Source: an optimization exercise on an open RTL-to-GDS flow (aim: small area and a short achievable clock period). Production flows keep margins and buffers that such runs may drop. Only simulation tests tie the RTL to the original design; equivalence was not proved. Some runs may be left out. An edit can pass the tests and still lose a function that they never use. Power figures rest on the tool's default switching activity, not on a simulated workload.

==> design/flow/design.v <==
`timescale 1ns/1ns
module ceff #(
	parameter SIZE = 1
)
(
	input clk,
	input reset,
	input valid_i,
	input logic [SIZE-1:0] data_i,
	output logic [SIZE- 1:0] data_o,
	output logic valid_o
);
reg [SIZE-1:0] data;
logic valid;
assign data_o = data;
assign valid_o = valid;
always_ff @(posedge clk) begin
	if(reset) begin
		data <= 'b0;
		valid <= 'b0;
	end
	else begin
		if (valid_i) begin
			data <= data_i;
			valid <= 'b1;
		end
	end
end
endmodule
`timescale 1ns/1ns
module register_ #(
	parameter SIZE = 32
)
(
	input clk,
	input reset,
	input valid_i,
	input logic [SIZE - 1: 0] data_i,
	output logic [SIZE - 1: 0] data_o,
	output logic valid_o
);
ceff #(.SIZE(SIZE)) ff_inst(
	clk,
	reset,
	valid_i,
	data_i,
	data_o,
	valid_o
);
endmodule
`timescale 1ns/1ns
module decoder #(
	parameter SIZE = 5
)
(
	input logic [SIZE-1:0] inp_i,
	input logic valid_i,
	output logic [2**SIZE-1:0] out_o
);
always_comb begin
	if (~valid_i) begin
		out_o = 32'h0000_0000;
	end else begin
		out_o = 32'h0000_0000;
		case (inp_i)
			5'h00: out_o = 32'h0000_0001;
			5'h01: out_o = 32'h0000_0002;
			5'h02: out_o = 32'h0000_0004;
			5'h03: out_o = 32'h0000_0008;
			5'h04: out_o = 32'h0000_0010;
			5'h05: out_o = 32'h0000_0020;
			5'h06: out_o = 32'h0000_0040;
			5'h07: out_o = 32'h0000_0080;
			5'h08: out_o = 32'h0000_0100;
			5'h09: out_o = 32'h0000_0200;
			5'h0A: out_o = 32'h0000_0400;
			5'h0B: out_o = 32'h0000_0800;
			5'h0C: out_o = 32'h0000_1000;
			5'h0D: out_o = 32'h0000_2000;
			5'h0E: out_o = 32'h0000_4000;
			5'h0F: out_o = 32'h0000_8000;
			5'h10: out_o = 32'h0001_0000;
			5'h11: out_o = 32'h0002_0000;
			5'h12: out_o = 32'h0004_0000;
			5'h13: out_o = 32'h0008_0000;
			5'h14: out_o = 32'h0010_0000;
			5'h15: out_o = 32'h0020_0000;
			5'h16: out_o = 32'h0040_0000;
			5'h17: out_o = 32'h0080_0000;
			5'h18: out_o = 32'h0100_0000;
			5'h19: out_o = 32'h0200_0000;
			5'h1A: out_o = 32'h0400_0000;
			5'h1B: out_o = 32'h0800_0000;
			5'h1C: out_o = 32'h1000_0000;
			5'h1D: out_o = 32'h2000_0000;
			5'h1E: out_o = 32'h4000_0000;
			5'h1F: out_o = 32'h8000_0000;
		endcase
	end
end
endmodule
`timescale 1ns/1ns
module mux #(
	parameter SELECT_WIDTH = 5,
	parameter DATA_WIDTH = 5
)
(
	input logic [2**SELECT_WIDTH*2**DATA_WIDTH-1:0] inp_i,
	input [SELECT_WIDTH-1:0] selector_i,
	output [2**DATA_WIDTH-1:0] out_o
);
localparam W = 2**DATA_WIDTH;
logic [2**DATA_WIDTH-1:0] out;
assign out_o = out;
always_comb begin
	out = '0;
	case (selector_i)
		5'd00: out = inp_i[0*W +: W];
		5'd01: out = inp_i[1*W +: W];
		5'd02: out = inp_i[2*W +: W];
		5'd03: out = inp_i[3*W +: W];
		5'd04: out = inp_i[4*W +: W];
		5'd05: out = inp_i[5*W +: W];
		5'd06: out = inp_i[6*W +: W];
		5'd07: out = inp_i[7*W +: W];
		5'd08: out = inp_i[8*W +: W];
		5'd09: out = inp_i[9*W +: W];
		5'd10: out = inp_i[10*W +: W];
		5'd11: out = inp_i[11*W +: W];
		5'd12: out = inp_i[12*W +: W];
		5'd13: out = inp_i[13*W +: W];
		5'd14: out = inp_i[14*W +: W];
		5'd15: out = inp_i[15*W +: W];
		5'd16: out = inp_i[16*W +: W];
		5'd17: out = inp_i[17*W +: W];
		5'd18: out = inp_i[18*W +: W];
		5'd19: out = inp_i[19*W +: W];
		5'd20: out = inp_i[20*W +: W];
		5'd21: out = inp_i[21*W +: W];
		5'd22: out = inp_i[22*W +: W];
		5'd23: out = inp_i[23*W +: W];
		5'd24: out = inp_i[24*W +: W];
		5'd25: out = inp_i[25*W +: W];
		5'd26: out = inp_i[26*W +: W];
		5'd27: out = inp_i[27*W +: W];
		5'd28: out = inp_i[28*W +: W];
		5'd29: out = inp_i[29*W +: W];
		5'd30: out = inp_i[30*W +: W];
		5'd31: out = inp_i[31*W +: W];
	endcase
end
endmodule
`timescale 1ns/1ns
module equality_checker #(
	parameter DATA_WIDTH = 5,
	parameter NUM_COMP = 32
)
(
	input logic [NUM_COMP*2**DATA_WIDTH-1:0] inp_i,
	input logic [NUM_COMP-1:0] valid_i,
	input logic [2**DATA_WIDTH-1:0] data_i,
	output logic [NUM_COMP-1:0] out_o
);
logic [NUM_COMP-1:0] out;
assign out_o = out;
always_comb begin
	for (int iter = 0; iter < NUM_COMP; ++iter) begin
		out[iter] = ((inp_i[iter*2**DATA_WIDTH +: 2**DATA_WIDTH] == data_i) & valid_i[iter]);
	end
end
endmodule
`timescale 1ns/1ns
module priorityencoder #(parameter SIZE = 5) (
	input logic [2**SIZE-1:0] inp_i,
	output logic [SIZE-1:0] out_o,
	output logic valid_o
);
always_comb begin
	out_o = '0;
	for (int k = 0; k < 2**SIZE; ++k) begin
		if (inp_i[k]) begin
			out_o = k[SIZE-1:0];
		end
	end
	if (inp_i == 32'd0) begin
		valid_o = 1'b0;
	end
	else begin
		valid_o = 1'b1;
	end
end
endmodule
`timescale 1ns/1ns
module cam #(
  parameter ARRAY_WIDTH_LOG2 = 5,
  parameter ARRAY_SIZE_LOG2 = 5
)
(
  input logic clk,
  input logic reset,
  input logic read_i,
  input logic [ARRAY_WIDTH_LOG2 - 1:0] read_index_i,
  input logic write_i,
  input logic [ARRAY_WIDTH_LOG2 - 1:0] write_index_i,
  input logic [2**ARRAY_WIDTH_LOG2 - 1:0] write_data_i,
  input logic search_i,
  input logic [2**ARRAY_WIDTH_LOG2 - 1:0] search_data_i,
  output logic read_valid_o,
  output logic [2**ARRAY_WIDTH_LOG2 - 1:0] read_value_o,
  output logic search_valid_o,
  output logic [ARRAY_WIDTH_LOG2 - 1:0] search_index_o
);
localparam W = 2**ARRAY_WIDTH_LOG2;
localparam N = 2**ARRAY_SIZE_LOG2;
logic [2**ARRAY_WIDTH_LOG2 - 1:0] out_value;  
logic [ARRAY_WIDTH_LOG2 - 1:0] out_index;  
logic found;
logic written;
logic [N*W - 1:0] cam_i;
wire [N*W - 1:0] cam_o;
wire [N - 1:0] cam_v_o;
logic [2**ARRAY_SIZE_LOG2-1:0] cam_found;  
logic [N-1:0] write_reg_enable;
decoder write_dec(
  .inp_i(write_index_i),
  .valid_i(write_i),
  .out_o(write_reg_enable)
);
always_comb begin
  for (int iter = 0; iter < 2**ARRAY_SIZE_LOG2; ++iter) begin
    cam_i[iter*W +: W] = write_data_i;
  end
end
mux #(
  .SELECT_WIDTH(ARRAY_SIZE_LOG2),
  .DATA_WIDTH(ARRAY_WIDTH_LOG2)
) read_data_mux(
  .inp_i(cam_o),
  .selector_i(read_index_i),
  .out_o(out_value)
);
mux #(
  .SELECT_WIDTH(ARRAY_SIZE_LOG2),
  .DATA_WIDTH(0)
) read_valid_mux(
  .inp_i(cam_v_o),
  .selector_i(read_index_i),
  .out_o(written)
);
equality_checker #(
  .DATA_WIDTH(ARRAY_WIDTH_LOG2),
  .NUM_COMP(2**ARRAY_SIZE_LOG2)
) eq_check_search (
  .inp_i(cam_o),
  .valid_i(cam_v_o),
  .data_i(search_data_i),
  .out_o(cam_found)
);
priorityencoder #(
  .SIZE(ARRAY_WIDTH_LOG2)
) search_priorityenc (
  .inp_i(cam_found),
  .out_o(out_index),
  .valid_o(found)
);
assign read_valid_o = read_i && written && !reset;  
assign search_valid_o = search_i && found && !reset;  
assign read_value_o = out_value;  
assign search_index_o = out_index;  
generate
  for(genvar iter = 0; iter < 2**ARRAY_SIZE_LOG2; iter++) begin : g_entry
    register_ #(
      .SIZE(2**ARRAY_SIZE_LOG2)
    ) ar_inst(
      .clk(clk),
      .reset(reset),
      .data_i(cam_i[iter*W +: W]),
      .data_o(cam_o[iter*W +: W]),
      .valid_i(write_reg_enable[iter]),
      .valid_o(cam_v_o[iter])
    );
  end
endgenerate
endmodule
==> design/flow/run.sh <==
#!/bin/bash
# synth_recipe.tcl (not shown) runs the flow's synth.tcl, then flattens the netlist and writes it again
# the make line also repeats each setting of config.mk as NAME=value (left out here)
make -C /OpenROAD-flow-scripts/flow DESIGN_CONFIG=/design/flow/config.mk WORK_HOME=/design/flow/orfs CLKGATE_MAP_FILE= SYNTH_SCRIPT=/design/flow/synth_recipe.tcl finish
==> design/flow/config.mk <==
export PLATFORM = sky130hd
export DESIGN_NAME = cam
export DESIGN_NICKNAME = cam
export VERILOG_FILES = /design/flow/design.v
export SDC_FILE = /design/flow/constraint.sdc
export NUM_CORES = 4
export LEC_CHECK = 0
export CAP_MARGIN = 30
export CORE_MARGIN = 2
export CORE_UTILIZATION = 25
export SETUP_SLACK_MARGIN = 0.6
export SLEW_MARGIN = 40
==> design/flow/constraint.sdc <==
create_clock -name core_clock -period 7.0 [get_ports {clk}]
set_input_delay 1.4000 -clock core_clock [delete_from_list [all_inputs] [get_ports {clk}]]
set_output_delay 1.4000 -clock core_clock [all_outputs]
set_load 0.01 [all_outputs]
Fig. 1: run 1, port wiring
Scale: 1 px per um.
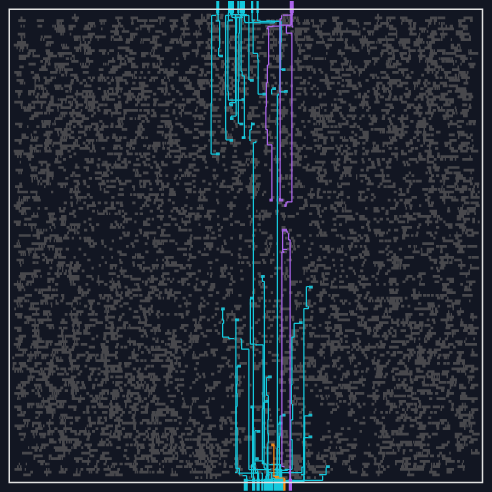
| colour | port | bits | direction | edge | end cells | buffers | wire |
|---|---|---|---|---|---|---|---|
| orange | `read_i` | 1 | input | south | 1 | 1 | 49.0 um |
| cyan | `read_value_o` | 32 | output | 20 south, 12 north | 32 | 36 | 4,280 um |
| purple | `search_index_o` | 5 | output | 3 north, 2 south | 5 | 9 | 1,150 um |

Fig. 2: run 1, final layout
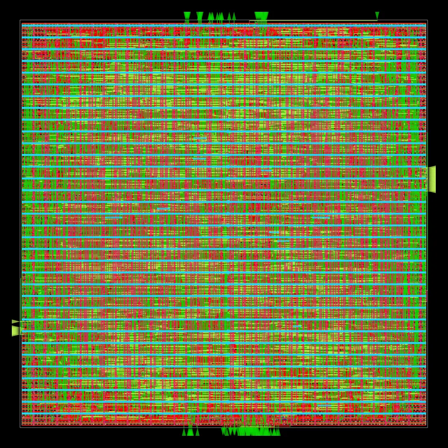
boundary pin count: 118
Layout Cells excl Fill: 10,520
Core Util, Final: 32.41%
design area: 70,460 um2

Fig. 3: run 1, met3 routing
Scale: 1 px per um.
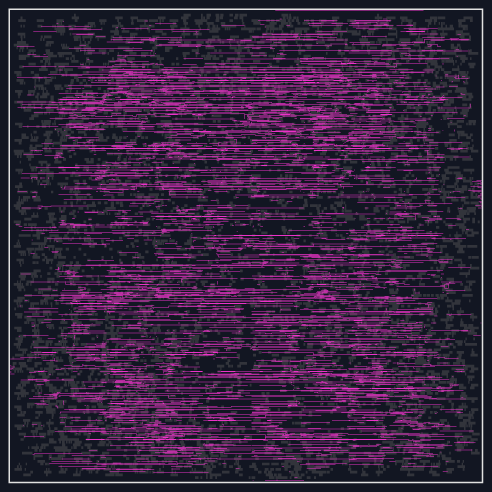
wire length on this layer: 61.7 mm
main direction: horizontal
share of all routed wire: 11%

Fig. 4: run 1, wire density map
24 x 24 tiles, from dark purple (low) to yellow (high), scaled to the fullest tile. Values are wire area over tile area, all layers added.
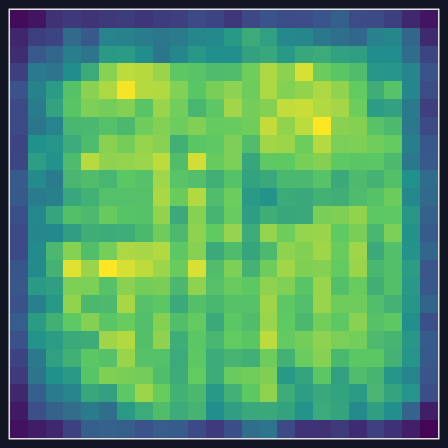
nearly empty tiles: 0.20%
densest ninth of the die: centre
mean over tiles: 0.45

==> flow_summary.toml, run 1 <==
[floorplan]
nWellTaps = 2854
start_util_pct = 25.15
core_um2 = 217400
die_y_um = 471.7
fp-row-count = 171
die_w_um = 471.7

[global_route]
grt_use_met3_pct = 13.57
overflow = 0
grt_max_degree = 164
use_met2_pct = 70.54
use_met1_pct = 62.23
grt_pass1_wl_mm = 696.1
top_usage_layer = "met2"
track_usage_pct = 49.11

[timing]
tightest_slew_ns = 1.076
final_max_slew_viol_count = 0
holdWs_ns = 0.4824
max-slew-margin-rel_pct = 28.30
setup_viol = 0
fin_crit_sh_pct = 93.66
clock_skew_ns = 0
fin_tns_setup_ns = 0

[finish]
multi_input_cells = 5378
regArea_um2 = 21140
nonClkBufAreaFrac_pct = 12.35
inv_count = 7
nClkBuffers = 207
diodes = 33
final_cell_mix = "2,088 x nand2_1, 1,060 x a21oi_1, 1,056 x dfxtp_1, 806 x xnor2_1, 680 x buf_4"
syn2layout_area_growth_pct = 28.86
final_common_cell = "nand2_1"
clock_cell_area_share_pct = 7.055
seq_cells = 1056
final_nets = 7597
fillers = 23200
largest_class = "multi-input combinational cells"
reg_top3 = "g_entry.ar_inst.ff_inst.data (1024), g_entry.ar_inst.ff_inst.valid (32)"

[cts]
clk_pin_slew_worst_paths_ns = 0.05
postCtsHoldBufs = 0
cts_resized = 87
cts.sinks = 1056
postCtsSetupBuffers = 12
h-tree-depth = 4
worstSkewPairLatency_ns = 0.85
cts_root_buffer = "clkbuf_16"
cts_tree = "done"

[power_and_ir_drop]
power_frac_seq_pct = 37.9
ir_worst_vdd_mv = 0.2347
comb-power_w = 0.00204
p_sw_w = 0.005014
p_comb_share_pct = 12.6
seq-power_w = 0.00616
switching_share_pct = 30.84
totalPowerFinal_w = 0.01626
intPower_w = 0.01125

[detailed_routing]
wirelength_mm = 567.0
via_per_inst = 6.210
wire_per_inst_um = 53.89
wl_met3_mm = 61.69
antenna_left = 0
wl_met2_mm = 229.6
routed.top_layer = "met5"
via_count = 65340

[worst_setup_path]
path_delay_family = "buffers and inverters"
cp_data_arrival_time_ns = 5.16
max_stage_delay_ns = 0.50
r2r_slack_ns = 5.37
worst_path_max_delay_cell = "xnor2_2"
path_class = "primary input to primary output"
r2r_cells = 3
crit_required_ns = 5.60
cpMostUsedCell = "buf_4"
cp.depth = 17
r2r_start = "g_entry[20].ar_inst.ff_inst.data[29]"
cp_max_fo = 8
cp-endpoint = "search_index_o[1]"
cp-end-kind = "primary output"
startpoint_type = "primary input"

[synthesis]
synth_nets = 7161
synthXorXnorAreaFrac_pct = 16.44
synth.most_common_cell = "nand2_1"
synth.area.mux_share_pct = 0
yosys.area_share.simple_pct = 21.08
synthFlopType = "dfxtp_1"
synth_seq_cells = 1056
synthCells = 7082
syn-cell-area_um2 = 54680
synth_compound_area_share_pct = 18.15
yosys-top-cells-count = "2,096 x nand2_1, 1,061 x a21oi_1, 1,056 x dfxtp_1"
synth_top_area_share_pct = 38.66
synth_top_family_by_area = "simple AND/OR/NAND/NOR gates"
async_flop_share_pct = 0
synth_area_leaders = "dfxtp_1 39%, nand2_1 14%, xnor2_1 14%, a21oi_1 9.7%, clkbuf_1 3.5%"
yosys.area.top_type = "dfxtp_1"
yosysWarnings = 7

[hold_path]
min_path_type = "flip-flop to flip-flop"
hp-start = "g_entry[27].ar_inst.ff_inst.data[23]"
hold_depth = 2

[placement]
dp.cells = 10190
place_hpwl_mm = 428.5
post_dp_cell_area_um2 = 64150
numPortBuffers = 117

[status]
status = "no timing/DRC/antenna violations"
Fig. 5: run 1, register map, names as in the netlist
Scale: 1.5 px per um. Other cells in grey.
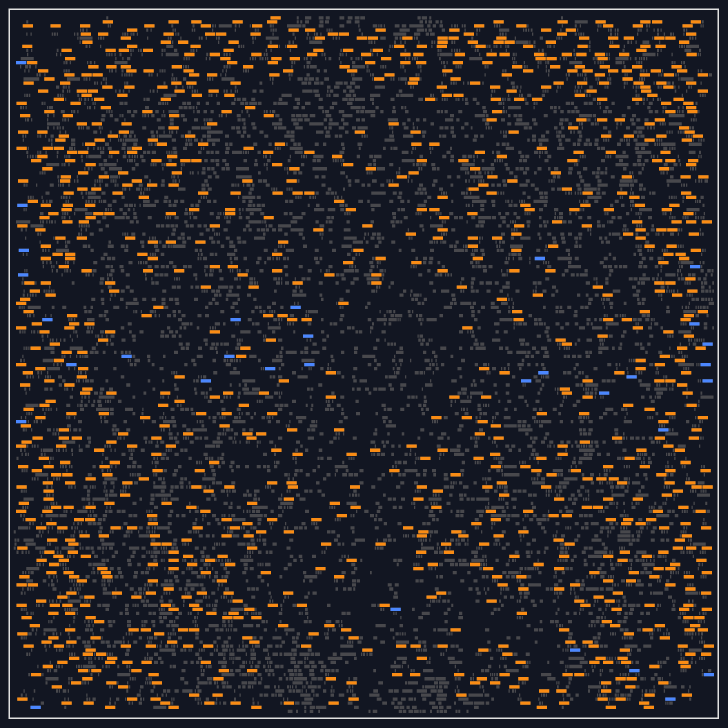

==> run 2, diff against run 1 <==
==> design/flow/design.v (replaced) <==
`timescale 1ns/1ns
module cam_row #(parameter W = 32) (
  input  logic         clk,
  input  logic         we,
  input  logic         we_n,
  input  logic [W-1:0] wdata,
  input  logic [W-1:0] sdata,
  output logic [W-1:0] q,
  output logic         eq
);
  always_ff @(posedge clk) q <= (wdata & {W{we}}) | (q & {W{we_n}});
  assign eq = (q == sdata);
endmodule
module cam_read #(parameter N = 32, parameter W = 32) (
  input  logic [N-1:0]   sel,
  input  logic [N*W-1:0] d,
  output logic [W-1:0]   q
);
  always_comb begin
    q = '0;
    for (int k = 0; k < N; k++) q = q | (d[k*W +: W] & {W{sel[k]}});
  end
endmodule
module cam #(
  parameter ARRAY_WIDTH_LOG2 = 5,
  parameter ARRAY_SIZE_LOG2 = 5
)
(
  input logic clk,
  input logic reset,
  input logic read_i,
  input logic [ARRAY_WIDTH_LOG2 - 1:0] read_index_i,
  input logic write_i,
  input logic [ARRAY_WIDTH_LOG2 - 1:0] write_index_i,
  input logic [2**ARRAY_WIDTH_LOG2 - 1:0] write_data_i,
  input logic search_i,
  input logic [2**ARRAY_WIDTH_LOG2 - 1:0] search_data_i,
  output logic read_valid_o,
  output logic [2**ARRAY_WIDTH_LOG2 - 1:0] read_value_o,
  output logic search_valid_o,
  output logic [ARRAY_WIDTH_LOG2 - 1:0] search_index_o
);
localparam W = 2**ARRAY_WIDTH_LOG2;
localparam N = 2**ARRAY_SIZE_LOG2;
logic [N*W-1:0] data;
logic [N-1:0]   valid;
logic [N-1:0]   eq;
logic [N-1:0]   we;
logic [N-1:0]   rsel;
always_comb begin
  for (int k = 0; k < N; k++) begin
    we[k]   = write_i && !reset && (write_index_i == k[ARRAY_SIZE_LOG2-1:0]);
    rsel[k] = (read_index_i == k[ARRAY_SIZE_LOG2-1:0]);
  end
end
for (genvar k = 0; k < N; k++) begin : g_entry
  cam_row #(.W(W)) row (
    .clk(clk), .we(we[k]), .we_n(!we[k]),
    .wdata(write_data_i), .sdata(search_data_i),
    .q(data[k*W +: W]), .eq(eq[k])
  );
end
always_ff @(posedge clk) begin
  if (reset) valid <= '0;
  else valid <= valid | we;
end
cam_read #(.N(N), .W(W)) rd (.sel(rsel), .d(data), .q(read_value_o));
assign read_valid_o = read_i && !reset && (|(rsel & valid));
logic [N-1:0] match;
assign match = eq & valid;
always_comb begin
  search_index_o = '0;
  for (int k = 0; k < N; k++) if (match[k]) search_index_o = k[ARRAY_SIZE_LOG2-1:0];
end
assign search_valid_o = search_i && !reset && (|match);
endmodule
==> design/flow/config.mk (replaced) <==
export PLATFORM = sky130hd
export DESIGN_NAME = cam
export DESIGN_NICKNAME = cam
export VERILOG_FILES = /design/flow/design.v
export SDC_FILE = /design/flow/constraint.sdc
export NUM_CORES = 4
export LEC_CHECK = 0
export CAP_MARGIN = 20
export CORE_MARGIN = 2
export CORE_UTILIZATION = 55
export SETUP_SLACK_MARGIN = 2.0
export SLEW_MARGIN = 20
export SYNTH_HIERARCHICAL = 1
Fig. 6: run 2, register map, names as in the netlist
Scale: 2 px per um. Other cells in grey.
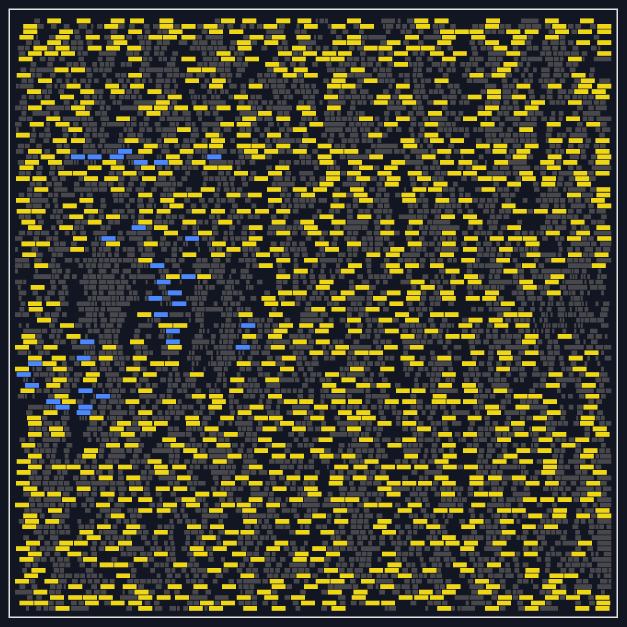
| colour | netlist name | sequential cells | where |
|---|---|---|---|
| yellow | `g_entry.row.q` | 1,024 | widely spread |
| blue | `valid` | 32 | west |

Fig. 7: run 2, wire density map
Scale: 1 px per um. 30 x 30 tiles, from dark purple (low) to yellow (high), scaled to the fullest tile. Values are wire area over tile area, all layers added.
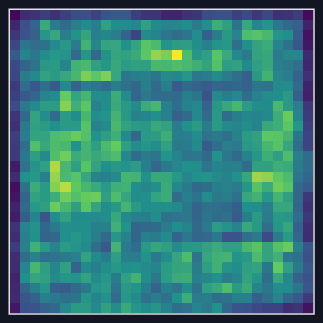
Via Count: 44,360
GRT Overall Usage: 43.08%
DR WL/cell: 32.84 um
total wire length: 206.1 mm

==> flow_summary.toml, run 2 <==
[status]
status = "no timing/DRC/antenna violations"

[power_and_ir_drop]
totalPowerFinal_w = 0.01661
leakage_nw = 25.45
p_sw_w = 0.004754
p_comb_share_pct = 15.7
intPower_w = 0.01186
switching_share_pct = 28.62
pg_clk_w = 0.00630
seq-power_w = 0.00771
ir_worst_vdd_mv = 0.2676
power_frac_seq_pct = 46.4
comb-power_w = 0.00260

[worst_setup_path]
r2r_start = "g_entry[15].row.q[30]"
cp-end-kind = "primary output"
crit_required_ns = 5.60
worst_path_max_delay_cell = "nand4_1"
r2r_cells = 1
cp_data_arrival_time_ns = 4.13
cp-endpoint = "search_index_o[0]"
cp_max_fo = 16
max_stage_delay_ns = 0.40
cp.depth = 12
cpMostUsedCell = "nand2_1"
startpoint_type = "primary input"
r2r_slack_ns = 6.18
path_delay_family = "simple AND/OR/NAND/NOR gates"

[synthesis]
synthXorXnorAreaFrac_pct = 18.21
synth_nets = 4837
yosys.area_share.simple_pct = 8.399
yosysWarnings = 9
synth_area_leaders = "dfxtp_1 43%, xor2_1 18%, a22o_1 18%, a22oi_1 8.0%, nor4_1 3.3%"
syn-cell-area_um2 = 49260
synth.most_common_cell = "dfxtp_1"
synthAdderAreaFrac_pct = 0
synth.area.mux_share_pct = 0.1219
synth_top_area_share_pct = 42.91
yosys.area.top_type = "dfxtp_1"
ys_seq_area_share_pct = 42.91
synthFlopType = "dfxtp_1"
synth_compound_area_share_pct = 27.02
avgSynthCellArea_um2 = 10.35
yosys-top-cells-count = "1,056 x dfxtp_1, 1,024 x xor2_1, 995 x a22o_1"
synth_top_family_by_area = "compound AO/OA/AOI/OAI gates"
synth_seq_cells = 1056
async_flop_share_pct = 0
synthCells = 4758

[detailed_routing]
via_per_inst = 7.068
routed.top_layer = "met5"
antenna_left = 0
wl_met2_mm = 85.87
wl_met3_mm = 24.58
drt-met1-wl_mm = 83.51

[floorplan]
io_pins = 118
fp-row-count = 109
core_um2 = 88510
die_w_um = 303.3
start_util_pct = 55.66
nWellTaps = 1165

[finish]
reg_top3 = "g_entry.row.q (1024), valid (32)"
utilization_pct = 67.07
nonClkBufAreaFrac_pct = 7.527
diodes = 12
seq_cells = 1056
regArea_um2 = 21140
final_common_cell = "dfxtp_1"
final_nets = 5085
final_cell_mix = "1,056 x dfxtp_1, 1,012 x xor2_1, 995 x a22o_1, 444 x a22oi_1, 237 x buf_4"
syn2layout_area_growth_pct = 20.50
multi_input_cells = 3357
fillers = 7006
inv_count = 40
clock_cell_area_share_pct = 6.570
nClkBuffers = 169

[placement]
numPortBuffers = 117
post_dp_cell_area_um2 = 52090
place_hpwl_mm = 139.6
gp_congestion = 1.037
dp.cells = 5951

[global_route]
grt_pass1_wl_mm = 292.4
grt_max_degree = 35
use_met1_pct = 59.73
use_met2_pct = 62.20
grt_use_met3_pct = 10.71
overflow = 0
top_usage_layer = "met2"

[hold_path]
hold_depth = 1
min_path_type = "flip-flop to flip-flop"
hp-start = "g_entry[6].row.q[5]"

[timing]
max-slew-margin-rel_pct = 28.73
min_period_ns = 5.532
fin_crit_sh_pct = 79.03
clock_skew_ns = 0
fin_tns_setup_ns = 0
holdWs_ns = 0.5191
layout_setup_ws_ns = 1.468
rsz0062_at_grt = "yes"
setup_viol = 0
tightest_slew_ns = 1.069
final_max_slew_viol_count = 0

[cts]
worstSkewPairLatency_ns = 0.70
postCtsHoldBufs = 0
cts.sinks = 1056
cts_resized = 532
cts_tree = "done"
h-tree-depth = 3
postCtsSetupBuffers = 67
clk_pin_slew_worst_paths_ns = 0.06
cts_root_buffer = "clkbuf_16"
Fig. 8: run 2, final layout
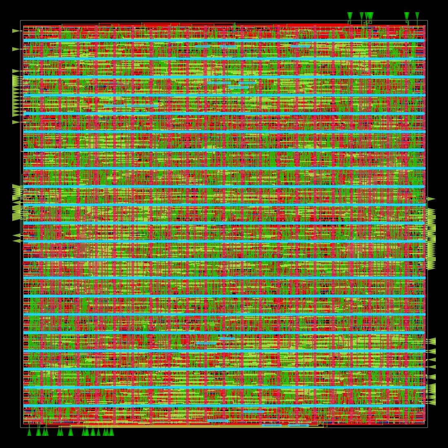
Die ar.: 91,980 um2
Layout Cells excl Fill: 6,277
design area: 59,360 um2
die height: 303.3 um

Fig. 9: run 2, met3 routing
Scale: 1.5 px per um.
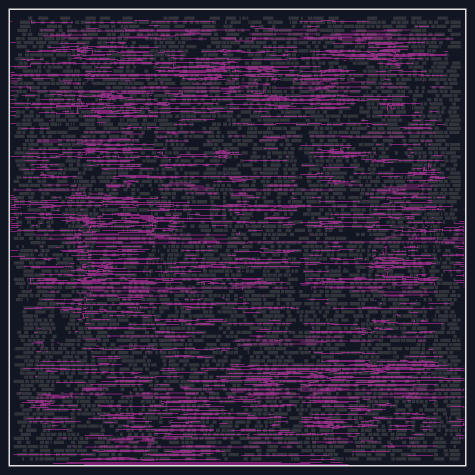
share of all routed wire: 12%
longest straight run: 176 um
main direction: horizontal
wire length on this layer: 24.6 mm

==> run 3, diff against run 2 <==
--- a/design/flow/config.mk
+++ b/design/flow/config.mk
@@ -7,7 +7,7 @@
 export LEC_CHECK = 0
 export CAP_MARGIN = 20
 export CORE_MARGIN = 2
-export CORE_UTILIZATION = 55
-export SETUP_SLACK_MARGIN = 2.0
+export CORE_UTILIZATION = 70
+export SETUP_SLACK_MARGIN = 3.0
 export SLEW_MARGIN = 20
 export SYNTH_HIERARCHICAL = 1
==> flow_summary.toml, run 3 <==
[global_route]
use_met1_pct = 83.26
antenna_found_initial = 30
grt_use_met3_pct = 67.97
overflow = 23
top_usage_layer = "met2"
track_usage_pct = 80.10
use_met2_pct = 92.02
grt_max_degree = 35

[synthesis]
synth_cell_types = 50
async_flop_share_pct = 0
synth_top_area_share_pct = 42.91
syn-cell-area_um2 = 49260
synth_edf_count = 0
yosys-top-cells-count = "1,056 x dfxtp_1, 1,024 x xor2_1, 995 x a22o_1"
synth_area_leaders = "dfxtp_1 43%, xor2_1 18%, a22o_1 18%, a22oi_1 8.0%, nor4_1 3.3%"
synthAdderAreaFrac_pct = 0
synth_seq_cells = 1056
synthXorXnorAreaFrac_pct = 18.21
yosys.area_share.simple_pct = 8.399
ys_seq_area_share_pct = 42.91
yosysWarnings = 9
avgSynthCellArea_um2 = 10.35
synth.area.mux_share_pct = 0.1219
synthCells = 4758
synth_nets = 4837
synth_top_family_by_area = "compound AO/OA/AOI/OAI gates"
synth.most_common_cell = "dfxtp_1"
synth_compound_area_share_pct = 27.02
yosys.area.top_type = "dfxtp_1"
synthFlopType = "dfxtp_1"

[timing]
worstEndpointType = "output port"
postGrtWorstEndpoint = "search_index_o[2]"

[floorplan]
start_util_pct = 70.47
io_pins = 118
die_w_um = 269.3
fp-row-count = 97
die_y_um = 269.3

[cts]
postCtsSetupBuffers = 107
h-tree-depth = 3
postCtsHoldBufs = 0
cts_resized = 763
cts.sinks = 1056
cts_root_buffer = "clkbuf_16"
cts_buffers = 104
cts_buffer_depth = 3

[status]
stop_stage = "5_1_grt"
status = "did not finish"
stop_error = "[ERROR GRT-0232] Routing congestion too high. Check the congestion heatmap in the GUI."

[placement]
gp_congestion = 1.048
numPortBuffers = 117
post-place-ws_ns = 0.5379
dp.cells = 5739
post_dp_cell_area_um2 = 52040
place_hpwl_mm = 128.6
==> run 4, diff against run 3 <==
--- a/design/flow/config.mk
+++ b/design/flow/config.mk
@@ -7,7 +7,8 @@
 export LEC_CHECK = 0
 export CAP_MARGIN = 20
 export CORE_MARGIN = 2
-export CORE_UTILIZATION = 70
-export SETUP_SLACK_MARGIN = 3.0
+export CORE_UTILIZATION = 55
+export CTS_BUF_LIST = sky130_fd_sc_hd__clkbuf_8
+export SETUP_SLACK_MARGIN = 3.5
 export SLEW_MARGIN = 20
 export SYNTH_HIERARCHICAL = 1
Fig. 10: run 4, final layout
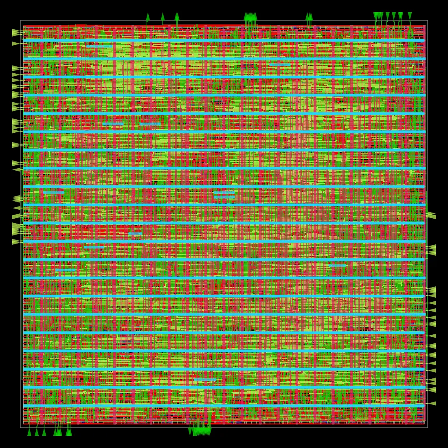
die width: 303.3 um
total wire length: 242.1 mm
Layout Cells excl Fill: 6,583

Fig. 11: run 4, met3 routing
Scale: 1.5 px per um.
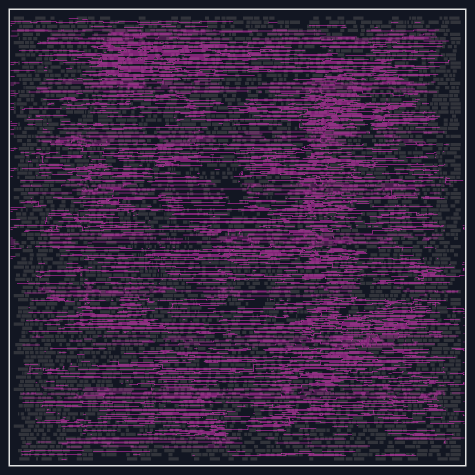
main direction: horizontal
wire length on this layer: 37.1 mm

==> flow_summary.toml, run 4 <==
[cts]
h-tree-depth = 4
cts.sinks = 1056
cts_root_buffer = "clkbuf_8"
cts_tree = "done"
worstSkewPairLatency_ns = 0.87
clk_pin_slew_worst_paths_ns = 0.05
cts_buffers = 175
postCtsHoldBufs = 0
cts_resized = 770
postCtsSetupBuffers = 182
cts_buffer_depth = 3

[detailed_routing]
via_per_inst = 7.289
wire_per_inst_um = 36.78
wl_met3_mm = 37.12
via_count = 47980
drtIter0Drc = 7592
wl_met2_mm = 94.07
first_pass_iters = 9
antenna_left = 0
routed.top_layer = "met5"
drt-met1-wl_mm = 89.71

[finish]
largest_reg_flops = 1024
seq_cells = 1056
final_nets = 5360
regMostFlops = "g_entry.row.q"
utilization_pct = 70.17
multi_input_area_share_pct = 46.22
buffers = 644
syn2layout_area_growth_pct = 26.07
inv_count = 42
nonClkBufAreaFrac_pct = 11.24
multi_input_area_um2 = 28700
multi_input_cells = 3362
final_cell_mix = "1,056 x dfxtp_1, 1,022 x xor2_1, 995 x a22o_1, 361 x a22oi_1, 332 x buf_4"
largest_class = "multi-input combinational cells"
final_common_cell = "dfxtp_1"
finish.instance_area_um2 = 62100
diodes = 9
nClkBuffers = 226
reg_top3 = "g_entry.row.q (1024), valid (32)"
clock_cell_area_share_pct = 5.764
final_layout_size_suffix_gt1_share_pct = 24.74
fillers = 6784

[synthesis]
yosys.area.top_type = "dfxtp_1"
async_flop_share_pct = 0
synthCells = 4758
syn-cell-area_um2 = 49260
synth_top_family_by_area = "compound AO/OA/AOI/OAI gates"
synthFlopType = "dfxtp_1"
avgSynthCellArea_um2 = 10.35
synth.most_common_cell = "dfxtp_1"
yosys-top-cells-count = "1,056 x dfxtp_1, 1,024 x xor2_1, 995 x a22o_1"
synth_top_area_share_pct = 42.91
synth_compound_area_share_pct = 27.02
synth_edf_count = 0
yosysWarnings = 9
yosys.area_share.simple_pct = 8.399
synth_area_leaders = "dfxtp_1 43%, xor2_1 18%, a22o_1 18%, a22oi_1 8.0%, nor4_1 3.3%"
synthXorXnorAreaFrac_pct = 18.21
ys_seq_area_share_pct = 42.91
synth_nets = 4837
synth_seq_cells = 1056
synthAdderAreaFrac_pct = 0
synth.area.mux_share_pct = 0.1219
synth_cell_types = 50

[timing]
final_max_slew_viol_count = 0
layout_setup_ws_ns = 1.450
fin_tns_setup_ns = 0
setup_viol = 0
rsz0062_at_grt = "yes"
max-slew-margin-rel_pct = 15.28
fin_crit_sh_pct = 79.29
holdWs_ns = 0.5123
min_period_ns = 5.550
clock_skew_ns = 0
timing.fmax_mhz = 180.2
tightest_slew_ns = 1.271
hold_viol_final = 0

[placement]
gp_congestion = 1.077
post-place-ws_ns = 0.2629
dp.cells = 5981
numPortBuffers = 117
post_dp_cell_area_um2 = 52470
place_hpwl_mm = 156.1

[worst_setup_path]
cp.depth = 14
cp_max_fo = 16
cp_data_arrival_time_ns = 4.15
crit_required_ns = 5.60
path_class = "primary input to primary output"
r2r_start = "g_entry[10].row.q[30]"
max_stage_delay_ns = 0.38
worst_path_max_delay_cell = "nor4_2"
startpoint = "search_data_i[28]"
startpoint_type = "primary input"
cp-endpoint = "search_index_o[0]"
cp-end-kind = "primary output"
r2r_slack_ns = 6.06
crit_chain = "buf_6 -> buf_12 -> xor2_1 -> nor4_2 -> nand4_1 -> nor2_4 -> buf_4 -> a22o_1 -> a31oi_1 -> o211ai_1 -> a31oi_1 -> o21ai_1 -> buf_4 -> buf_6"
r2r_cells = 1
path_delay_family = "simple AND/OR/NAND/NOR gates"

[power_and_ir_drop]
largestPowerGroup = "sequential cells"
power.share.clock_pct = 34.8
totalPowerFinal_w = 0.01633
p_sw_w = 0.005057
intPower_w = 0.01128
comb-power_w = 0.00285
p_comb_share_pct = 17.5
ir_worst_vdd_mv = 0.2527
power_density_nw_per_um2 = 263.0
leakage_nw = 26.90
power_frac_seq_pct = 47.7
switching_share_pct = 30.96
pg_clk_w = 0.00569

[hold_path]
hold_depth = 1
min_path_type = "flip-flop to flip-flop"
hp-start = "g_entry[12].row.q[7]"
min_to = "g_entry[12].row.q[7]"

[global_route]
antenna_found_initial = 20
grt_pass1_wl_mm = 334.1
grt_max_degree = 36
use_met2_pct = 68.22
grt_pass1_vias = 44000
use_met1_pct = 65.55
grt_use_met3_pct = 20.03
top_usage_layer = "met2"
track_usage_pct = 50.85
overflow = 0

[floorplan]
start_util_pct = 55.66
fp-row-count = 109
io_pins = 118
die_area_um2 = 91980
core_um2 = 88510
nWellTaps = 1165

[flow_run]
drv_cap = 0

[status]
status = "no timing/DRC/antenna violations"
Fig. 12: run 4, port wiring
Scale: 1.5 px per um.
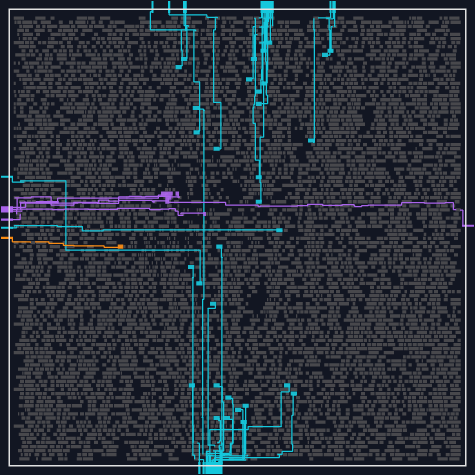
| colour | port | bits | direction | edge | end cells | buffers | wire |
|---|---|---|---|---|---|---|---|
| purple | `search_index_o` | 5 | output | 4 west, 1 east | 5 | 8 | 747 um |
| cyan | `read_value_o` | 32 | output | 16 north, 14 south, 2 west | 32 | 32 | 2,730 um |
| orange | `read_i` | 1 | input | west | 1 | 1 | 77.6 um |

Fig. 13: run 4, register map, names as in the netlist
Scale: 2 px per um. Other cells in grey.
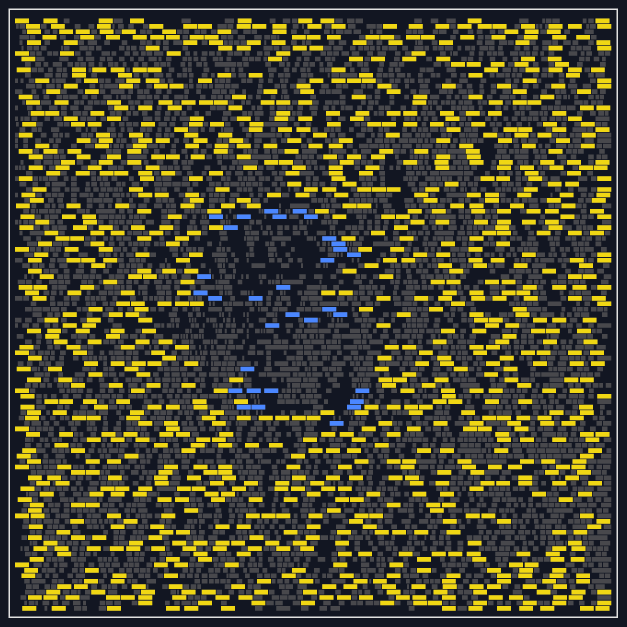
Seq. pwr: 0.00780 W
Register Area: 21,140 um2
sequential cell area share: 34.04%

Fig. 14: run 4, wire density map
Scale: 1 px per um. 30 x 30 tiles, from dark purple (low) to yellow (high), scaled to the fullest tile. Values are wire area over tile area, all layers added.
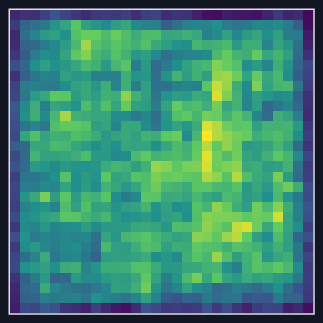

==> run 5: a larger rewrite; changed files in full <==
==> design/flow/design.v <==
`timescale 1ns/1ns
module cg_xnor2 (input logic a, b, output logic y); assign y = ~(a ^ b); endmodule
module cg_nand4 (input logic a, b, c, d, output logic y); assign y = ~(a & b & c & d); endmodule
module cg_nand2 (input logic a, b, output logic y); assign y = ~(a & b); endmodule
module cg_nor2  (input logic a, b, output logic y); assign y = ~(a | b); endmodule
module cg_nor3  (input logic a, b, c, output logic y); assign y = ~(a | b | c); endmodule
module cg_a21oi (input logic a1, a2, b1, output logic y); assign y = ~((a1 & a2) | b1); endmodule
module cg_o21ai (input logic a1, a2, b1, output logic y); assign y = ~((a1 | a2) & b1); endmodule
module cg_inv   (input logic a, output logic y); assign y = ~a; endmodule
module cam_row #(parameter W = 32) (
  input  logic         clk,
  input  logic         we,
  input  logic         we_n,
  input  logic [W-1:0] wdata,
  output logic [W-1:0] q
);
  always_ff @(posedge clk) q <= (wdata & {W{we}}) | (q & {W{we_n}});
endmodule
module cam_match (
  input  logic [31:0] q,
  input  logic [31:0] s,
  input  logic        invalid,
  output logic        m
);
  logic [31:0] x;
  logic [7:0]  a_n;
  logic [3:0]  b;
  logic [1:0]  c_n;
  for (genvar i = 0; i < 32; i++) begin : g_x
    cg_xnor2 u (.a(q[i]), .b(s[i]), .y(x[i]));
  end
  for (genvar i = 0; i < 8; i++) begin : g_a
    cg_nand4 u (.a(x[4*i]), .b(x[4*i+1]), .c(x[4*i+2]), .d(x[4*i+3]), .y(a_n[i]));
  end
  for (genvar i = 0; i < 4; i++) begin : g_b
    cg_nor2 u (.a(a_n[2*i]), .b(a_n[2*i+1]), .y(b[i]));
  end
  for (genvar i = 0; i < 2; i++) begin : g_c
    cg_nand2 u (.a(b[2*i]), .b(b[2*i+1]), .y(c_n[i]));
  end
  cg_nor3 u_m (.a(c_n[0]), .b(c_n[1]), .c(invalid), .y(m));
endmodule
module cam_or8 (
  input  logic [7:0] sel,
  input  logic [7:0] d,
  output logic       y
);
  assign y = |(sel & d);
endmodule
module cam_rdec (
  input  logic [4:0]  a,
  output logic [31:0] y
);
  always_comb for (int k = 0; k < 32; k++) y[k] = (a == k[4:0]);
endmodule
module cam_read_bit (
  input  logic [31:0] sel,
  input  logic [31:0] d,
  output logic        y
);
  logic [3:0] o;
  logic [1:0] r_n;
  for (genvar i = 0; i < 4; i++) begin : g_o
    cam_or8 u (.sel(sel[8*i +: 8]), .d(d[8*i +: 8]), .y(o[i]));
  end
  for (genvar i = 0; i < 2; i++) begin : g_r
    cg_nor2 u (.a(o[2*i]), .b(o[2*i+1]), .y(r_n[i]));
  end
  cg_nand2 u_y (.a(r_n[0]), .b(r_n[1]), .y(y));
endmodule
module cam_prio (
  input  logic [31:0] m,       
  output logic [4:0]  idx,     
  output logic        any_n    
);
  logic [15:0] a1_n;
  for (genvar p = 0; p < 16; p++) begin : g_l1
    cg_nor2 u_a (.a(m[2*p+1]), .b(m[2*p]), .y(a1_n[p]));
  end
  logic [7:0] a2;
  logic [7:0] i2_0_n;
  for (genvar q = 0; q < 8; q++) begin : g_l2
    cg_nand2 u_a (.a(a1_n[2*q+1]), .b(a1_n[2*q]), .y(a2[q]));
    cg_a21oi u_0 (.a1(a1_n[2*q+1]), .a2(m[4*q+1]), .b1(m[4*q+3]), .y(i2_0_n[q]));
  end
  logic [3:0] a3_n;
  logic [3:0] i3_0, i3_1;
  for (genvar o = 0; o < 4; o++) begin : g_l3
    cg_nor2  u_a (.a(a2[2*o+1]), .b(a2[2*o]), .y(a3_n[o]));
    cg_o21ai u_0 (.a1(a2[2*o+1]), .a2(i2_0_n[2*o]), .b1(i2_0_n[2*o+1]), .y(i3_0[o]));
    cg_o21ai u_1 (.a1(a2[2*o+1]), .a2(a1_n[4*o+1]), .b1(a1_n[4*o+3]), .y(i3_1[o]));
  end
  logic [1:0] a4;
  logic [1:0] i4_0_n, i4_1_n, i4_2_n;
  for (genvar h = 0; h < 2; h++) begin : g_l4
    cg_nand2 u_a (.a(a3_n[2*h+1]), .b(a3_n[2*h]), .y(a4[h]));
    cg_a21oi u_0 (.a1(a3_n[2*h+1]), .a2(i3_0[2*h]), .b1(i3_0[2*h+1]), .y(i4_0_n[h]));
    cg_a21oi u_1 (.a1(a3_n[2*h+1]), .a2(i3_1[2*h]), .b1(i3_1[2*h+1]), .y(i4_1_n[h]));
    cg_a21oi u_2 (.a1(a3_n[2*h+1]), .a2(a2[4*h+1]), .b1(a2[4*h+3]), .y(i4_2_n[h]));
  end
  cg_nor2  u_a5 (.a(a4[1]), .b(a4[0]), .y(any_n));
  cg_o21ai u_i0 (.a1(a4[1]), .a2(i4_0_n[0]), .b1(i4_0_n[1]), .y(idx[0]));
  cg_o21ai u_i1 (.a1(a4[1]), .a2(i4_1_n[0]), .b1(i4_1_n[1]), .y(idx[1]));
  cg_o21ai u_i2 (.a1(a4[1]), .a2(i4_2_n[0]), .b1(i4_2_n[1]), .y(idx[2]));
  cg_o21ai u_i3 (.a1(a4[1]), .a2(a3_n[1]), .b1(a3_n[3]), .y(idx[3]));
  assign idx[4] = a4[1];
endmodule
module cam #(
  parameter ARRAY_WIDTH_LOG2 = 5,
  parameter ARRAY_SIZE_LOG2 = 5
)
(
  input logic clk,
  input logic reset,
  input logic read_i,
  input logic [ARRAY_WIDTH_LOG2 - 1:0] read_index_i,
  input logic write_i,
  input logic [ARRAY_WIDTH_LOG2 - 1:0] write_index_i,
  input logic [2**ARRAY_WIDTH_LOG2 - 1:0] write_data_i,
  input logic search_i,
  input logic [2**ARRAY_WIDTH_LOG2 - 1:0] search_data_i,
  output logic read_valid_o,
  output logic [2**ARRAY_WIDTH_LOG2 - 1:0] read_value_o,
  output logic search_valid_o,
  output logic [ARRAY_WIDTH_LOG2 - 1:0] search_index_o
);
localparam W = 2**ARRAY_WIDTH_LOG2;
localparam N = 2**ARRAY_SIZE_LOG2;
logic [W-1:0]   data [N];
logic [N-1:0]   valid;
logic [N-1:0]   match;
logic [N-1:0]   we;
always_comb begin
  for (int k = 0; k < N; k++) begin
    we[k]   = write_i && !reset && (write_index_i == k[ARRAY_SIZE_LOG2-1:0]);
  end
end
always_ff @(posedge clk) begin
  if (reset) valid <= '0;
  else valid <= valid | we;
end
for (genvar k = 0; k < N; k++) begin : g_entry
  cam_row #(.W(W)) row (
    .clk(clk), .we(we[k]), .we_n(!we[k]),
    .wdata(write_data_i), .q(data[k])
  );
  cam_match cmp (.q(data[k]), .s(search_data_i), .invalid(!valid[k]), .m(match[k]));
end
localparam RD = 3;
logic [N-1:0] rsel_c [RD];
for (genvar c = 0; c < RD; c++) begin : g_rdec
  cam_rdec u (.a(read_index_i), .y(rsel_c[c]));
end
logic [W:0] rd;
for (genvar b = 0; b <= W; b++) begin : g_read
  logic [N-1:0] col;
  for (genvar k = 0; k < N; k++) begin : g_col
    if (b < W) begin : g_d
      assign col[k] = data[k][b];
    end else begin : g_v
      assign col[k] = valid[k];
    end
  end
  cam_read_bit rb (.sel(rsel_c[b / 11]), .d(col), .y(rd[b]));
end
assign read_value_o = rd[W-1:0];
assign read_valid_o = read_i && !reset && rd[W];
logic none;
cam_prio prio (.m(match), .idx(search_index_o), .any_n(none));
assign search_valid_o = search_i && !reset && !none;
endmodule
==> design/flow/config.mk <==
export PLATFORM = sky130hd
export DESIGN_NAME = cam
export DESIGN_NICKNAME = cam
export VERILOG_FILES = /design/flow/design.v
export SDC_FILE = /design/flow/constraint.sdc
export NUM_CORES = 4
export LEC_CHECK = 0
export CAP_MARGIN = 20
export CORE_MARGIN = 2
export CORE_UTILIZATION = 55
export SETUP_SLACK_MARGIN = 2.0
export SLEW_MARGIN = 20
export SYNTH_HIERARCHICAL = 1
Fig. 15: run 5, wire density map
Scale: 1 px per um. 31 x 31 tiles, from dark purple (low) to yellow (high), scaled to the fullest tile. Values are wire area over tile area, all layers added.
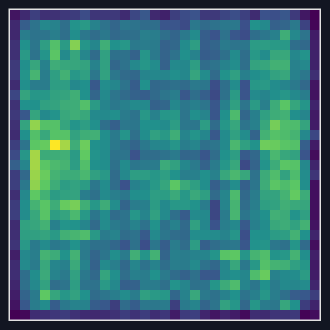
nearly empty tiles: 0.40%
densest ninth of the die: west
fullest tile: 0.74
tiles over half the peak: 35%

Fig. 16: run 5, met3 routing
Scale: 1.5 px per um.
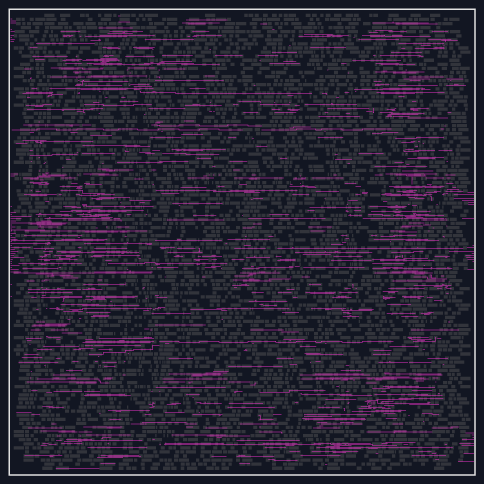
share of all routed wire: 7.2%
longest straight run: 124 um

Fig. 17: run 5, port wiring
Scale: 1.5 px per um.
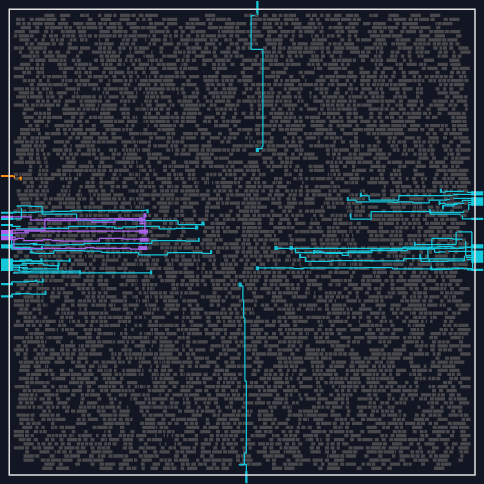
| colour | port | bits | direction | edge | end cells | buffers | wire |
|---|---|---|---|---|---|---|---|
| orange | `read_i` | 1 | input | west | 1 | 1 | 6.10 um |
| cyan | `read_value_o` | 32 | output | 16 east, 14 west, 1 north, 1 south | 32 | 32 | 2,460 um |
| purple | `search_index_o` | 5 | output | west | 5 | 5 | 505 um |

Fig. 18: run 5, final layout
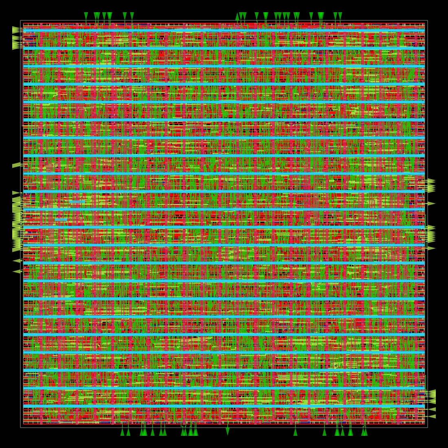
Core Util, Final: 64.05%
die width: 309.6 um
total wire length: 184.7 mm
Layout Cells excl Fill: 6,578

==> flow_summary.toml, run 5 <==
[finish]
reg_top3 = "g_entry.row.q (1024), valid (32)"
final_layout_size_suffix_gt1_share_pct = 17.13
regMostFlops = "g_entry.row.q"
nClkBuffers = 166
multi_input_area_share_pct = 48.30
fillers = 7672
final_common_cell = "dfxtp_1"
syn2layout_area_growth_pct = 15.86
multi_input_area_um2 = 28740
nonClkBufAreaFrac_pct = 6.945
finish.instance_area_um2 = 59500

[status]
status = "no timing/DRC/antenna violations"

[timing]
max-slew-margin-rel_pct = 35.77
fin_tns_setup_ns = 0
tightest_slew_ns = 0.9604
setup_viol = 0
clock_skew_ns = 0
final_max_slew_viol_count = 0
min_period_ns = 5.065
hold_viol_final = 0
timing.fmax_mhz = 197.4
fin_crit_sh_pct = 72.35

[cts]
cts.sinks = 1056
postCtsHoldBufs = 0
cts_buffers = 114
cts_buffer_depth = 3
clk_pin_slew_worst_paths_ns = 0.06
h-tree-depth = 3
cts_tree = "done"

[placement]
place_hpwl_mm = 126.8
dp.cells = 6295
numPortBuffers = 117
post_dp_cell_area_um2 = 53340
post-place-ws_ns = 0.6935

[worst_setup_path]
startpoint = "read_index_i[0]"
startpoint_type = "primary input"
cp-endpoint = "read_value_o[28]"
max_stage_delay_ns = 0.50
worst_path_max_delay_cell = "clkdlybuf4s50_1"
r2r_slack_ns = 6.30
path_class = "primary input to primary output"
r2r_start = "valid[20]"
cp.depth = 9

[synthesis]
synthFlopType = "dfxtp_1"
yosysWarnings = 11
synth.area.mux_share_pct = 0
yosys.area.top_type = "dfxtp_1"
synth.most_common_cell = "dfxtp_1"
synthAdderAreaFrac_pct = 0
synthXorXnorAreaFrac_pct = 17.46
async_flop_share_pct = 0
synth_seq_cells = 1056
synth_cell_types = 39

[detailed_routing]
wl_met2_mm = 81.60
first_pass_iters = 6
routed.top_layer = "met5"
wire_per_inst_um = 28.07
antenna_left = 0
wl_met3_mm = 13.31

[global_route]
top_usage_layer = "met2"
overflow = 0

[floorplan]
start_util_pct = 55.28
nWellTaps = 1254

[power_and_ir_drop]
power.share.clock_pct = 37.4
leakage_nw = 21.33
intPower_w = 0.01193
seq-power_w = 0.00768

[hold_path]
min_to = "valid[28]"
hold_depth = 2

[flow_run]
drv_cap = 0
Fig. 19: run 5, register map, names as in the netlist
Scale: 2 px per um. Other cells in grey.
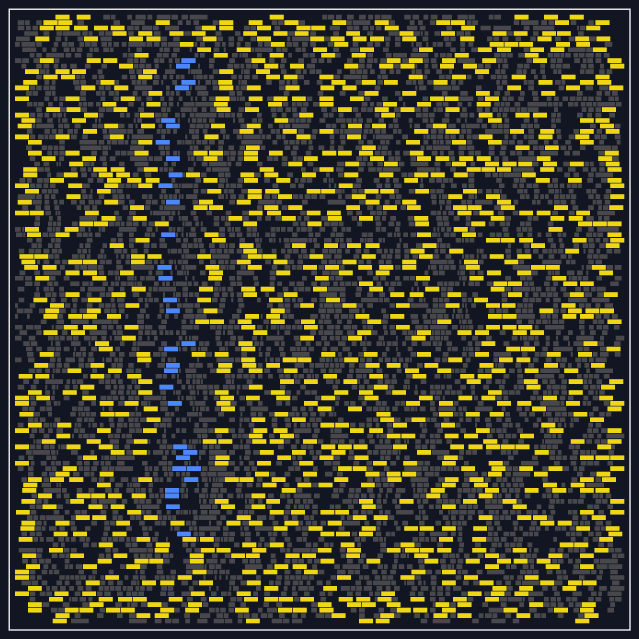

==> run 6, diff against run 5 <==
--- a/design/flow/design.v
+++ b/design/flow/design.v
@@ -3,7 +3,7 @@
 module cg_nand4 (input logic a, b, c, d, output logic y); assign y = ~(a & b & c & d); endmodule
 module cg_nand2 (input logic a, b, output logic y); assign y = ~(a & b); endmodule
 module cg_nor2  (input logic a, b, output logic y); assign y = ~(a | b); endmodule
-module cg_nor3  (input logic a, b, c, output logic y); assign y = ~(a | b | c); endmodule
+module cg_nand3 (input logic a, b, c, output logic y); assign y = ~(a & b & c); endmodule
 module cg_a21oi (input logic a1, a2, b1, output logic y); assign y = ~((a1 & a2) | b1); endmodule
 module cg_o21ai (input logic a1, a2, b1, output logic y); assign y = ~((a1 | a2) & b1); endmodule
 module cg_inv   (input logic a, output logic y); assign y = ~a; endmodule
@@ -19,7 +19,7 @@
 module cam_match (
   input  logic [31:0] q,
   input  logic [31:0] s,
-  input  logic        invalid,
+  input  logic        valid,
   output logic        m
 );
   logic [31:0] x;
@@ -35,10 +35,9 @@
   for (genvar i = 0; i < 4; i++) begin : g_b
     cg_nor2 u (.a(a_n[2*i]), .b(a_n[2*i+1]), .y(b[i]));
   end
-  for (genvar i = 0; i < 2; i++) begin : g_c
-    cg_nand2 u (.a(b[2*i]), .b(b[2*i+1]), .y(c_n[i]));
-  end
-  cg_nor3 u_m (.a(c_n[0]), .b(c_n[1]), .c(invalid), .y(m));
+  cg_nand3 u_c0 (.a(b[0]), .b(b[1]), .c(valid), .y(c_n[0]));
+  cg_nand2 u_c1 (.a(b[2]), .b(b[3]), .y(c_n[1]));
+  cg_nor2 u_m (.a(c_n[0]), .b(c_n[1]), .y(m));
 endmodule
 module cam_or8 (
   input  logic [7:0] sel,
@@ -144,7 +143,7 @@
     .clk(clk), .we(we[k]), .we_n(!we[k]),
     .wdata(write_data_i), .q(data[k])
   );
-  cam_match cmp (.q(data[k]), .s(search_data_i), .invalid(!valid[k]), .m(match[k]));
+  cam_match cmp (.q(data[k]), .s(search_data_i), .valid(valid[k]), .m(match[k]));
 end
 localparam RD = 3;
 logic [N-1:0] rsel_c [RD];
==> design/flow/flow/run.sh (new file) <==
#!/bin/bash
# Layout flow: the standard flow (standard.sh, unchanged synthesis and
# steps), with two settings passed to ORFS through the environment:
#  - ports are buffered with buf_4 instead of the resizer's default choice
#    (a slow clkdlybuf4s50 delay cell);
#  - clock tree synthesis runs without dummy loads and builds the tree from
#    clkbuf_8 cells.
# The full output of the flow goes to flow.log in the work folder; ORFS's
# per-step logs stay under orfs/logs/.
set -o pipefail
export BUFFER_PORTS_ARGS="-buffer_cell sky130_fd_sc_hd__buf_4"
export CTS_ARGS="-sink_clustering_enable -repair_clock_nets -dont_use_dummy_load -buf_list sky130_fd_sc_hd__clkbuf_8"
bash standard.sh > flow.log 2>&1
==> design/flow/standard.sh (new file) <==
#!/bin/bash
# synth_recipe.tcl (not shown) runs the flow's synth.tcl, then flattens the netlist and writes it again
# the make line also repeats each setting of config.mk as NAME=value (left out here)
make -C /OpenROAD-flow-scripts/flow DESIGN_CONFIG=/design/flow/config.mk WORK_HOME=/design/flow/orfs CLKGATE_MAP_FILE= SYNTH_SCRIPT=/design/flow/synth_recipe.tcl "${@:-finish}"
removed: design/flow/run.sh
Fig. 20: run 6, register map, names as in the netlist
Scale: 2 px per um. Other cells in grey.
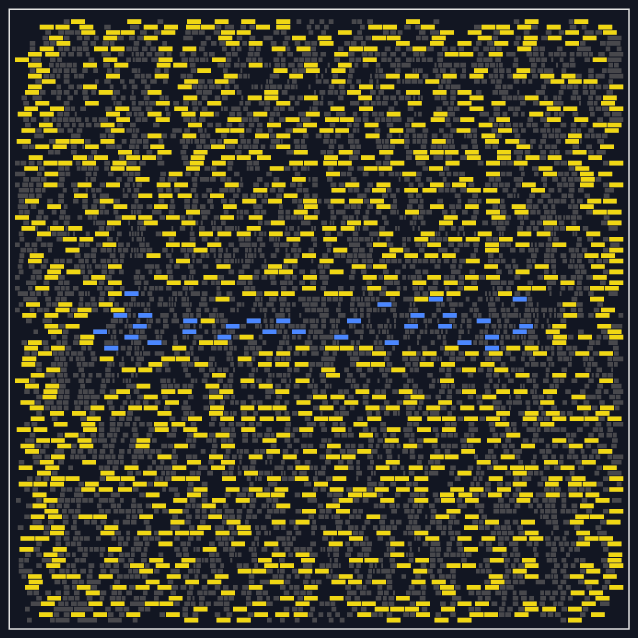
| colour | netlist name | sequential cells |
|---|---|---|
| yellow | `g_entry.row.q` | 1,024 |
| blue | `valid` | 32 |

Fig. 21: run 6, final layout
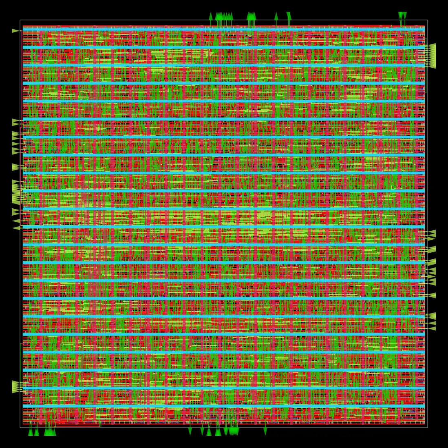
Layout Cells excl Fill: 6,307
Core Util, Final: 59.91%

==> flow_summary.toml, run 6 <==
[power_and_ir_drop]
power.share.clock_pct = 31.0
switching_share_pct = 28.84
intPower_w = 0.01044
power_frac_seq_pct = 52.2
p_sw_w = 0.004232
power_density_nw_per_um2 = 266.3
p_comb_share_pct = 16.8
totalPowerFinal_w = 0.01467
pg_clk_w = 0.00454
seq-power_w = 0.00766
ir_worst_vdd_mv = 0.2029
comb-power_w = 0.00247
leakage_nw = 18.95

[global_route]
grt_pass1_wl_mm = 260.6
top_usage_layer = "met2"
use_met1_pct = 50.72
track_usage_pct = 35.98
antenna_found_initial = 1
grt_max_degree = 42
grt_pass1_vias = 40250
overflow = 0

[synthesis]
synth_top_family_by_area = "compound AO/OA/AOI/OAI gates"
yosysWarnings = 11
synth_nets = 5025
synth_area_leaders = "dfxtp_1 41%, xnor2_1 18%, a22o_1 16%, a22oi_1 7.7%, nand4_1 4.8%"
ys_seq_area_share_pct = 41.29
syn-cell-area_um2 = 51200
synth_cell_types = 38
synth_top_area_share_pct = 41.29
synthXorXnorAreaFrac_pct = 17.52
synth.area.mux_share_pct = 0
synthFlopType = "dfxtp_1"
synth_compound_area_share_pct = 26.18

[finish]
seq_cells = 1056
final_cell_mix = "1,056 x dfxtp_1, 1,024 x xnor2_1, 960 x a22o_1, 528 x a22oi_1, 390 x nand4_1"
inv_count = 30
nonClkBufAreaFrac_pct = 3.371
nClkBuffers = 178
final_layout_size_suffix_gt1_share_pct = 12.66
regArea_um2 = 21140
largest_class = "multi-input combinational cells"
multi_input_cells = 3603
reg_top3 = "g_entry.row.q (1024), valid (32)"
clock_cell_area_share_pct = 4.447
multi_input_area_share_pct = 50.77
multi_input_area_um2 = 27970
final_common_cell = "dfxtp_1"
largest_reg_flops = 1024
seq_share_pct = 38.38
finish.instance_area_um2 = 55090
buffers = 195
final_nets = 5143

[timing]
fin_tns_setup_ns = 0
final_max_slew_viol_count = 0
min_period_ns = 5.075
hold_viol_final = 0
layout_setup_ws_ns = 1.925
timing.fmax_mhz = 197.1
fin_crit_sh_pct = 72.49

[hold_path]
hp-start = "valid[1]"
min_path_type = "flip-flop to flip-flop"

[detailed_routing]
antenna_left = 0
routed.top_layer = "met4"
via_count = 42210
wire_per_inst_um = 27.91
drtIter0Drc = 4508
via_per_inst = 6.693
first_pass_iters = 8
wirelength_mm = 176.0
wl_met2_mm = 76.07

[worst_setup_path]
r2r_start = "valid[3]"
r2r_cells = 2
cp_max_fo = 24
cpMostUsedCell = "buf_4"
crit_chain = "buf_4 -> nand3b_1 -> nor2_2 -> a22oi_1 -> nand4_1 -> nor2_1 -> nand2_1 -> buf_4"
startpoint_type = "primary input"
r2r_slack_ns = 6.28
crit_required_ns = 5.60
cp-endpoint = "read_value_o[9]"
startpoint = "read_index_i[1]"
cp-end-kind = "primary output"
path_class = "primary input to primary output"

[placement]
post_dp_cell_area_um2 = 51660
place_hpwl_mm = 122.9
dp.cells = 6115

[status]
status = "no timing/DRC/antenna violations"

[floorplan]
io_pins = 118
core_um2 = 91940
die_w_um = 309.1

[cts]
cts_resized = 147
Fig. 22: run 6, port wiring
Scale: 1.5 px per um.
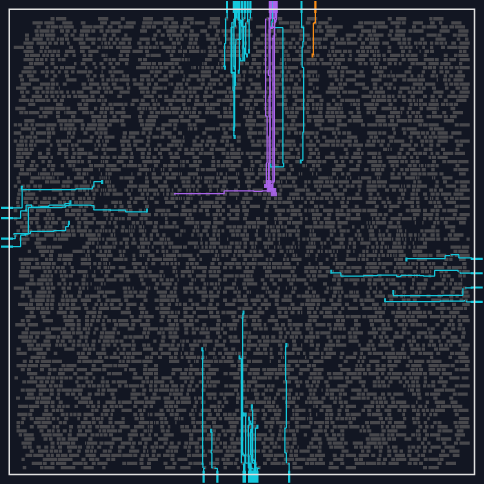
IO buf count: 117

Fig. 23: run 6, met3 routing
Scale: 1.5 px per um.
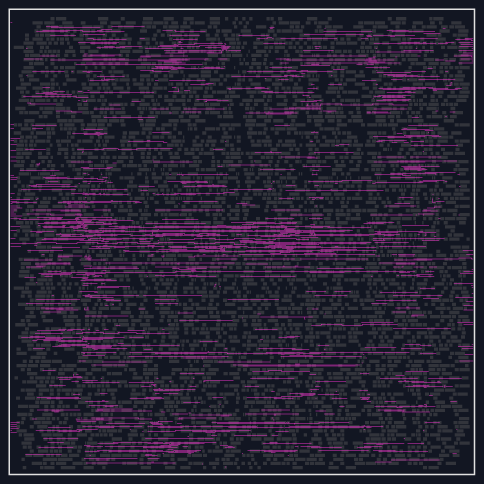
nets with wire on the layer: 571
main direction: horizontal
wire length on this layer: 15,400 um
longest straight run: 154 um

Fig. 24: run 6, wire density map
Scale: 1 px per um. 31 x 31 tiles, from dark purple (low) to yellow (high), scaled to the fullest tile. Values are wire area over tile area, all layers added.
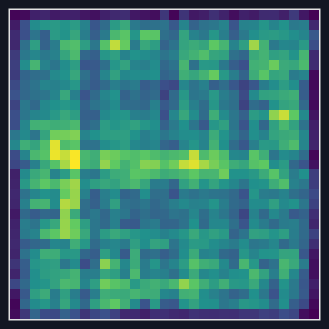

==> run 7, diff against run 6 <==
--- a/design/flow/design.v
+++ b/design/flow/design.v
@@ -145,7 +145,7 @@
   );
   cam_match cmp (.q(data[k]), .s(search_data_i), .valid(valid[k]), .m(match[k]));
 end
-localparam RD = 3;
+localparam RD = 4;
 logic [N-1:0] rsel_c [RD];
 for (genvar c = 0; c < RD; c++) begin : g_rdec
   cam_rdec u (.a(read_index_i), .y(rsel_c[c]));
@@ -160,7 +160,7 @@
       assign col[k] = valid[k];
     end
   end
-  cam_read_bit rb (.sel(rsel_c[b / 11]), .d(col), .y(rd[b]));
+  cam_read_bit rb (.sel(rsel_c[b / 9]), .d(col), .y(rd[b]));
 end
 assign read_value_o = rd[W-1:0];
 assign read_valid_o = read_i && !reset && rd[W];
==> design/flow/flow/run.sh (replaced) <==
#!/bin/bash
# Layout flow: the standard flow (standard.sh, unchanged synthesis and
# steps), with two settings passed to ORFS through the environment:
#  - ports are buffered with buf_4 instead of the resizer's default choice
#    (a slow clkdlybuf4s50 delay cell);
#  - clock tree synthesis runs without dummy loads and builds the tree from
#    clkbuf_16 cells, each driving a cluster of up to 24 flip-flops.
# The full output of the flow goes to flow.log in the work folder; ORFS's
# per-step logs stay under orfs/logs/.
set -o pipefail
export BUFFER_PORTS_ARGS="-buffer_cell sky130_fd_sc_hd__buf_4"
export CTS_ARGS="-sink_clustering_enable -repair_clock_nets -dont_use_dummy_load -buf_list sky130_fd_sc_hd__clkbuf_16 -sink_clustering_size 24 -sink_clustering_max_diameter 80"
bash standard.sh > flow.log 2>&1
Fig. 25: run 7, wire density map
Scale: 1 px per um. 31 x 31 tiles, from dark purple (low) to yellow (high), scaled to the fullest tile. Values are wire area over tile area, all layers added.
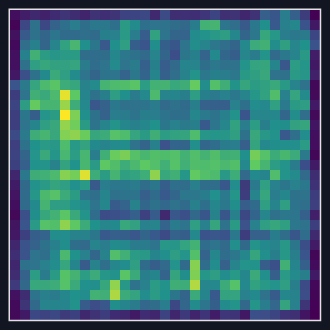
fullest tile: 0.73
tiles over half the peak: 33%
nearly empty tiles: 0.70%
mean over tiles: 0.31

Fig. 26: run 7, met3 routing
Scale: 1.5 px per um.
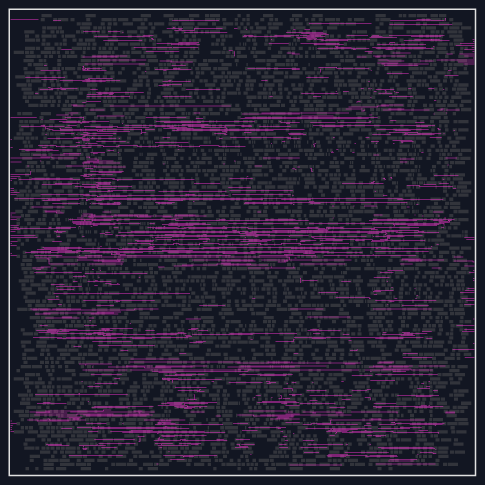
share of all routed wire: 9.1%
main direction: horizontal

Fig. 27: run 7, final layout
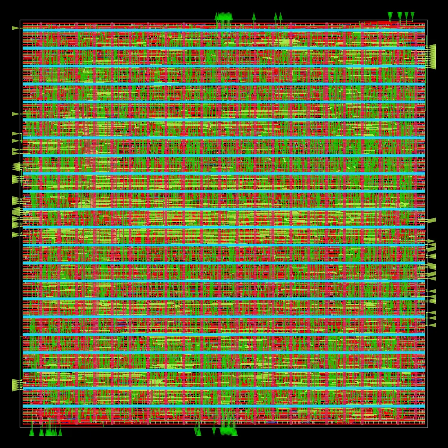
Core Util, Final: 58.36%
Layout Cells excl Fill: 6,242
total number of placement rows: 112

Fig. 28: run 7, register map, names as in the netlist
Scale: 2 px per um. Other cells in grey.
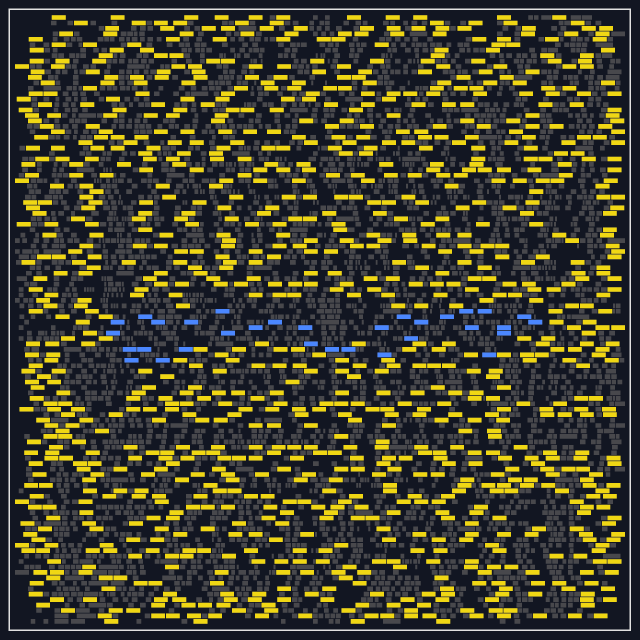
| colour | netlist name | sequential cells |
|---|---|---|
| blue | `valid` | 32 |
| yellow | `g_entry.row.q` | 1,024 |

==> flow_summary.toml, run 7 <==
[status]
status = "no timing/DRC/antenna violations"

[finish]
multi_input_area_um2 = 28190
syn2layout_area_growth_pct = 5.601
final_layout_size_suffix_gt1_share_pct = 10.87
final_common_cell = "dfxtp_1"
inv_count = 30
clock_cell_area_share_pct = 2.535
final_nets = 5067
diodes = 2
seq_cells = 1056

[cts]
worstSkewPairLatency_ns = 0.67
clk_pin_slew_worst_paths_ns = 0.10
cts_buffers = 55
h-tree-depth = 2
cts_tree = "done"
postCtsSetupBuffers = 1

[floorplan]
io_pins = 118
die_area_um2 = 95960
core_um2 = 93050
die_y_um = 309.8

[timing]
fin_crit_sh_pct = 72.54
max-slew-margin-rel_pct = 32.14
timing.fmax_mhz = 196.9
final_max_slew_viol_count = 0
clock_skew_ns = 0

[worst_setup_path]
startpoint_type = "primary input"
cp_data_arrival_time_ns = 3.68
cp-endpoint = "read_value_o[17]"
r2r_cells = 2
r2r_start = "valid[26]"
max_stage_delay_ns = 0.57
worst_path_max_delay_cell = "nand3_1"
crit_required_ns = 5.60
path_class = "primary input to primary output"

[global_route]
grt_pass1_vias = 39170
overflow = 0
use_met1_pct = 50.64
antenna_found_initial = 0
track_usage_pct = 36.16
use_met2_pct = 55.94

[synthesis]
async_flop_share_pct = 0
avgSynthCellArea_um2 = 10.30
synthAdderAreaFrac_pct = 0
yosys.area_share.simple_pct = 10.15
synth_cell_types = 38
synth_seq_cells = 1056
synth.area.mux_share_pct = 0
synthFlopType = "dfxtp_1"
synth_area_leaders = "dfxtp_1 41%, xnor2_1 17%, a22o_1 16%, a22oi_1 7.7%, nand4_1 4.7%"
yosys-top-cells-count = "1,056 x dfxtp_1, 1,024 x xnor2_1, 960 x a22o_1"
ys_seq_area_share_pct = 41.11
syn-cell-area_um2 = 51420
synth_compound_area_share_pct = 26.07
synth_nets = 5072
synth_top_area_share_pct = 41.11
synthXorXnorAreaFrac_pct = 17.44

[power_and_ir_drop]
intPower_w = 0.009601
ir_worst_vdd_mv = 0.2170
seq-power_w = 0.00766
pg_clk_w = 0.00343
p_sw_w = 0.004012

[detailed_routing]
via_count = 41960
drt-met1-wl_mm = 77.63
wl_met3_mm = 16.38
wl_met2_mm = 79.64
wire_per_inst_um = 28.78

[placement]
post_dp_cell_area_um2 = 51790
dp.cells = 6158

[hold_path]
min_to = "valid[22]"
min_path_type = "flip-flop to flip-flop"
hold_depth = 2

[flow_run]
drv_cap = 0
Fig. 29: run 7, port wiring
Scale: 1.5 px per um.
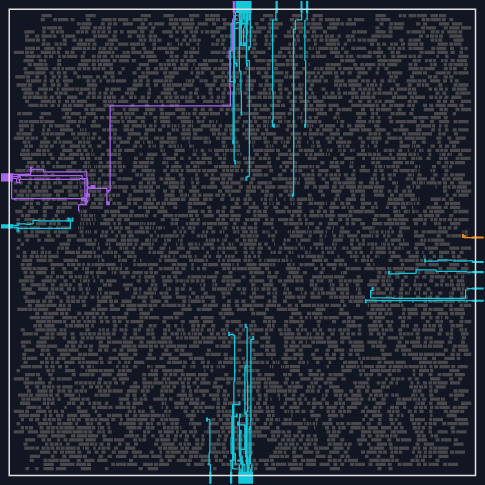

==> run 8, diff against run 7 <==
--- a/design/flow/config.mk
+++ b/design/flow/config.mk
@@ -7,7 +7,7 @@
 export LEC_CHECK = 0
 export CAP_MARGIN = 20
 export CORE_MARGIN = 2
-export CORE_UTILIZATION = 55
+export CORE_UTILIZATION = 66
 export SETUP_SLACK_MARGIN = 2.0
 export SLEW_MARGIN = 20
 export SYNTH_HIERARCHICAL = 1
Fig. 30: run 8, port wiring
Scale: 1.5 px per um.
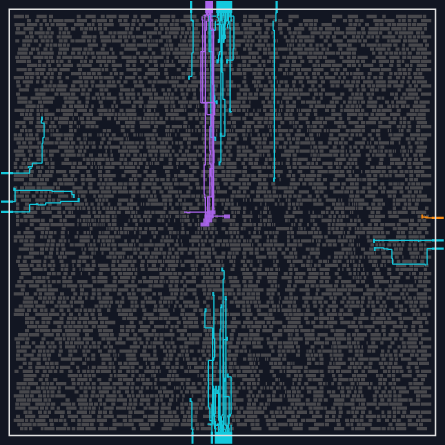
| colour | port | bits | direction | edge | end cells | buffers | wire |
|---|---|---|---|---|---|---|---|
| purple | `search_index_o` | 5 | output | north | 5 | 5 | 774 um |
| orange | `read_i` | 1 | input | east | 1 | 1 | 10.2 um |
| cyan | `read_value_o` | 32 | output | 14 south, 13 north, 3 west, 2 east | 32 | 32 | 1,840 um |

Fig. 31: run 8, met3 routing
Scale: 1.5 px per um.
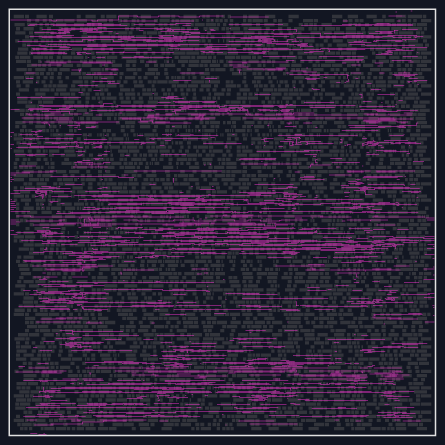
main direction: horizontal
share of all routed wire: 11%

Fig. 32: run 8, wire density map
Scale: 1.5 px per um. 28 x 28 tiles, from dark purple (low) to yellow (high), scaled to the fullest tile. Values are wire area over tile area, all layers added.
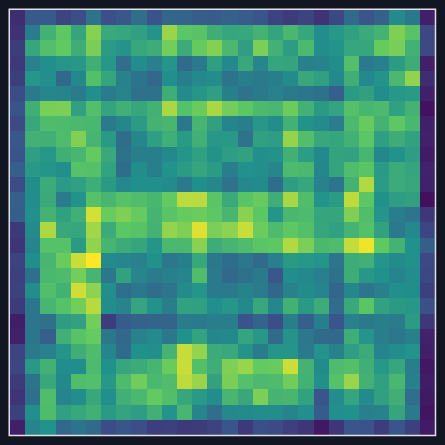
tiles over half the peak: 55%
mean over tiles: 0.37
fullest tile: 0.71

Fig. 33: run 8, register map, names as in the netlist
Scale: 2 px per um. Other cells in grey.
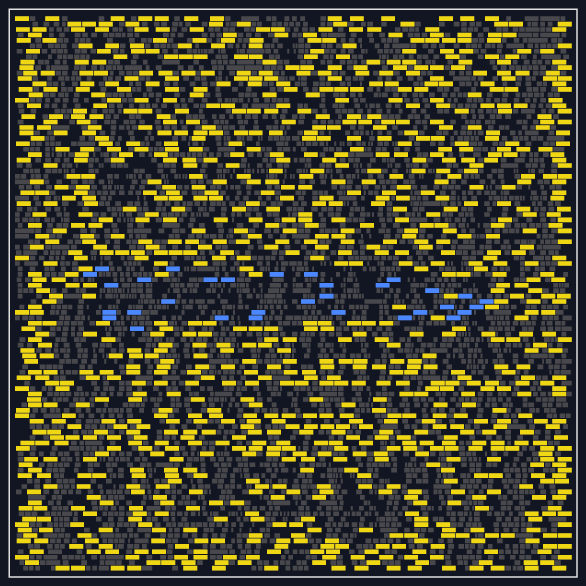
| colour | netlist name | sequential cells | where |
|---|---|---|---|
| yellow | `g_entry.row.q` | 1,024 | widely spread |
| blue | `valid` | 32 | a horizontal strip, middle |

==> flow_summary.toml, run 8 <==
[global_route]
antenna_found_initial = 1
top_usage_layer = "met2"
grt_pass1_wl_mm = 256.1

[synthesis]
synth_compound_area_share_pct = 26.07
synth.most_common_cell = "dfxtp_1"
synth_cell_types = 38
synth.area.mux_share_pct = 0
synth_edf_count = 0
yosys.area_share.simple_pct = 10.15
synth_seq_cells = 1056
synthFlopType = "dfxtp_1"
yosys-top-cells-count = "1,056 x dfxtp_1, 1,024 x xnor2_1, 960 x a22o_1"
synth_top_family_by_area = "compound AO/OA/AOI/OAI gates"
async_flop_share_pct = 0
synthCells = 4993
syn-cell-area_um2 = 51420

[finish]
nonClkBufAreaFrac_pct = 3.392
nClkBuffers = 52
regArea_um2 = 21140
multi_input_area_share_pct = 52.25
utilization_pct = 69.55
finish.instance_area_um2 = 53790
largest_class = "multi-input combinational cells"
final_common_cell = "dfxtp_1"
regMostFlops = "g_entry.row.q"
reg_top3 = "g_entry.row.q (1024), valid (32)"
fillers = 6214

[worst_setup_path]
cp-endpoint = "read_value_o[19]"
path_class = "primary input to primary output"
max_stage_delay_ns = 0.43
r2r_start = "valid[15]"
path_delay_family = "simple AND/OR/NAND/NOR gates"
crit_chain = "buf_4 -> nand2_1 -> nor2_2 -> a22oi_1 -> nand4_1 -> nor2_2 -> nand2_1 -> buf_4"
worst_path_max_delay_cell = "nor2_2"
crit_required_ns = 5.60
r2r_slack_ns = 6.28

[placement]
place_hpwl_mm = 122.4
dp.cells = 5939

[cts]
postCtsHoldBufs = 0
cts_resized = 123
cts_buffers = 52
cts_root_buffer = "clkbuf_16"
postCtsSetupBuffers = 0

[detailed_routing]
wirelength_mm = 173.7
first_pass_iters = 7
via_count = 43110
via_per_inst = 7.180

[floorplan]
die_y_um = 283.1
nWellTaps = 1040

[power_and_ir_drop]
p_comb_share_pct = 18.8
seq-power_w = 0.00766
power_frac_seq_pct = 56.9
largestPowerGroup = "sequential cells"

[hold_path]
min_to = "valid[11]"
hp-start = "valid[11]"

[timing]
tightest_slew_ns = 0.9375
min_period_ns = 5.043
timing.fmax_mhz = 198.3
max-slew-margin-rel_pct = 37.50
holdWs_ns = 0.4866
setup_viol = 0
layout_setup_ws_ns = 1.957

[status]
status = "no timing/DRC/antenna violations"

[flow_run]
drv_cap = 0
Fig. 34: run 8, final layout
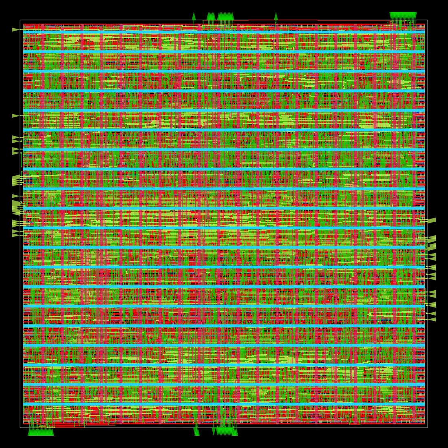

==> run 9, diff against run 8 <==
--- a/design/flow/config.mk
+++ b/design/flow/config.mk
@@ -7,7 +7,7 @@
 export LEC_CHECK = 0
 export CAP_MARGIN = 20
 export CORE_MARGIN = 2
-export CORE_UTILIZATION = 66
-export SETUP_SLACK_MARGIN = 2.0
+export CORE_UTILIZATION = 70
+export SETUP_SLACK_MARGIN = 2.2
 export SLEW_MARGIN = 20
 export SYNTH_HIERARCHICAL = 1
Fig. 35: run 9, final layout
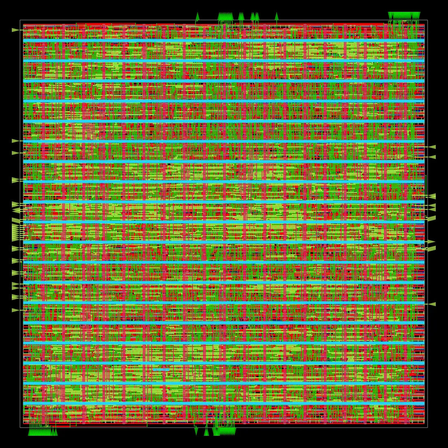
die width: 275.0 um
Layout Cells excl Fill: 5,936
total number of placement rows: 99

Fig. 36: run 9, port wiring
Scale: 1.5 px per um.
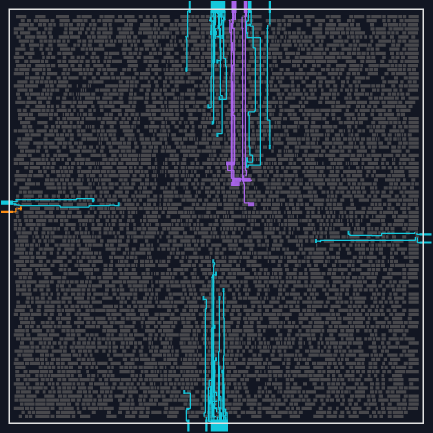

Fig. 37: run 9, met3 routing
Scale: 1.5 px per um.
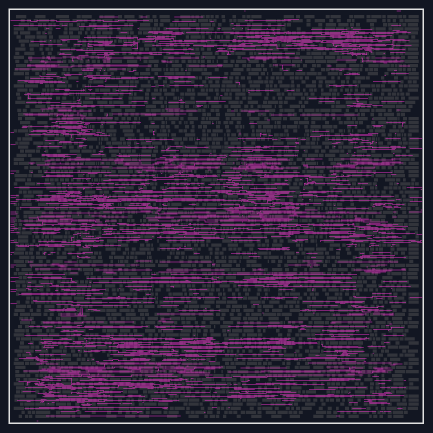
Via Count: 43,540
grt met3 use: 8.458%
total wire length: 171.3 mm

Fig. 38: run 9, register map, names as in the netlist
Scale: 2 px per um. Other cells in grey.
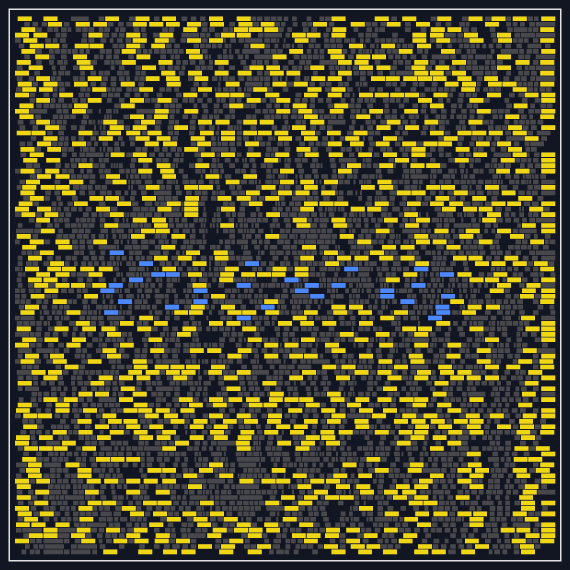
| colour | netlist name | sequential cells |
|---|---|---|
| yellow | `g_entry.row.q` | 1,024 |
| blue | `valid` | 32 |

==> flow_summary.toml, run 9 <==
[finish]
multi_input_area_share_pct = 52.56
fillers = 5317
nonClkBufAreaFrac_pct = 4.085
syn2layout_area_growth_pct = 6.448
nClkBuffers = 51
regArea_um2 = 21140
utilization_pct = 75.15
largest_class = "multi-input combinational cells"
clock_cell_area_share_pct = 2.331
finish.instance_area_um2 = 54740
seq_share_pct = 38.62
reg_top3 = "g_entry.row.q (1024), valid (32)"
largest_reg_flops = 1024
inv_count = 30

[synthesis]
synthCells = 4993
synth.most_common_cell = "dfxtp_1"
avgSynthCellArea_um2 = 10.30
yosys-top-cells-count = "1,056 x dfxtp_1, 1,024 x xnor2_1, 960 x a22o_1"
synth_area_leaders = "dfxtp_1 41%, xnor2_1 17%, a22o_1 16%, a22oi_1 7.7%, nand4_1 4.7%"
synth_top_area_share_pct = 41.11
synth_nets = 5072
yosysWarnings = 11
async_flop_share_pct = 0
synth.area.mux_share_pct = 0
synth_cell_types = 38
synth_top_family_by_area = "compound AO/OA/AOI/OAI gates"
synth_compound_area_share_pct = 26.07
ys_seq_area_share_pct = 41.11
synth_edf_count = 0
yosys.area.top_type = "dfxtp_1"
synthAdderAreaFrac_pct = 0

[timing]
hold_viol_final = 0
clock_skew_ns = 0
timing.fmax_mhz = 202.7
setup_viol = 0
min_period_ns = 4.933
holdWs_ns = 0.4950
fin_tns_setup_ns = 0
rsz0062_at_grt = "yes"
final_max_slew_viol_count = 0

[power_and_ir_drop]
power_density_nw_per_um2 = 246.2
ir_worst_vdd_mv = 0.3129
largestPowerGroup = "sequential cells"
switching_share_pct = 29.19
p_comb_share_pct = 19.1
p_sw_w = 0.003935
power_frac_seq_pct = 56.8
leakage_nw = 18.65
intPower_w = 0.009544

[detailed_routing]
routed.top_layer = "met5"
wire_per_inst_um = 28.86
drt-met1-wl_mm = 68.00
first_pass_iters = 7
antenna_left = 0
drtIter0Drc = 6744

[worst_setup_path]
path_class = "primary input to primary output"
r2r_cells = 2
cp_max_fo = 32
cp-endpoint = "search_valid_o"
crit_required_ns = 5.60
r2r_slack_ns = 6.24
worst_path_max_delay_cell = "nor2_1"
startpoint = "search_data_i[16]"
cp-end-kind = "primary output"
r2r_start = "valid[6]"
cpMostUsedCell = "nor2_1"
crit_chain = "buf_12 -> xnor2_1 -> nand4_1 -> nor2_1 -> nand2_1 -> nor2_1 -> nor2_1 -> nand2_1 -> nor2_1 -> nand2_1 -> nor2_4 -> nor3b_2 -> buf_4"

[global_route]
antenna_found_initial = 2
use_met2_pct = 64.79
track_usage_pct = 42.66
grt_pass1_vias = 39960
grt_max_degree = 42
use_met1_pct = 59.04
overflow = 0
top_usage_layer = "met2"

[cts]
cts_buffers = 51
cts.sinks = 1056
cts_resized = 247
clk_pin_slew_worst_paths_ns = 0.10
h-tree-depth = 2

[flow_run]
drv_cap = 0

[hold_path]
hold_depth = 2
min_to = "valid[19]"

[floorplan]
io_pins = 118
start_util_pct = 70.60
nWellTaps = 959
die_area_um2 = 75640

[placement]
post-place-ws_ns = 1.523
place_hpwl_mm = 118.8
numPortBuffers = 117

[status]
status = "no timing/DRC/antenna violations"
Fig. 39: run 9, wire density map
Scale: 1.5 px per um. 28 x 28 tiles, from dark purple (low) to yellow (high), scaled to the fullest tile. Values are wire area over tile area, all layers added.
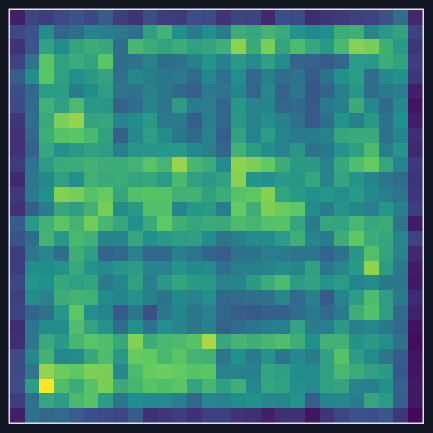

==> run 10, diff against run 9 <==
--- a/design/flow/design.v
+++ b/design/flow/design.v
@@ -6,7 +6,7 @@
 module cg_nand3 (input logic a, b, c, output logic y); assign y = ~(a & b & c); endmodule
 module cg_a21oi (input logic a1, a2, b1, output logic y); assign y = ~((a1 & a2) | b1); endmodule
 module cg_o21ai (input logic a1, a2, b1, output logic y); assign y = ~((a1 | a2) & b1); endmodule
-module cg_inv   (input logic a, output logic y); assign y = ~a; endmodule
+module cg_a41oi (input logic a1, a2, a3, a4, b1, output logic y); assign y = ~((a1 & a2 & a3 & a4) | b1); endmodule
 module cam_row #(parameter W = 32) (
   input  logic         clk,
   input  logic         we,
@@ -69,8 +69,9 @@
 endmodule
 module cam_prio (
   input  logic [31:0] m,       
+  input  logic        en_n,    
   output logic [4:0]  idx,     
-  output logic        any_n    
+  output logic        found    
 );
   logic [15:0] a1_n;
   for (genvar p = 0; p < 16; p++) begin : g_l1
@@ -97,7 +98,7 @@
     cg_a21oi u_1 (.a1(a3_n[2*h+1]), .a2(i3_1[2*h]), .b1(i3_1[2*h+1]), .y(i4_1_n[h]));
     cg_a21oi u_2 (.a1(a3_n[2*h+1]), .a2(a2[4*h+1]), .b1(a2[4*h+3]), .y(i4_2_n[h]));
   end
-  cg_nor2  u_a5 (.a(a4[1]), .b(a4[0]), .y(any_n));
+  cg_a41oi u_f (.a1(a3_n[0]), .a2(a3_n[1]), .a3(a3_n[2]), .a4(a3_n[3]), .b1(en_n), .y(found));
   cg_o21ai u_i0 (.a1(a4[1]), .a2(i4_0_n[0]), .b1(i4_0_n[1]), .y(idx[0]));
   cg_o21ai u_i1 (.a1(a4[1]), .a2(i4_1_n[0]), .b1(i4_1_n[1]), .y(idx[1]));
   cg_o21ai u_i2 (.a1(a4[1]), .a2(i4_2_n[0]), .b1(i4_2_n[1]), .y(idx[2]));
@@ -164,7 +165,7 @@
 end
 assign read_value_o = rd[W-1:0];
 assign read_valid_o = read_i && !reset && rd[W];
-logic none;
-cam_prio prio (.m(match), .idx(search_index_o), .any_n(none));
-assign search_valid_o = search_i && !reset && !none;
+logic search_off;
+assign search_off = !search_i || reset;
+cam_prio prio (.m(match), .en_n(search_off), .idx(search_index_o), .found(search_valid_o));
 endmodule
Fig. 40: run 10, wire density map
Scale: 1.5 px per um. 28 x 28 tiles, from dark purple (low) to yellow (high), scaled to the fullest tile. Values are wire area over tile area, all layers added.
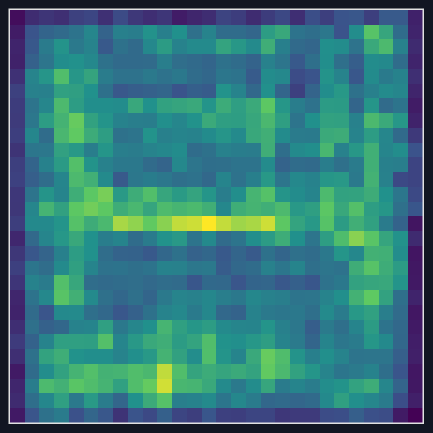
GRT Overall Usage: 43.56%
Via Count: 44,210

Fig. 41: run 10, port wiring
Scale: 1.5 px per um.
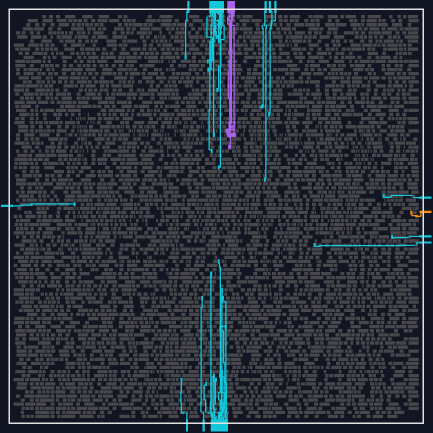
| colour | port | bits | direction | edge | end cells | buffers | wire |
|---|---|---|---|---|---|---|---|
| orange | `read_i` | 1 | input | east | 1 | 1 | 13.0 um |
| cyan | `read_value_o` | 32 | output | 14 south, 14 north, 3 east, 1 west | 32 | 32 | 1,770 um |
| purple | `search_index_o` | 5 | output | north | 5 | 5 | 452 um |

Fig. 42: run 10, register map, names as in the netlist
Scale: 2 px per um. Other cells in grey.
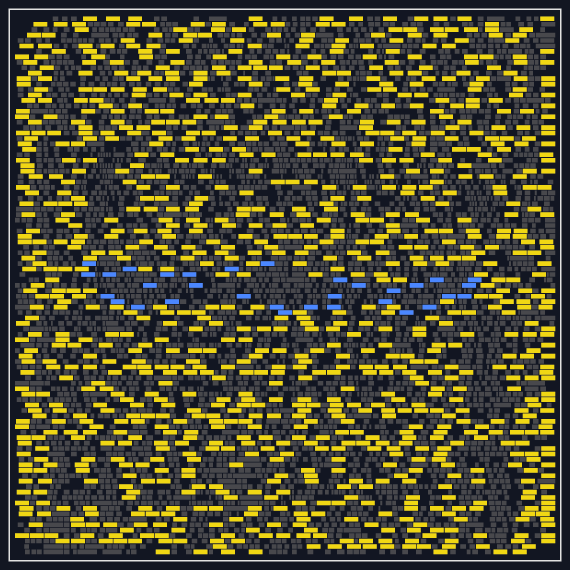
| colour | netlist name | sequential cells | where |
|---|---|---|---|
| yellow | `g_entry.row.q` | 1,024 | widely spread |
| blue | `valid` | 32 | a horizontal strip, middle |

Fig. 43: run 10, final layout
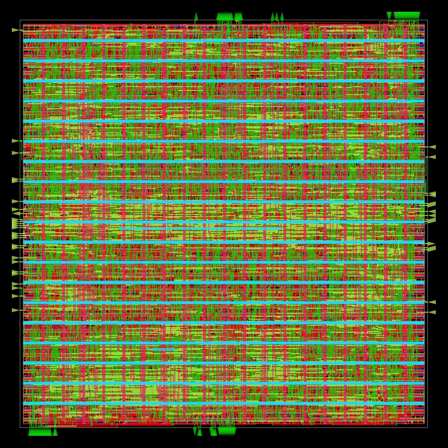
total wire length: 174.2 mm
Core Util, Final: 75.10%
design area: 54,700 um2
die height: 275.0 um
Die ar.: 75,640 um2

==> flow_summary.toml, run 10 <==
[synthesis]
synth_edf_count = 0
synth.most_common_cell = "dfxtp_1"
syn-cell-area_um2 = 51420
yosysWarnings = 11
async_flop_share_pct = 0
synth_top_family_by_area = "compound AO/OA/AOI/OAI gates"
synthAdderAreaFrac_pct = 0
synth_area_leaders = "dfxtp_1 41%, xnor2_1 17%, a22o_1 16%, a22oi_1 7.7%, nand4_1 4.7%"
synth_top_area_share_pct = 41.11
avgSynthCellArea_um2 = 10.30
synth.area.mux_share_pct = 0
ys_seq_area_share_pct = 41.11
synthCells = 4991
yosys.area.top_type = "dfxtp_1"
synth_cell_types = 39
synth_nets = 5070

[power_and_ir_drop]
leakage_nw = 18.57
comb-power_w = 0.00260
seq-power_w = 0.00766
p_comb_share_pct = 19.2
totalPowerFinal_w = 0.01353
ir_worst_vdd_mv = 0.3106
p_sw_w = 0.003969

[finish]
clock_cell_area_share_pct = 2.379
final_nets = 5063
reg_top3 = "g_entry.row.q (1024), valid (32)"
regMostFlops = "g_entry.row.q"
regArea_um2 = 21140
largest_class = "multi-input combinational cells"
final_cell_mix = "1,056 x dfxtp_1, 1,016 x xnor2_1, 960 x a22o_1, 528 x a22oi_1, 390 x nand4_1"
stdcell_count = 5943
nonClkBufAreaFrac_pct = 3.914
final_layout_size_suffix_gt1_share_pct = 12.77

[cts]
cts_buffer_depth = 3
h-tree-depth = 2
cts_resized = 223
postCtsHoldBufs = 0
cts_root_buffer = "clkbuf_16"
cts.sinks = 1056

[timing]
final_max_slew_viol_count = 0
holdWs_ns = 0.4889
setup_viol = 0
rsz0062_at_grt = "yes"
fin_tns_setup_ns = 0
hold_viol_final = 0
clock_skew_ns = 0

[hold_path]
hp-start = "valid[20]"
min_to = "valid[20]"
min_path_type = "flip-flop to flip-flop"

[placement]
post-place-ws_ns = 1.359
numPortBuffers = 117
gp_congestion = 1.019

[floorplan]
die_w_um = 275.0
io_pins = 118

[global_route]
use_met2_pct = 65.91
top_usage_layer = "met2"
grt_pass1_wl_mm = 253.5
grt_pass1_vias = 40920
grt_max_degree = 42
antenna_found_initial = 3
use_met1_pct = 58.72
grt_use_met3_pct = 9.653

[detailed_routing]
via_per_inst = 7.438
wl_met2_mm = 76.12
drt-met1-wl_mm = 67.71
drtIter0Drc = 6360
routed.top_layer = "met5"

[worst_setup_path]
cp.depth = 8
startpoint_type = "primary input"
crit_chain = "buf_4 -> or3b_4 -> nor2_2 -> a22oi_1 -> nand4_1 -> nor2_2 -> nand2_1 -> buf_4"
r2r_slack_ns = 6.24
cp-end-kind = "primary output"
cp_data_arrival_time_ns = 3.57
startpoint = "read_index_i[1]"
path_delay_family = "simple AND/OR/NAND/NOR gates"

[status]
status = "no timing/DRC/antenna violations"

[flow_run]
drv_cap = 0

-- separate check: timing with driven ports --
No port has a modelled driver above. Below, the same layouts with a new extraction and two added sets of constraints.
Step 1, drivers: a clkbuf_16 drives clk and a buf_2 each remaining input, both assumed.
Step 2 times the ports against the registers' clock, not the clock port: input delays grow and output delays shrink by t, the midpoint of the rising clock arrivals with the driver on.
Slacks: ideal / step 1 / step 2; pairs: ideal / step 1.
| run | t (ns) | slack for setup (ns) | worst hold slack (ns) |
|---|---|---|---|
| run 1 | 0.926 | 0.444 / 0.409 / 0.409 | 0.482 / 0.482 / 0.482 |
| run 2 | 0.766 | 1.468 / 1.287 / 1.287 | 0.519 / 0.519 / 0.519 |
| run 4 | 0.950 | 1.450 / 1.408 / 1.408 | 0.512 / 0.512 / 0.512 |
| run 5 | 0.771 | 1.935 / 1.898 / 1.898 | 0.507 / 0.507 / 0.507 |
| run 6 | 0.904 | 1.925 / 1.902 / 1.902 | 0.487 / 0.487 / 0.487 |
| run 7 | 0.770 | 1.922 / 1.874 / 1.874 | 0.492 / 0.492 / 0.492 |
| run 8 | 0.719 | 1.957 / 1.764 / 1.764 | 0.487 / 0.487 / 0.487 |
| run 9 | 0.718 | 2.067 / 1.879 / 1.879 | 0.495 / 0.495 / 0.495 |
| run 10 | 0.718 | 2.032 / 1.958 / 1.958 | 0.489 / 0.489 / 0.489 |
After both steps setup and hold are still met in every run listed. The setup slack of run 8, which loses most, moves by -0.193 ns with the drivers and by -0.193 ns with both steps.
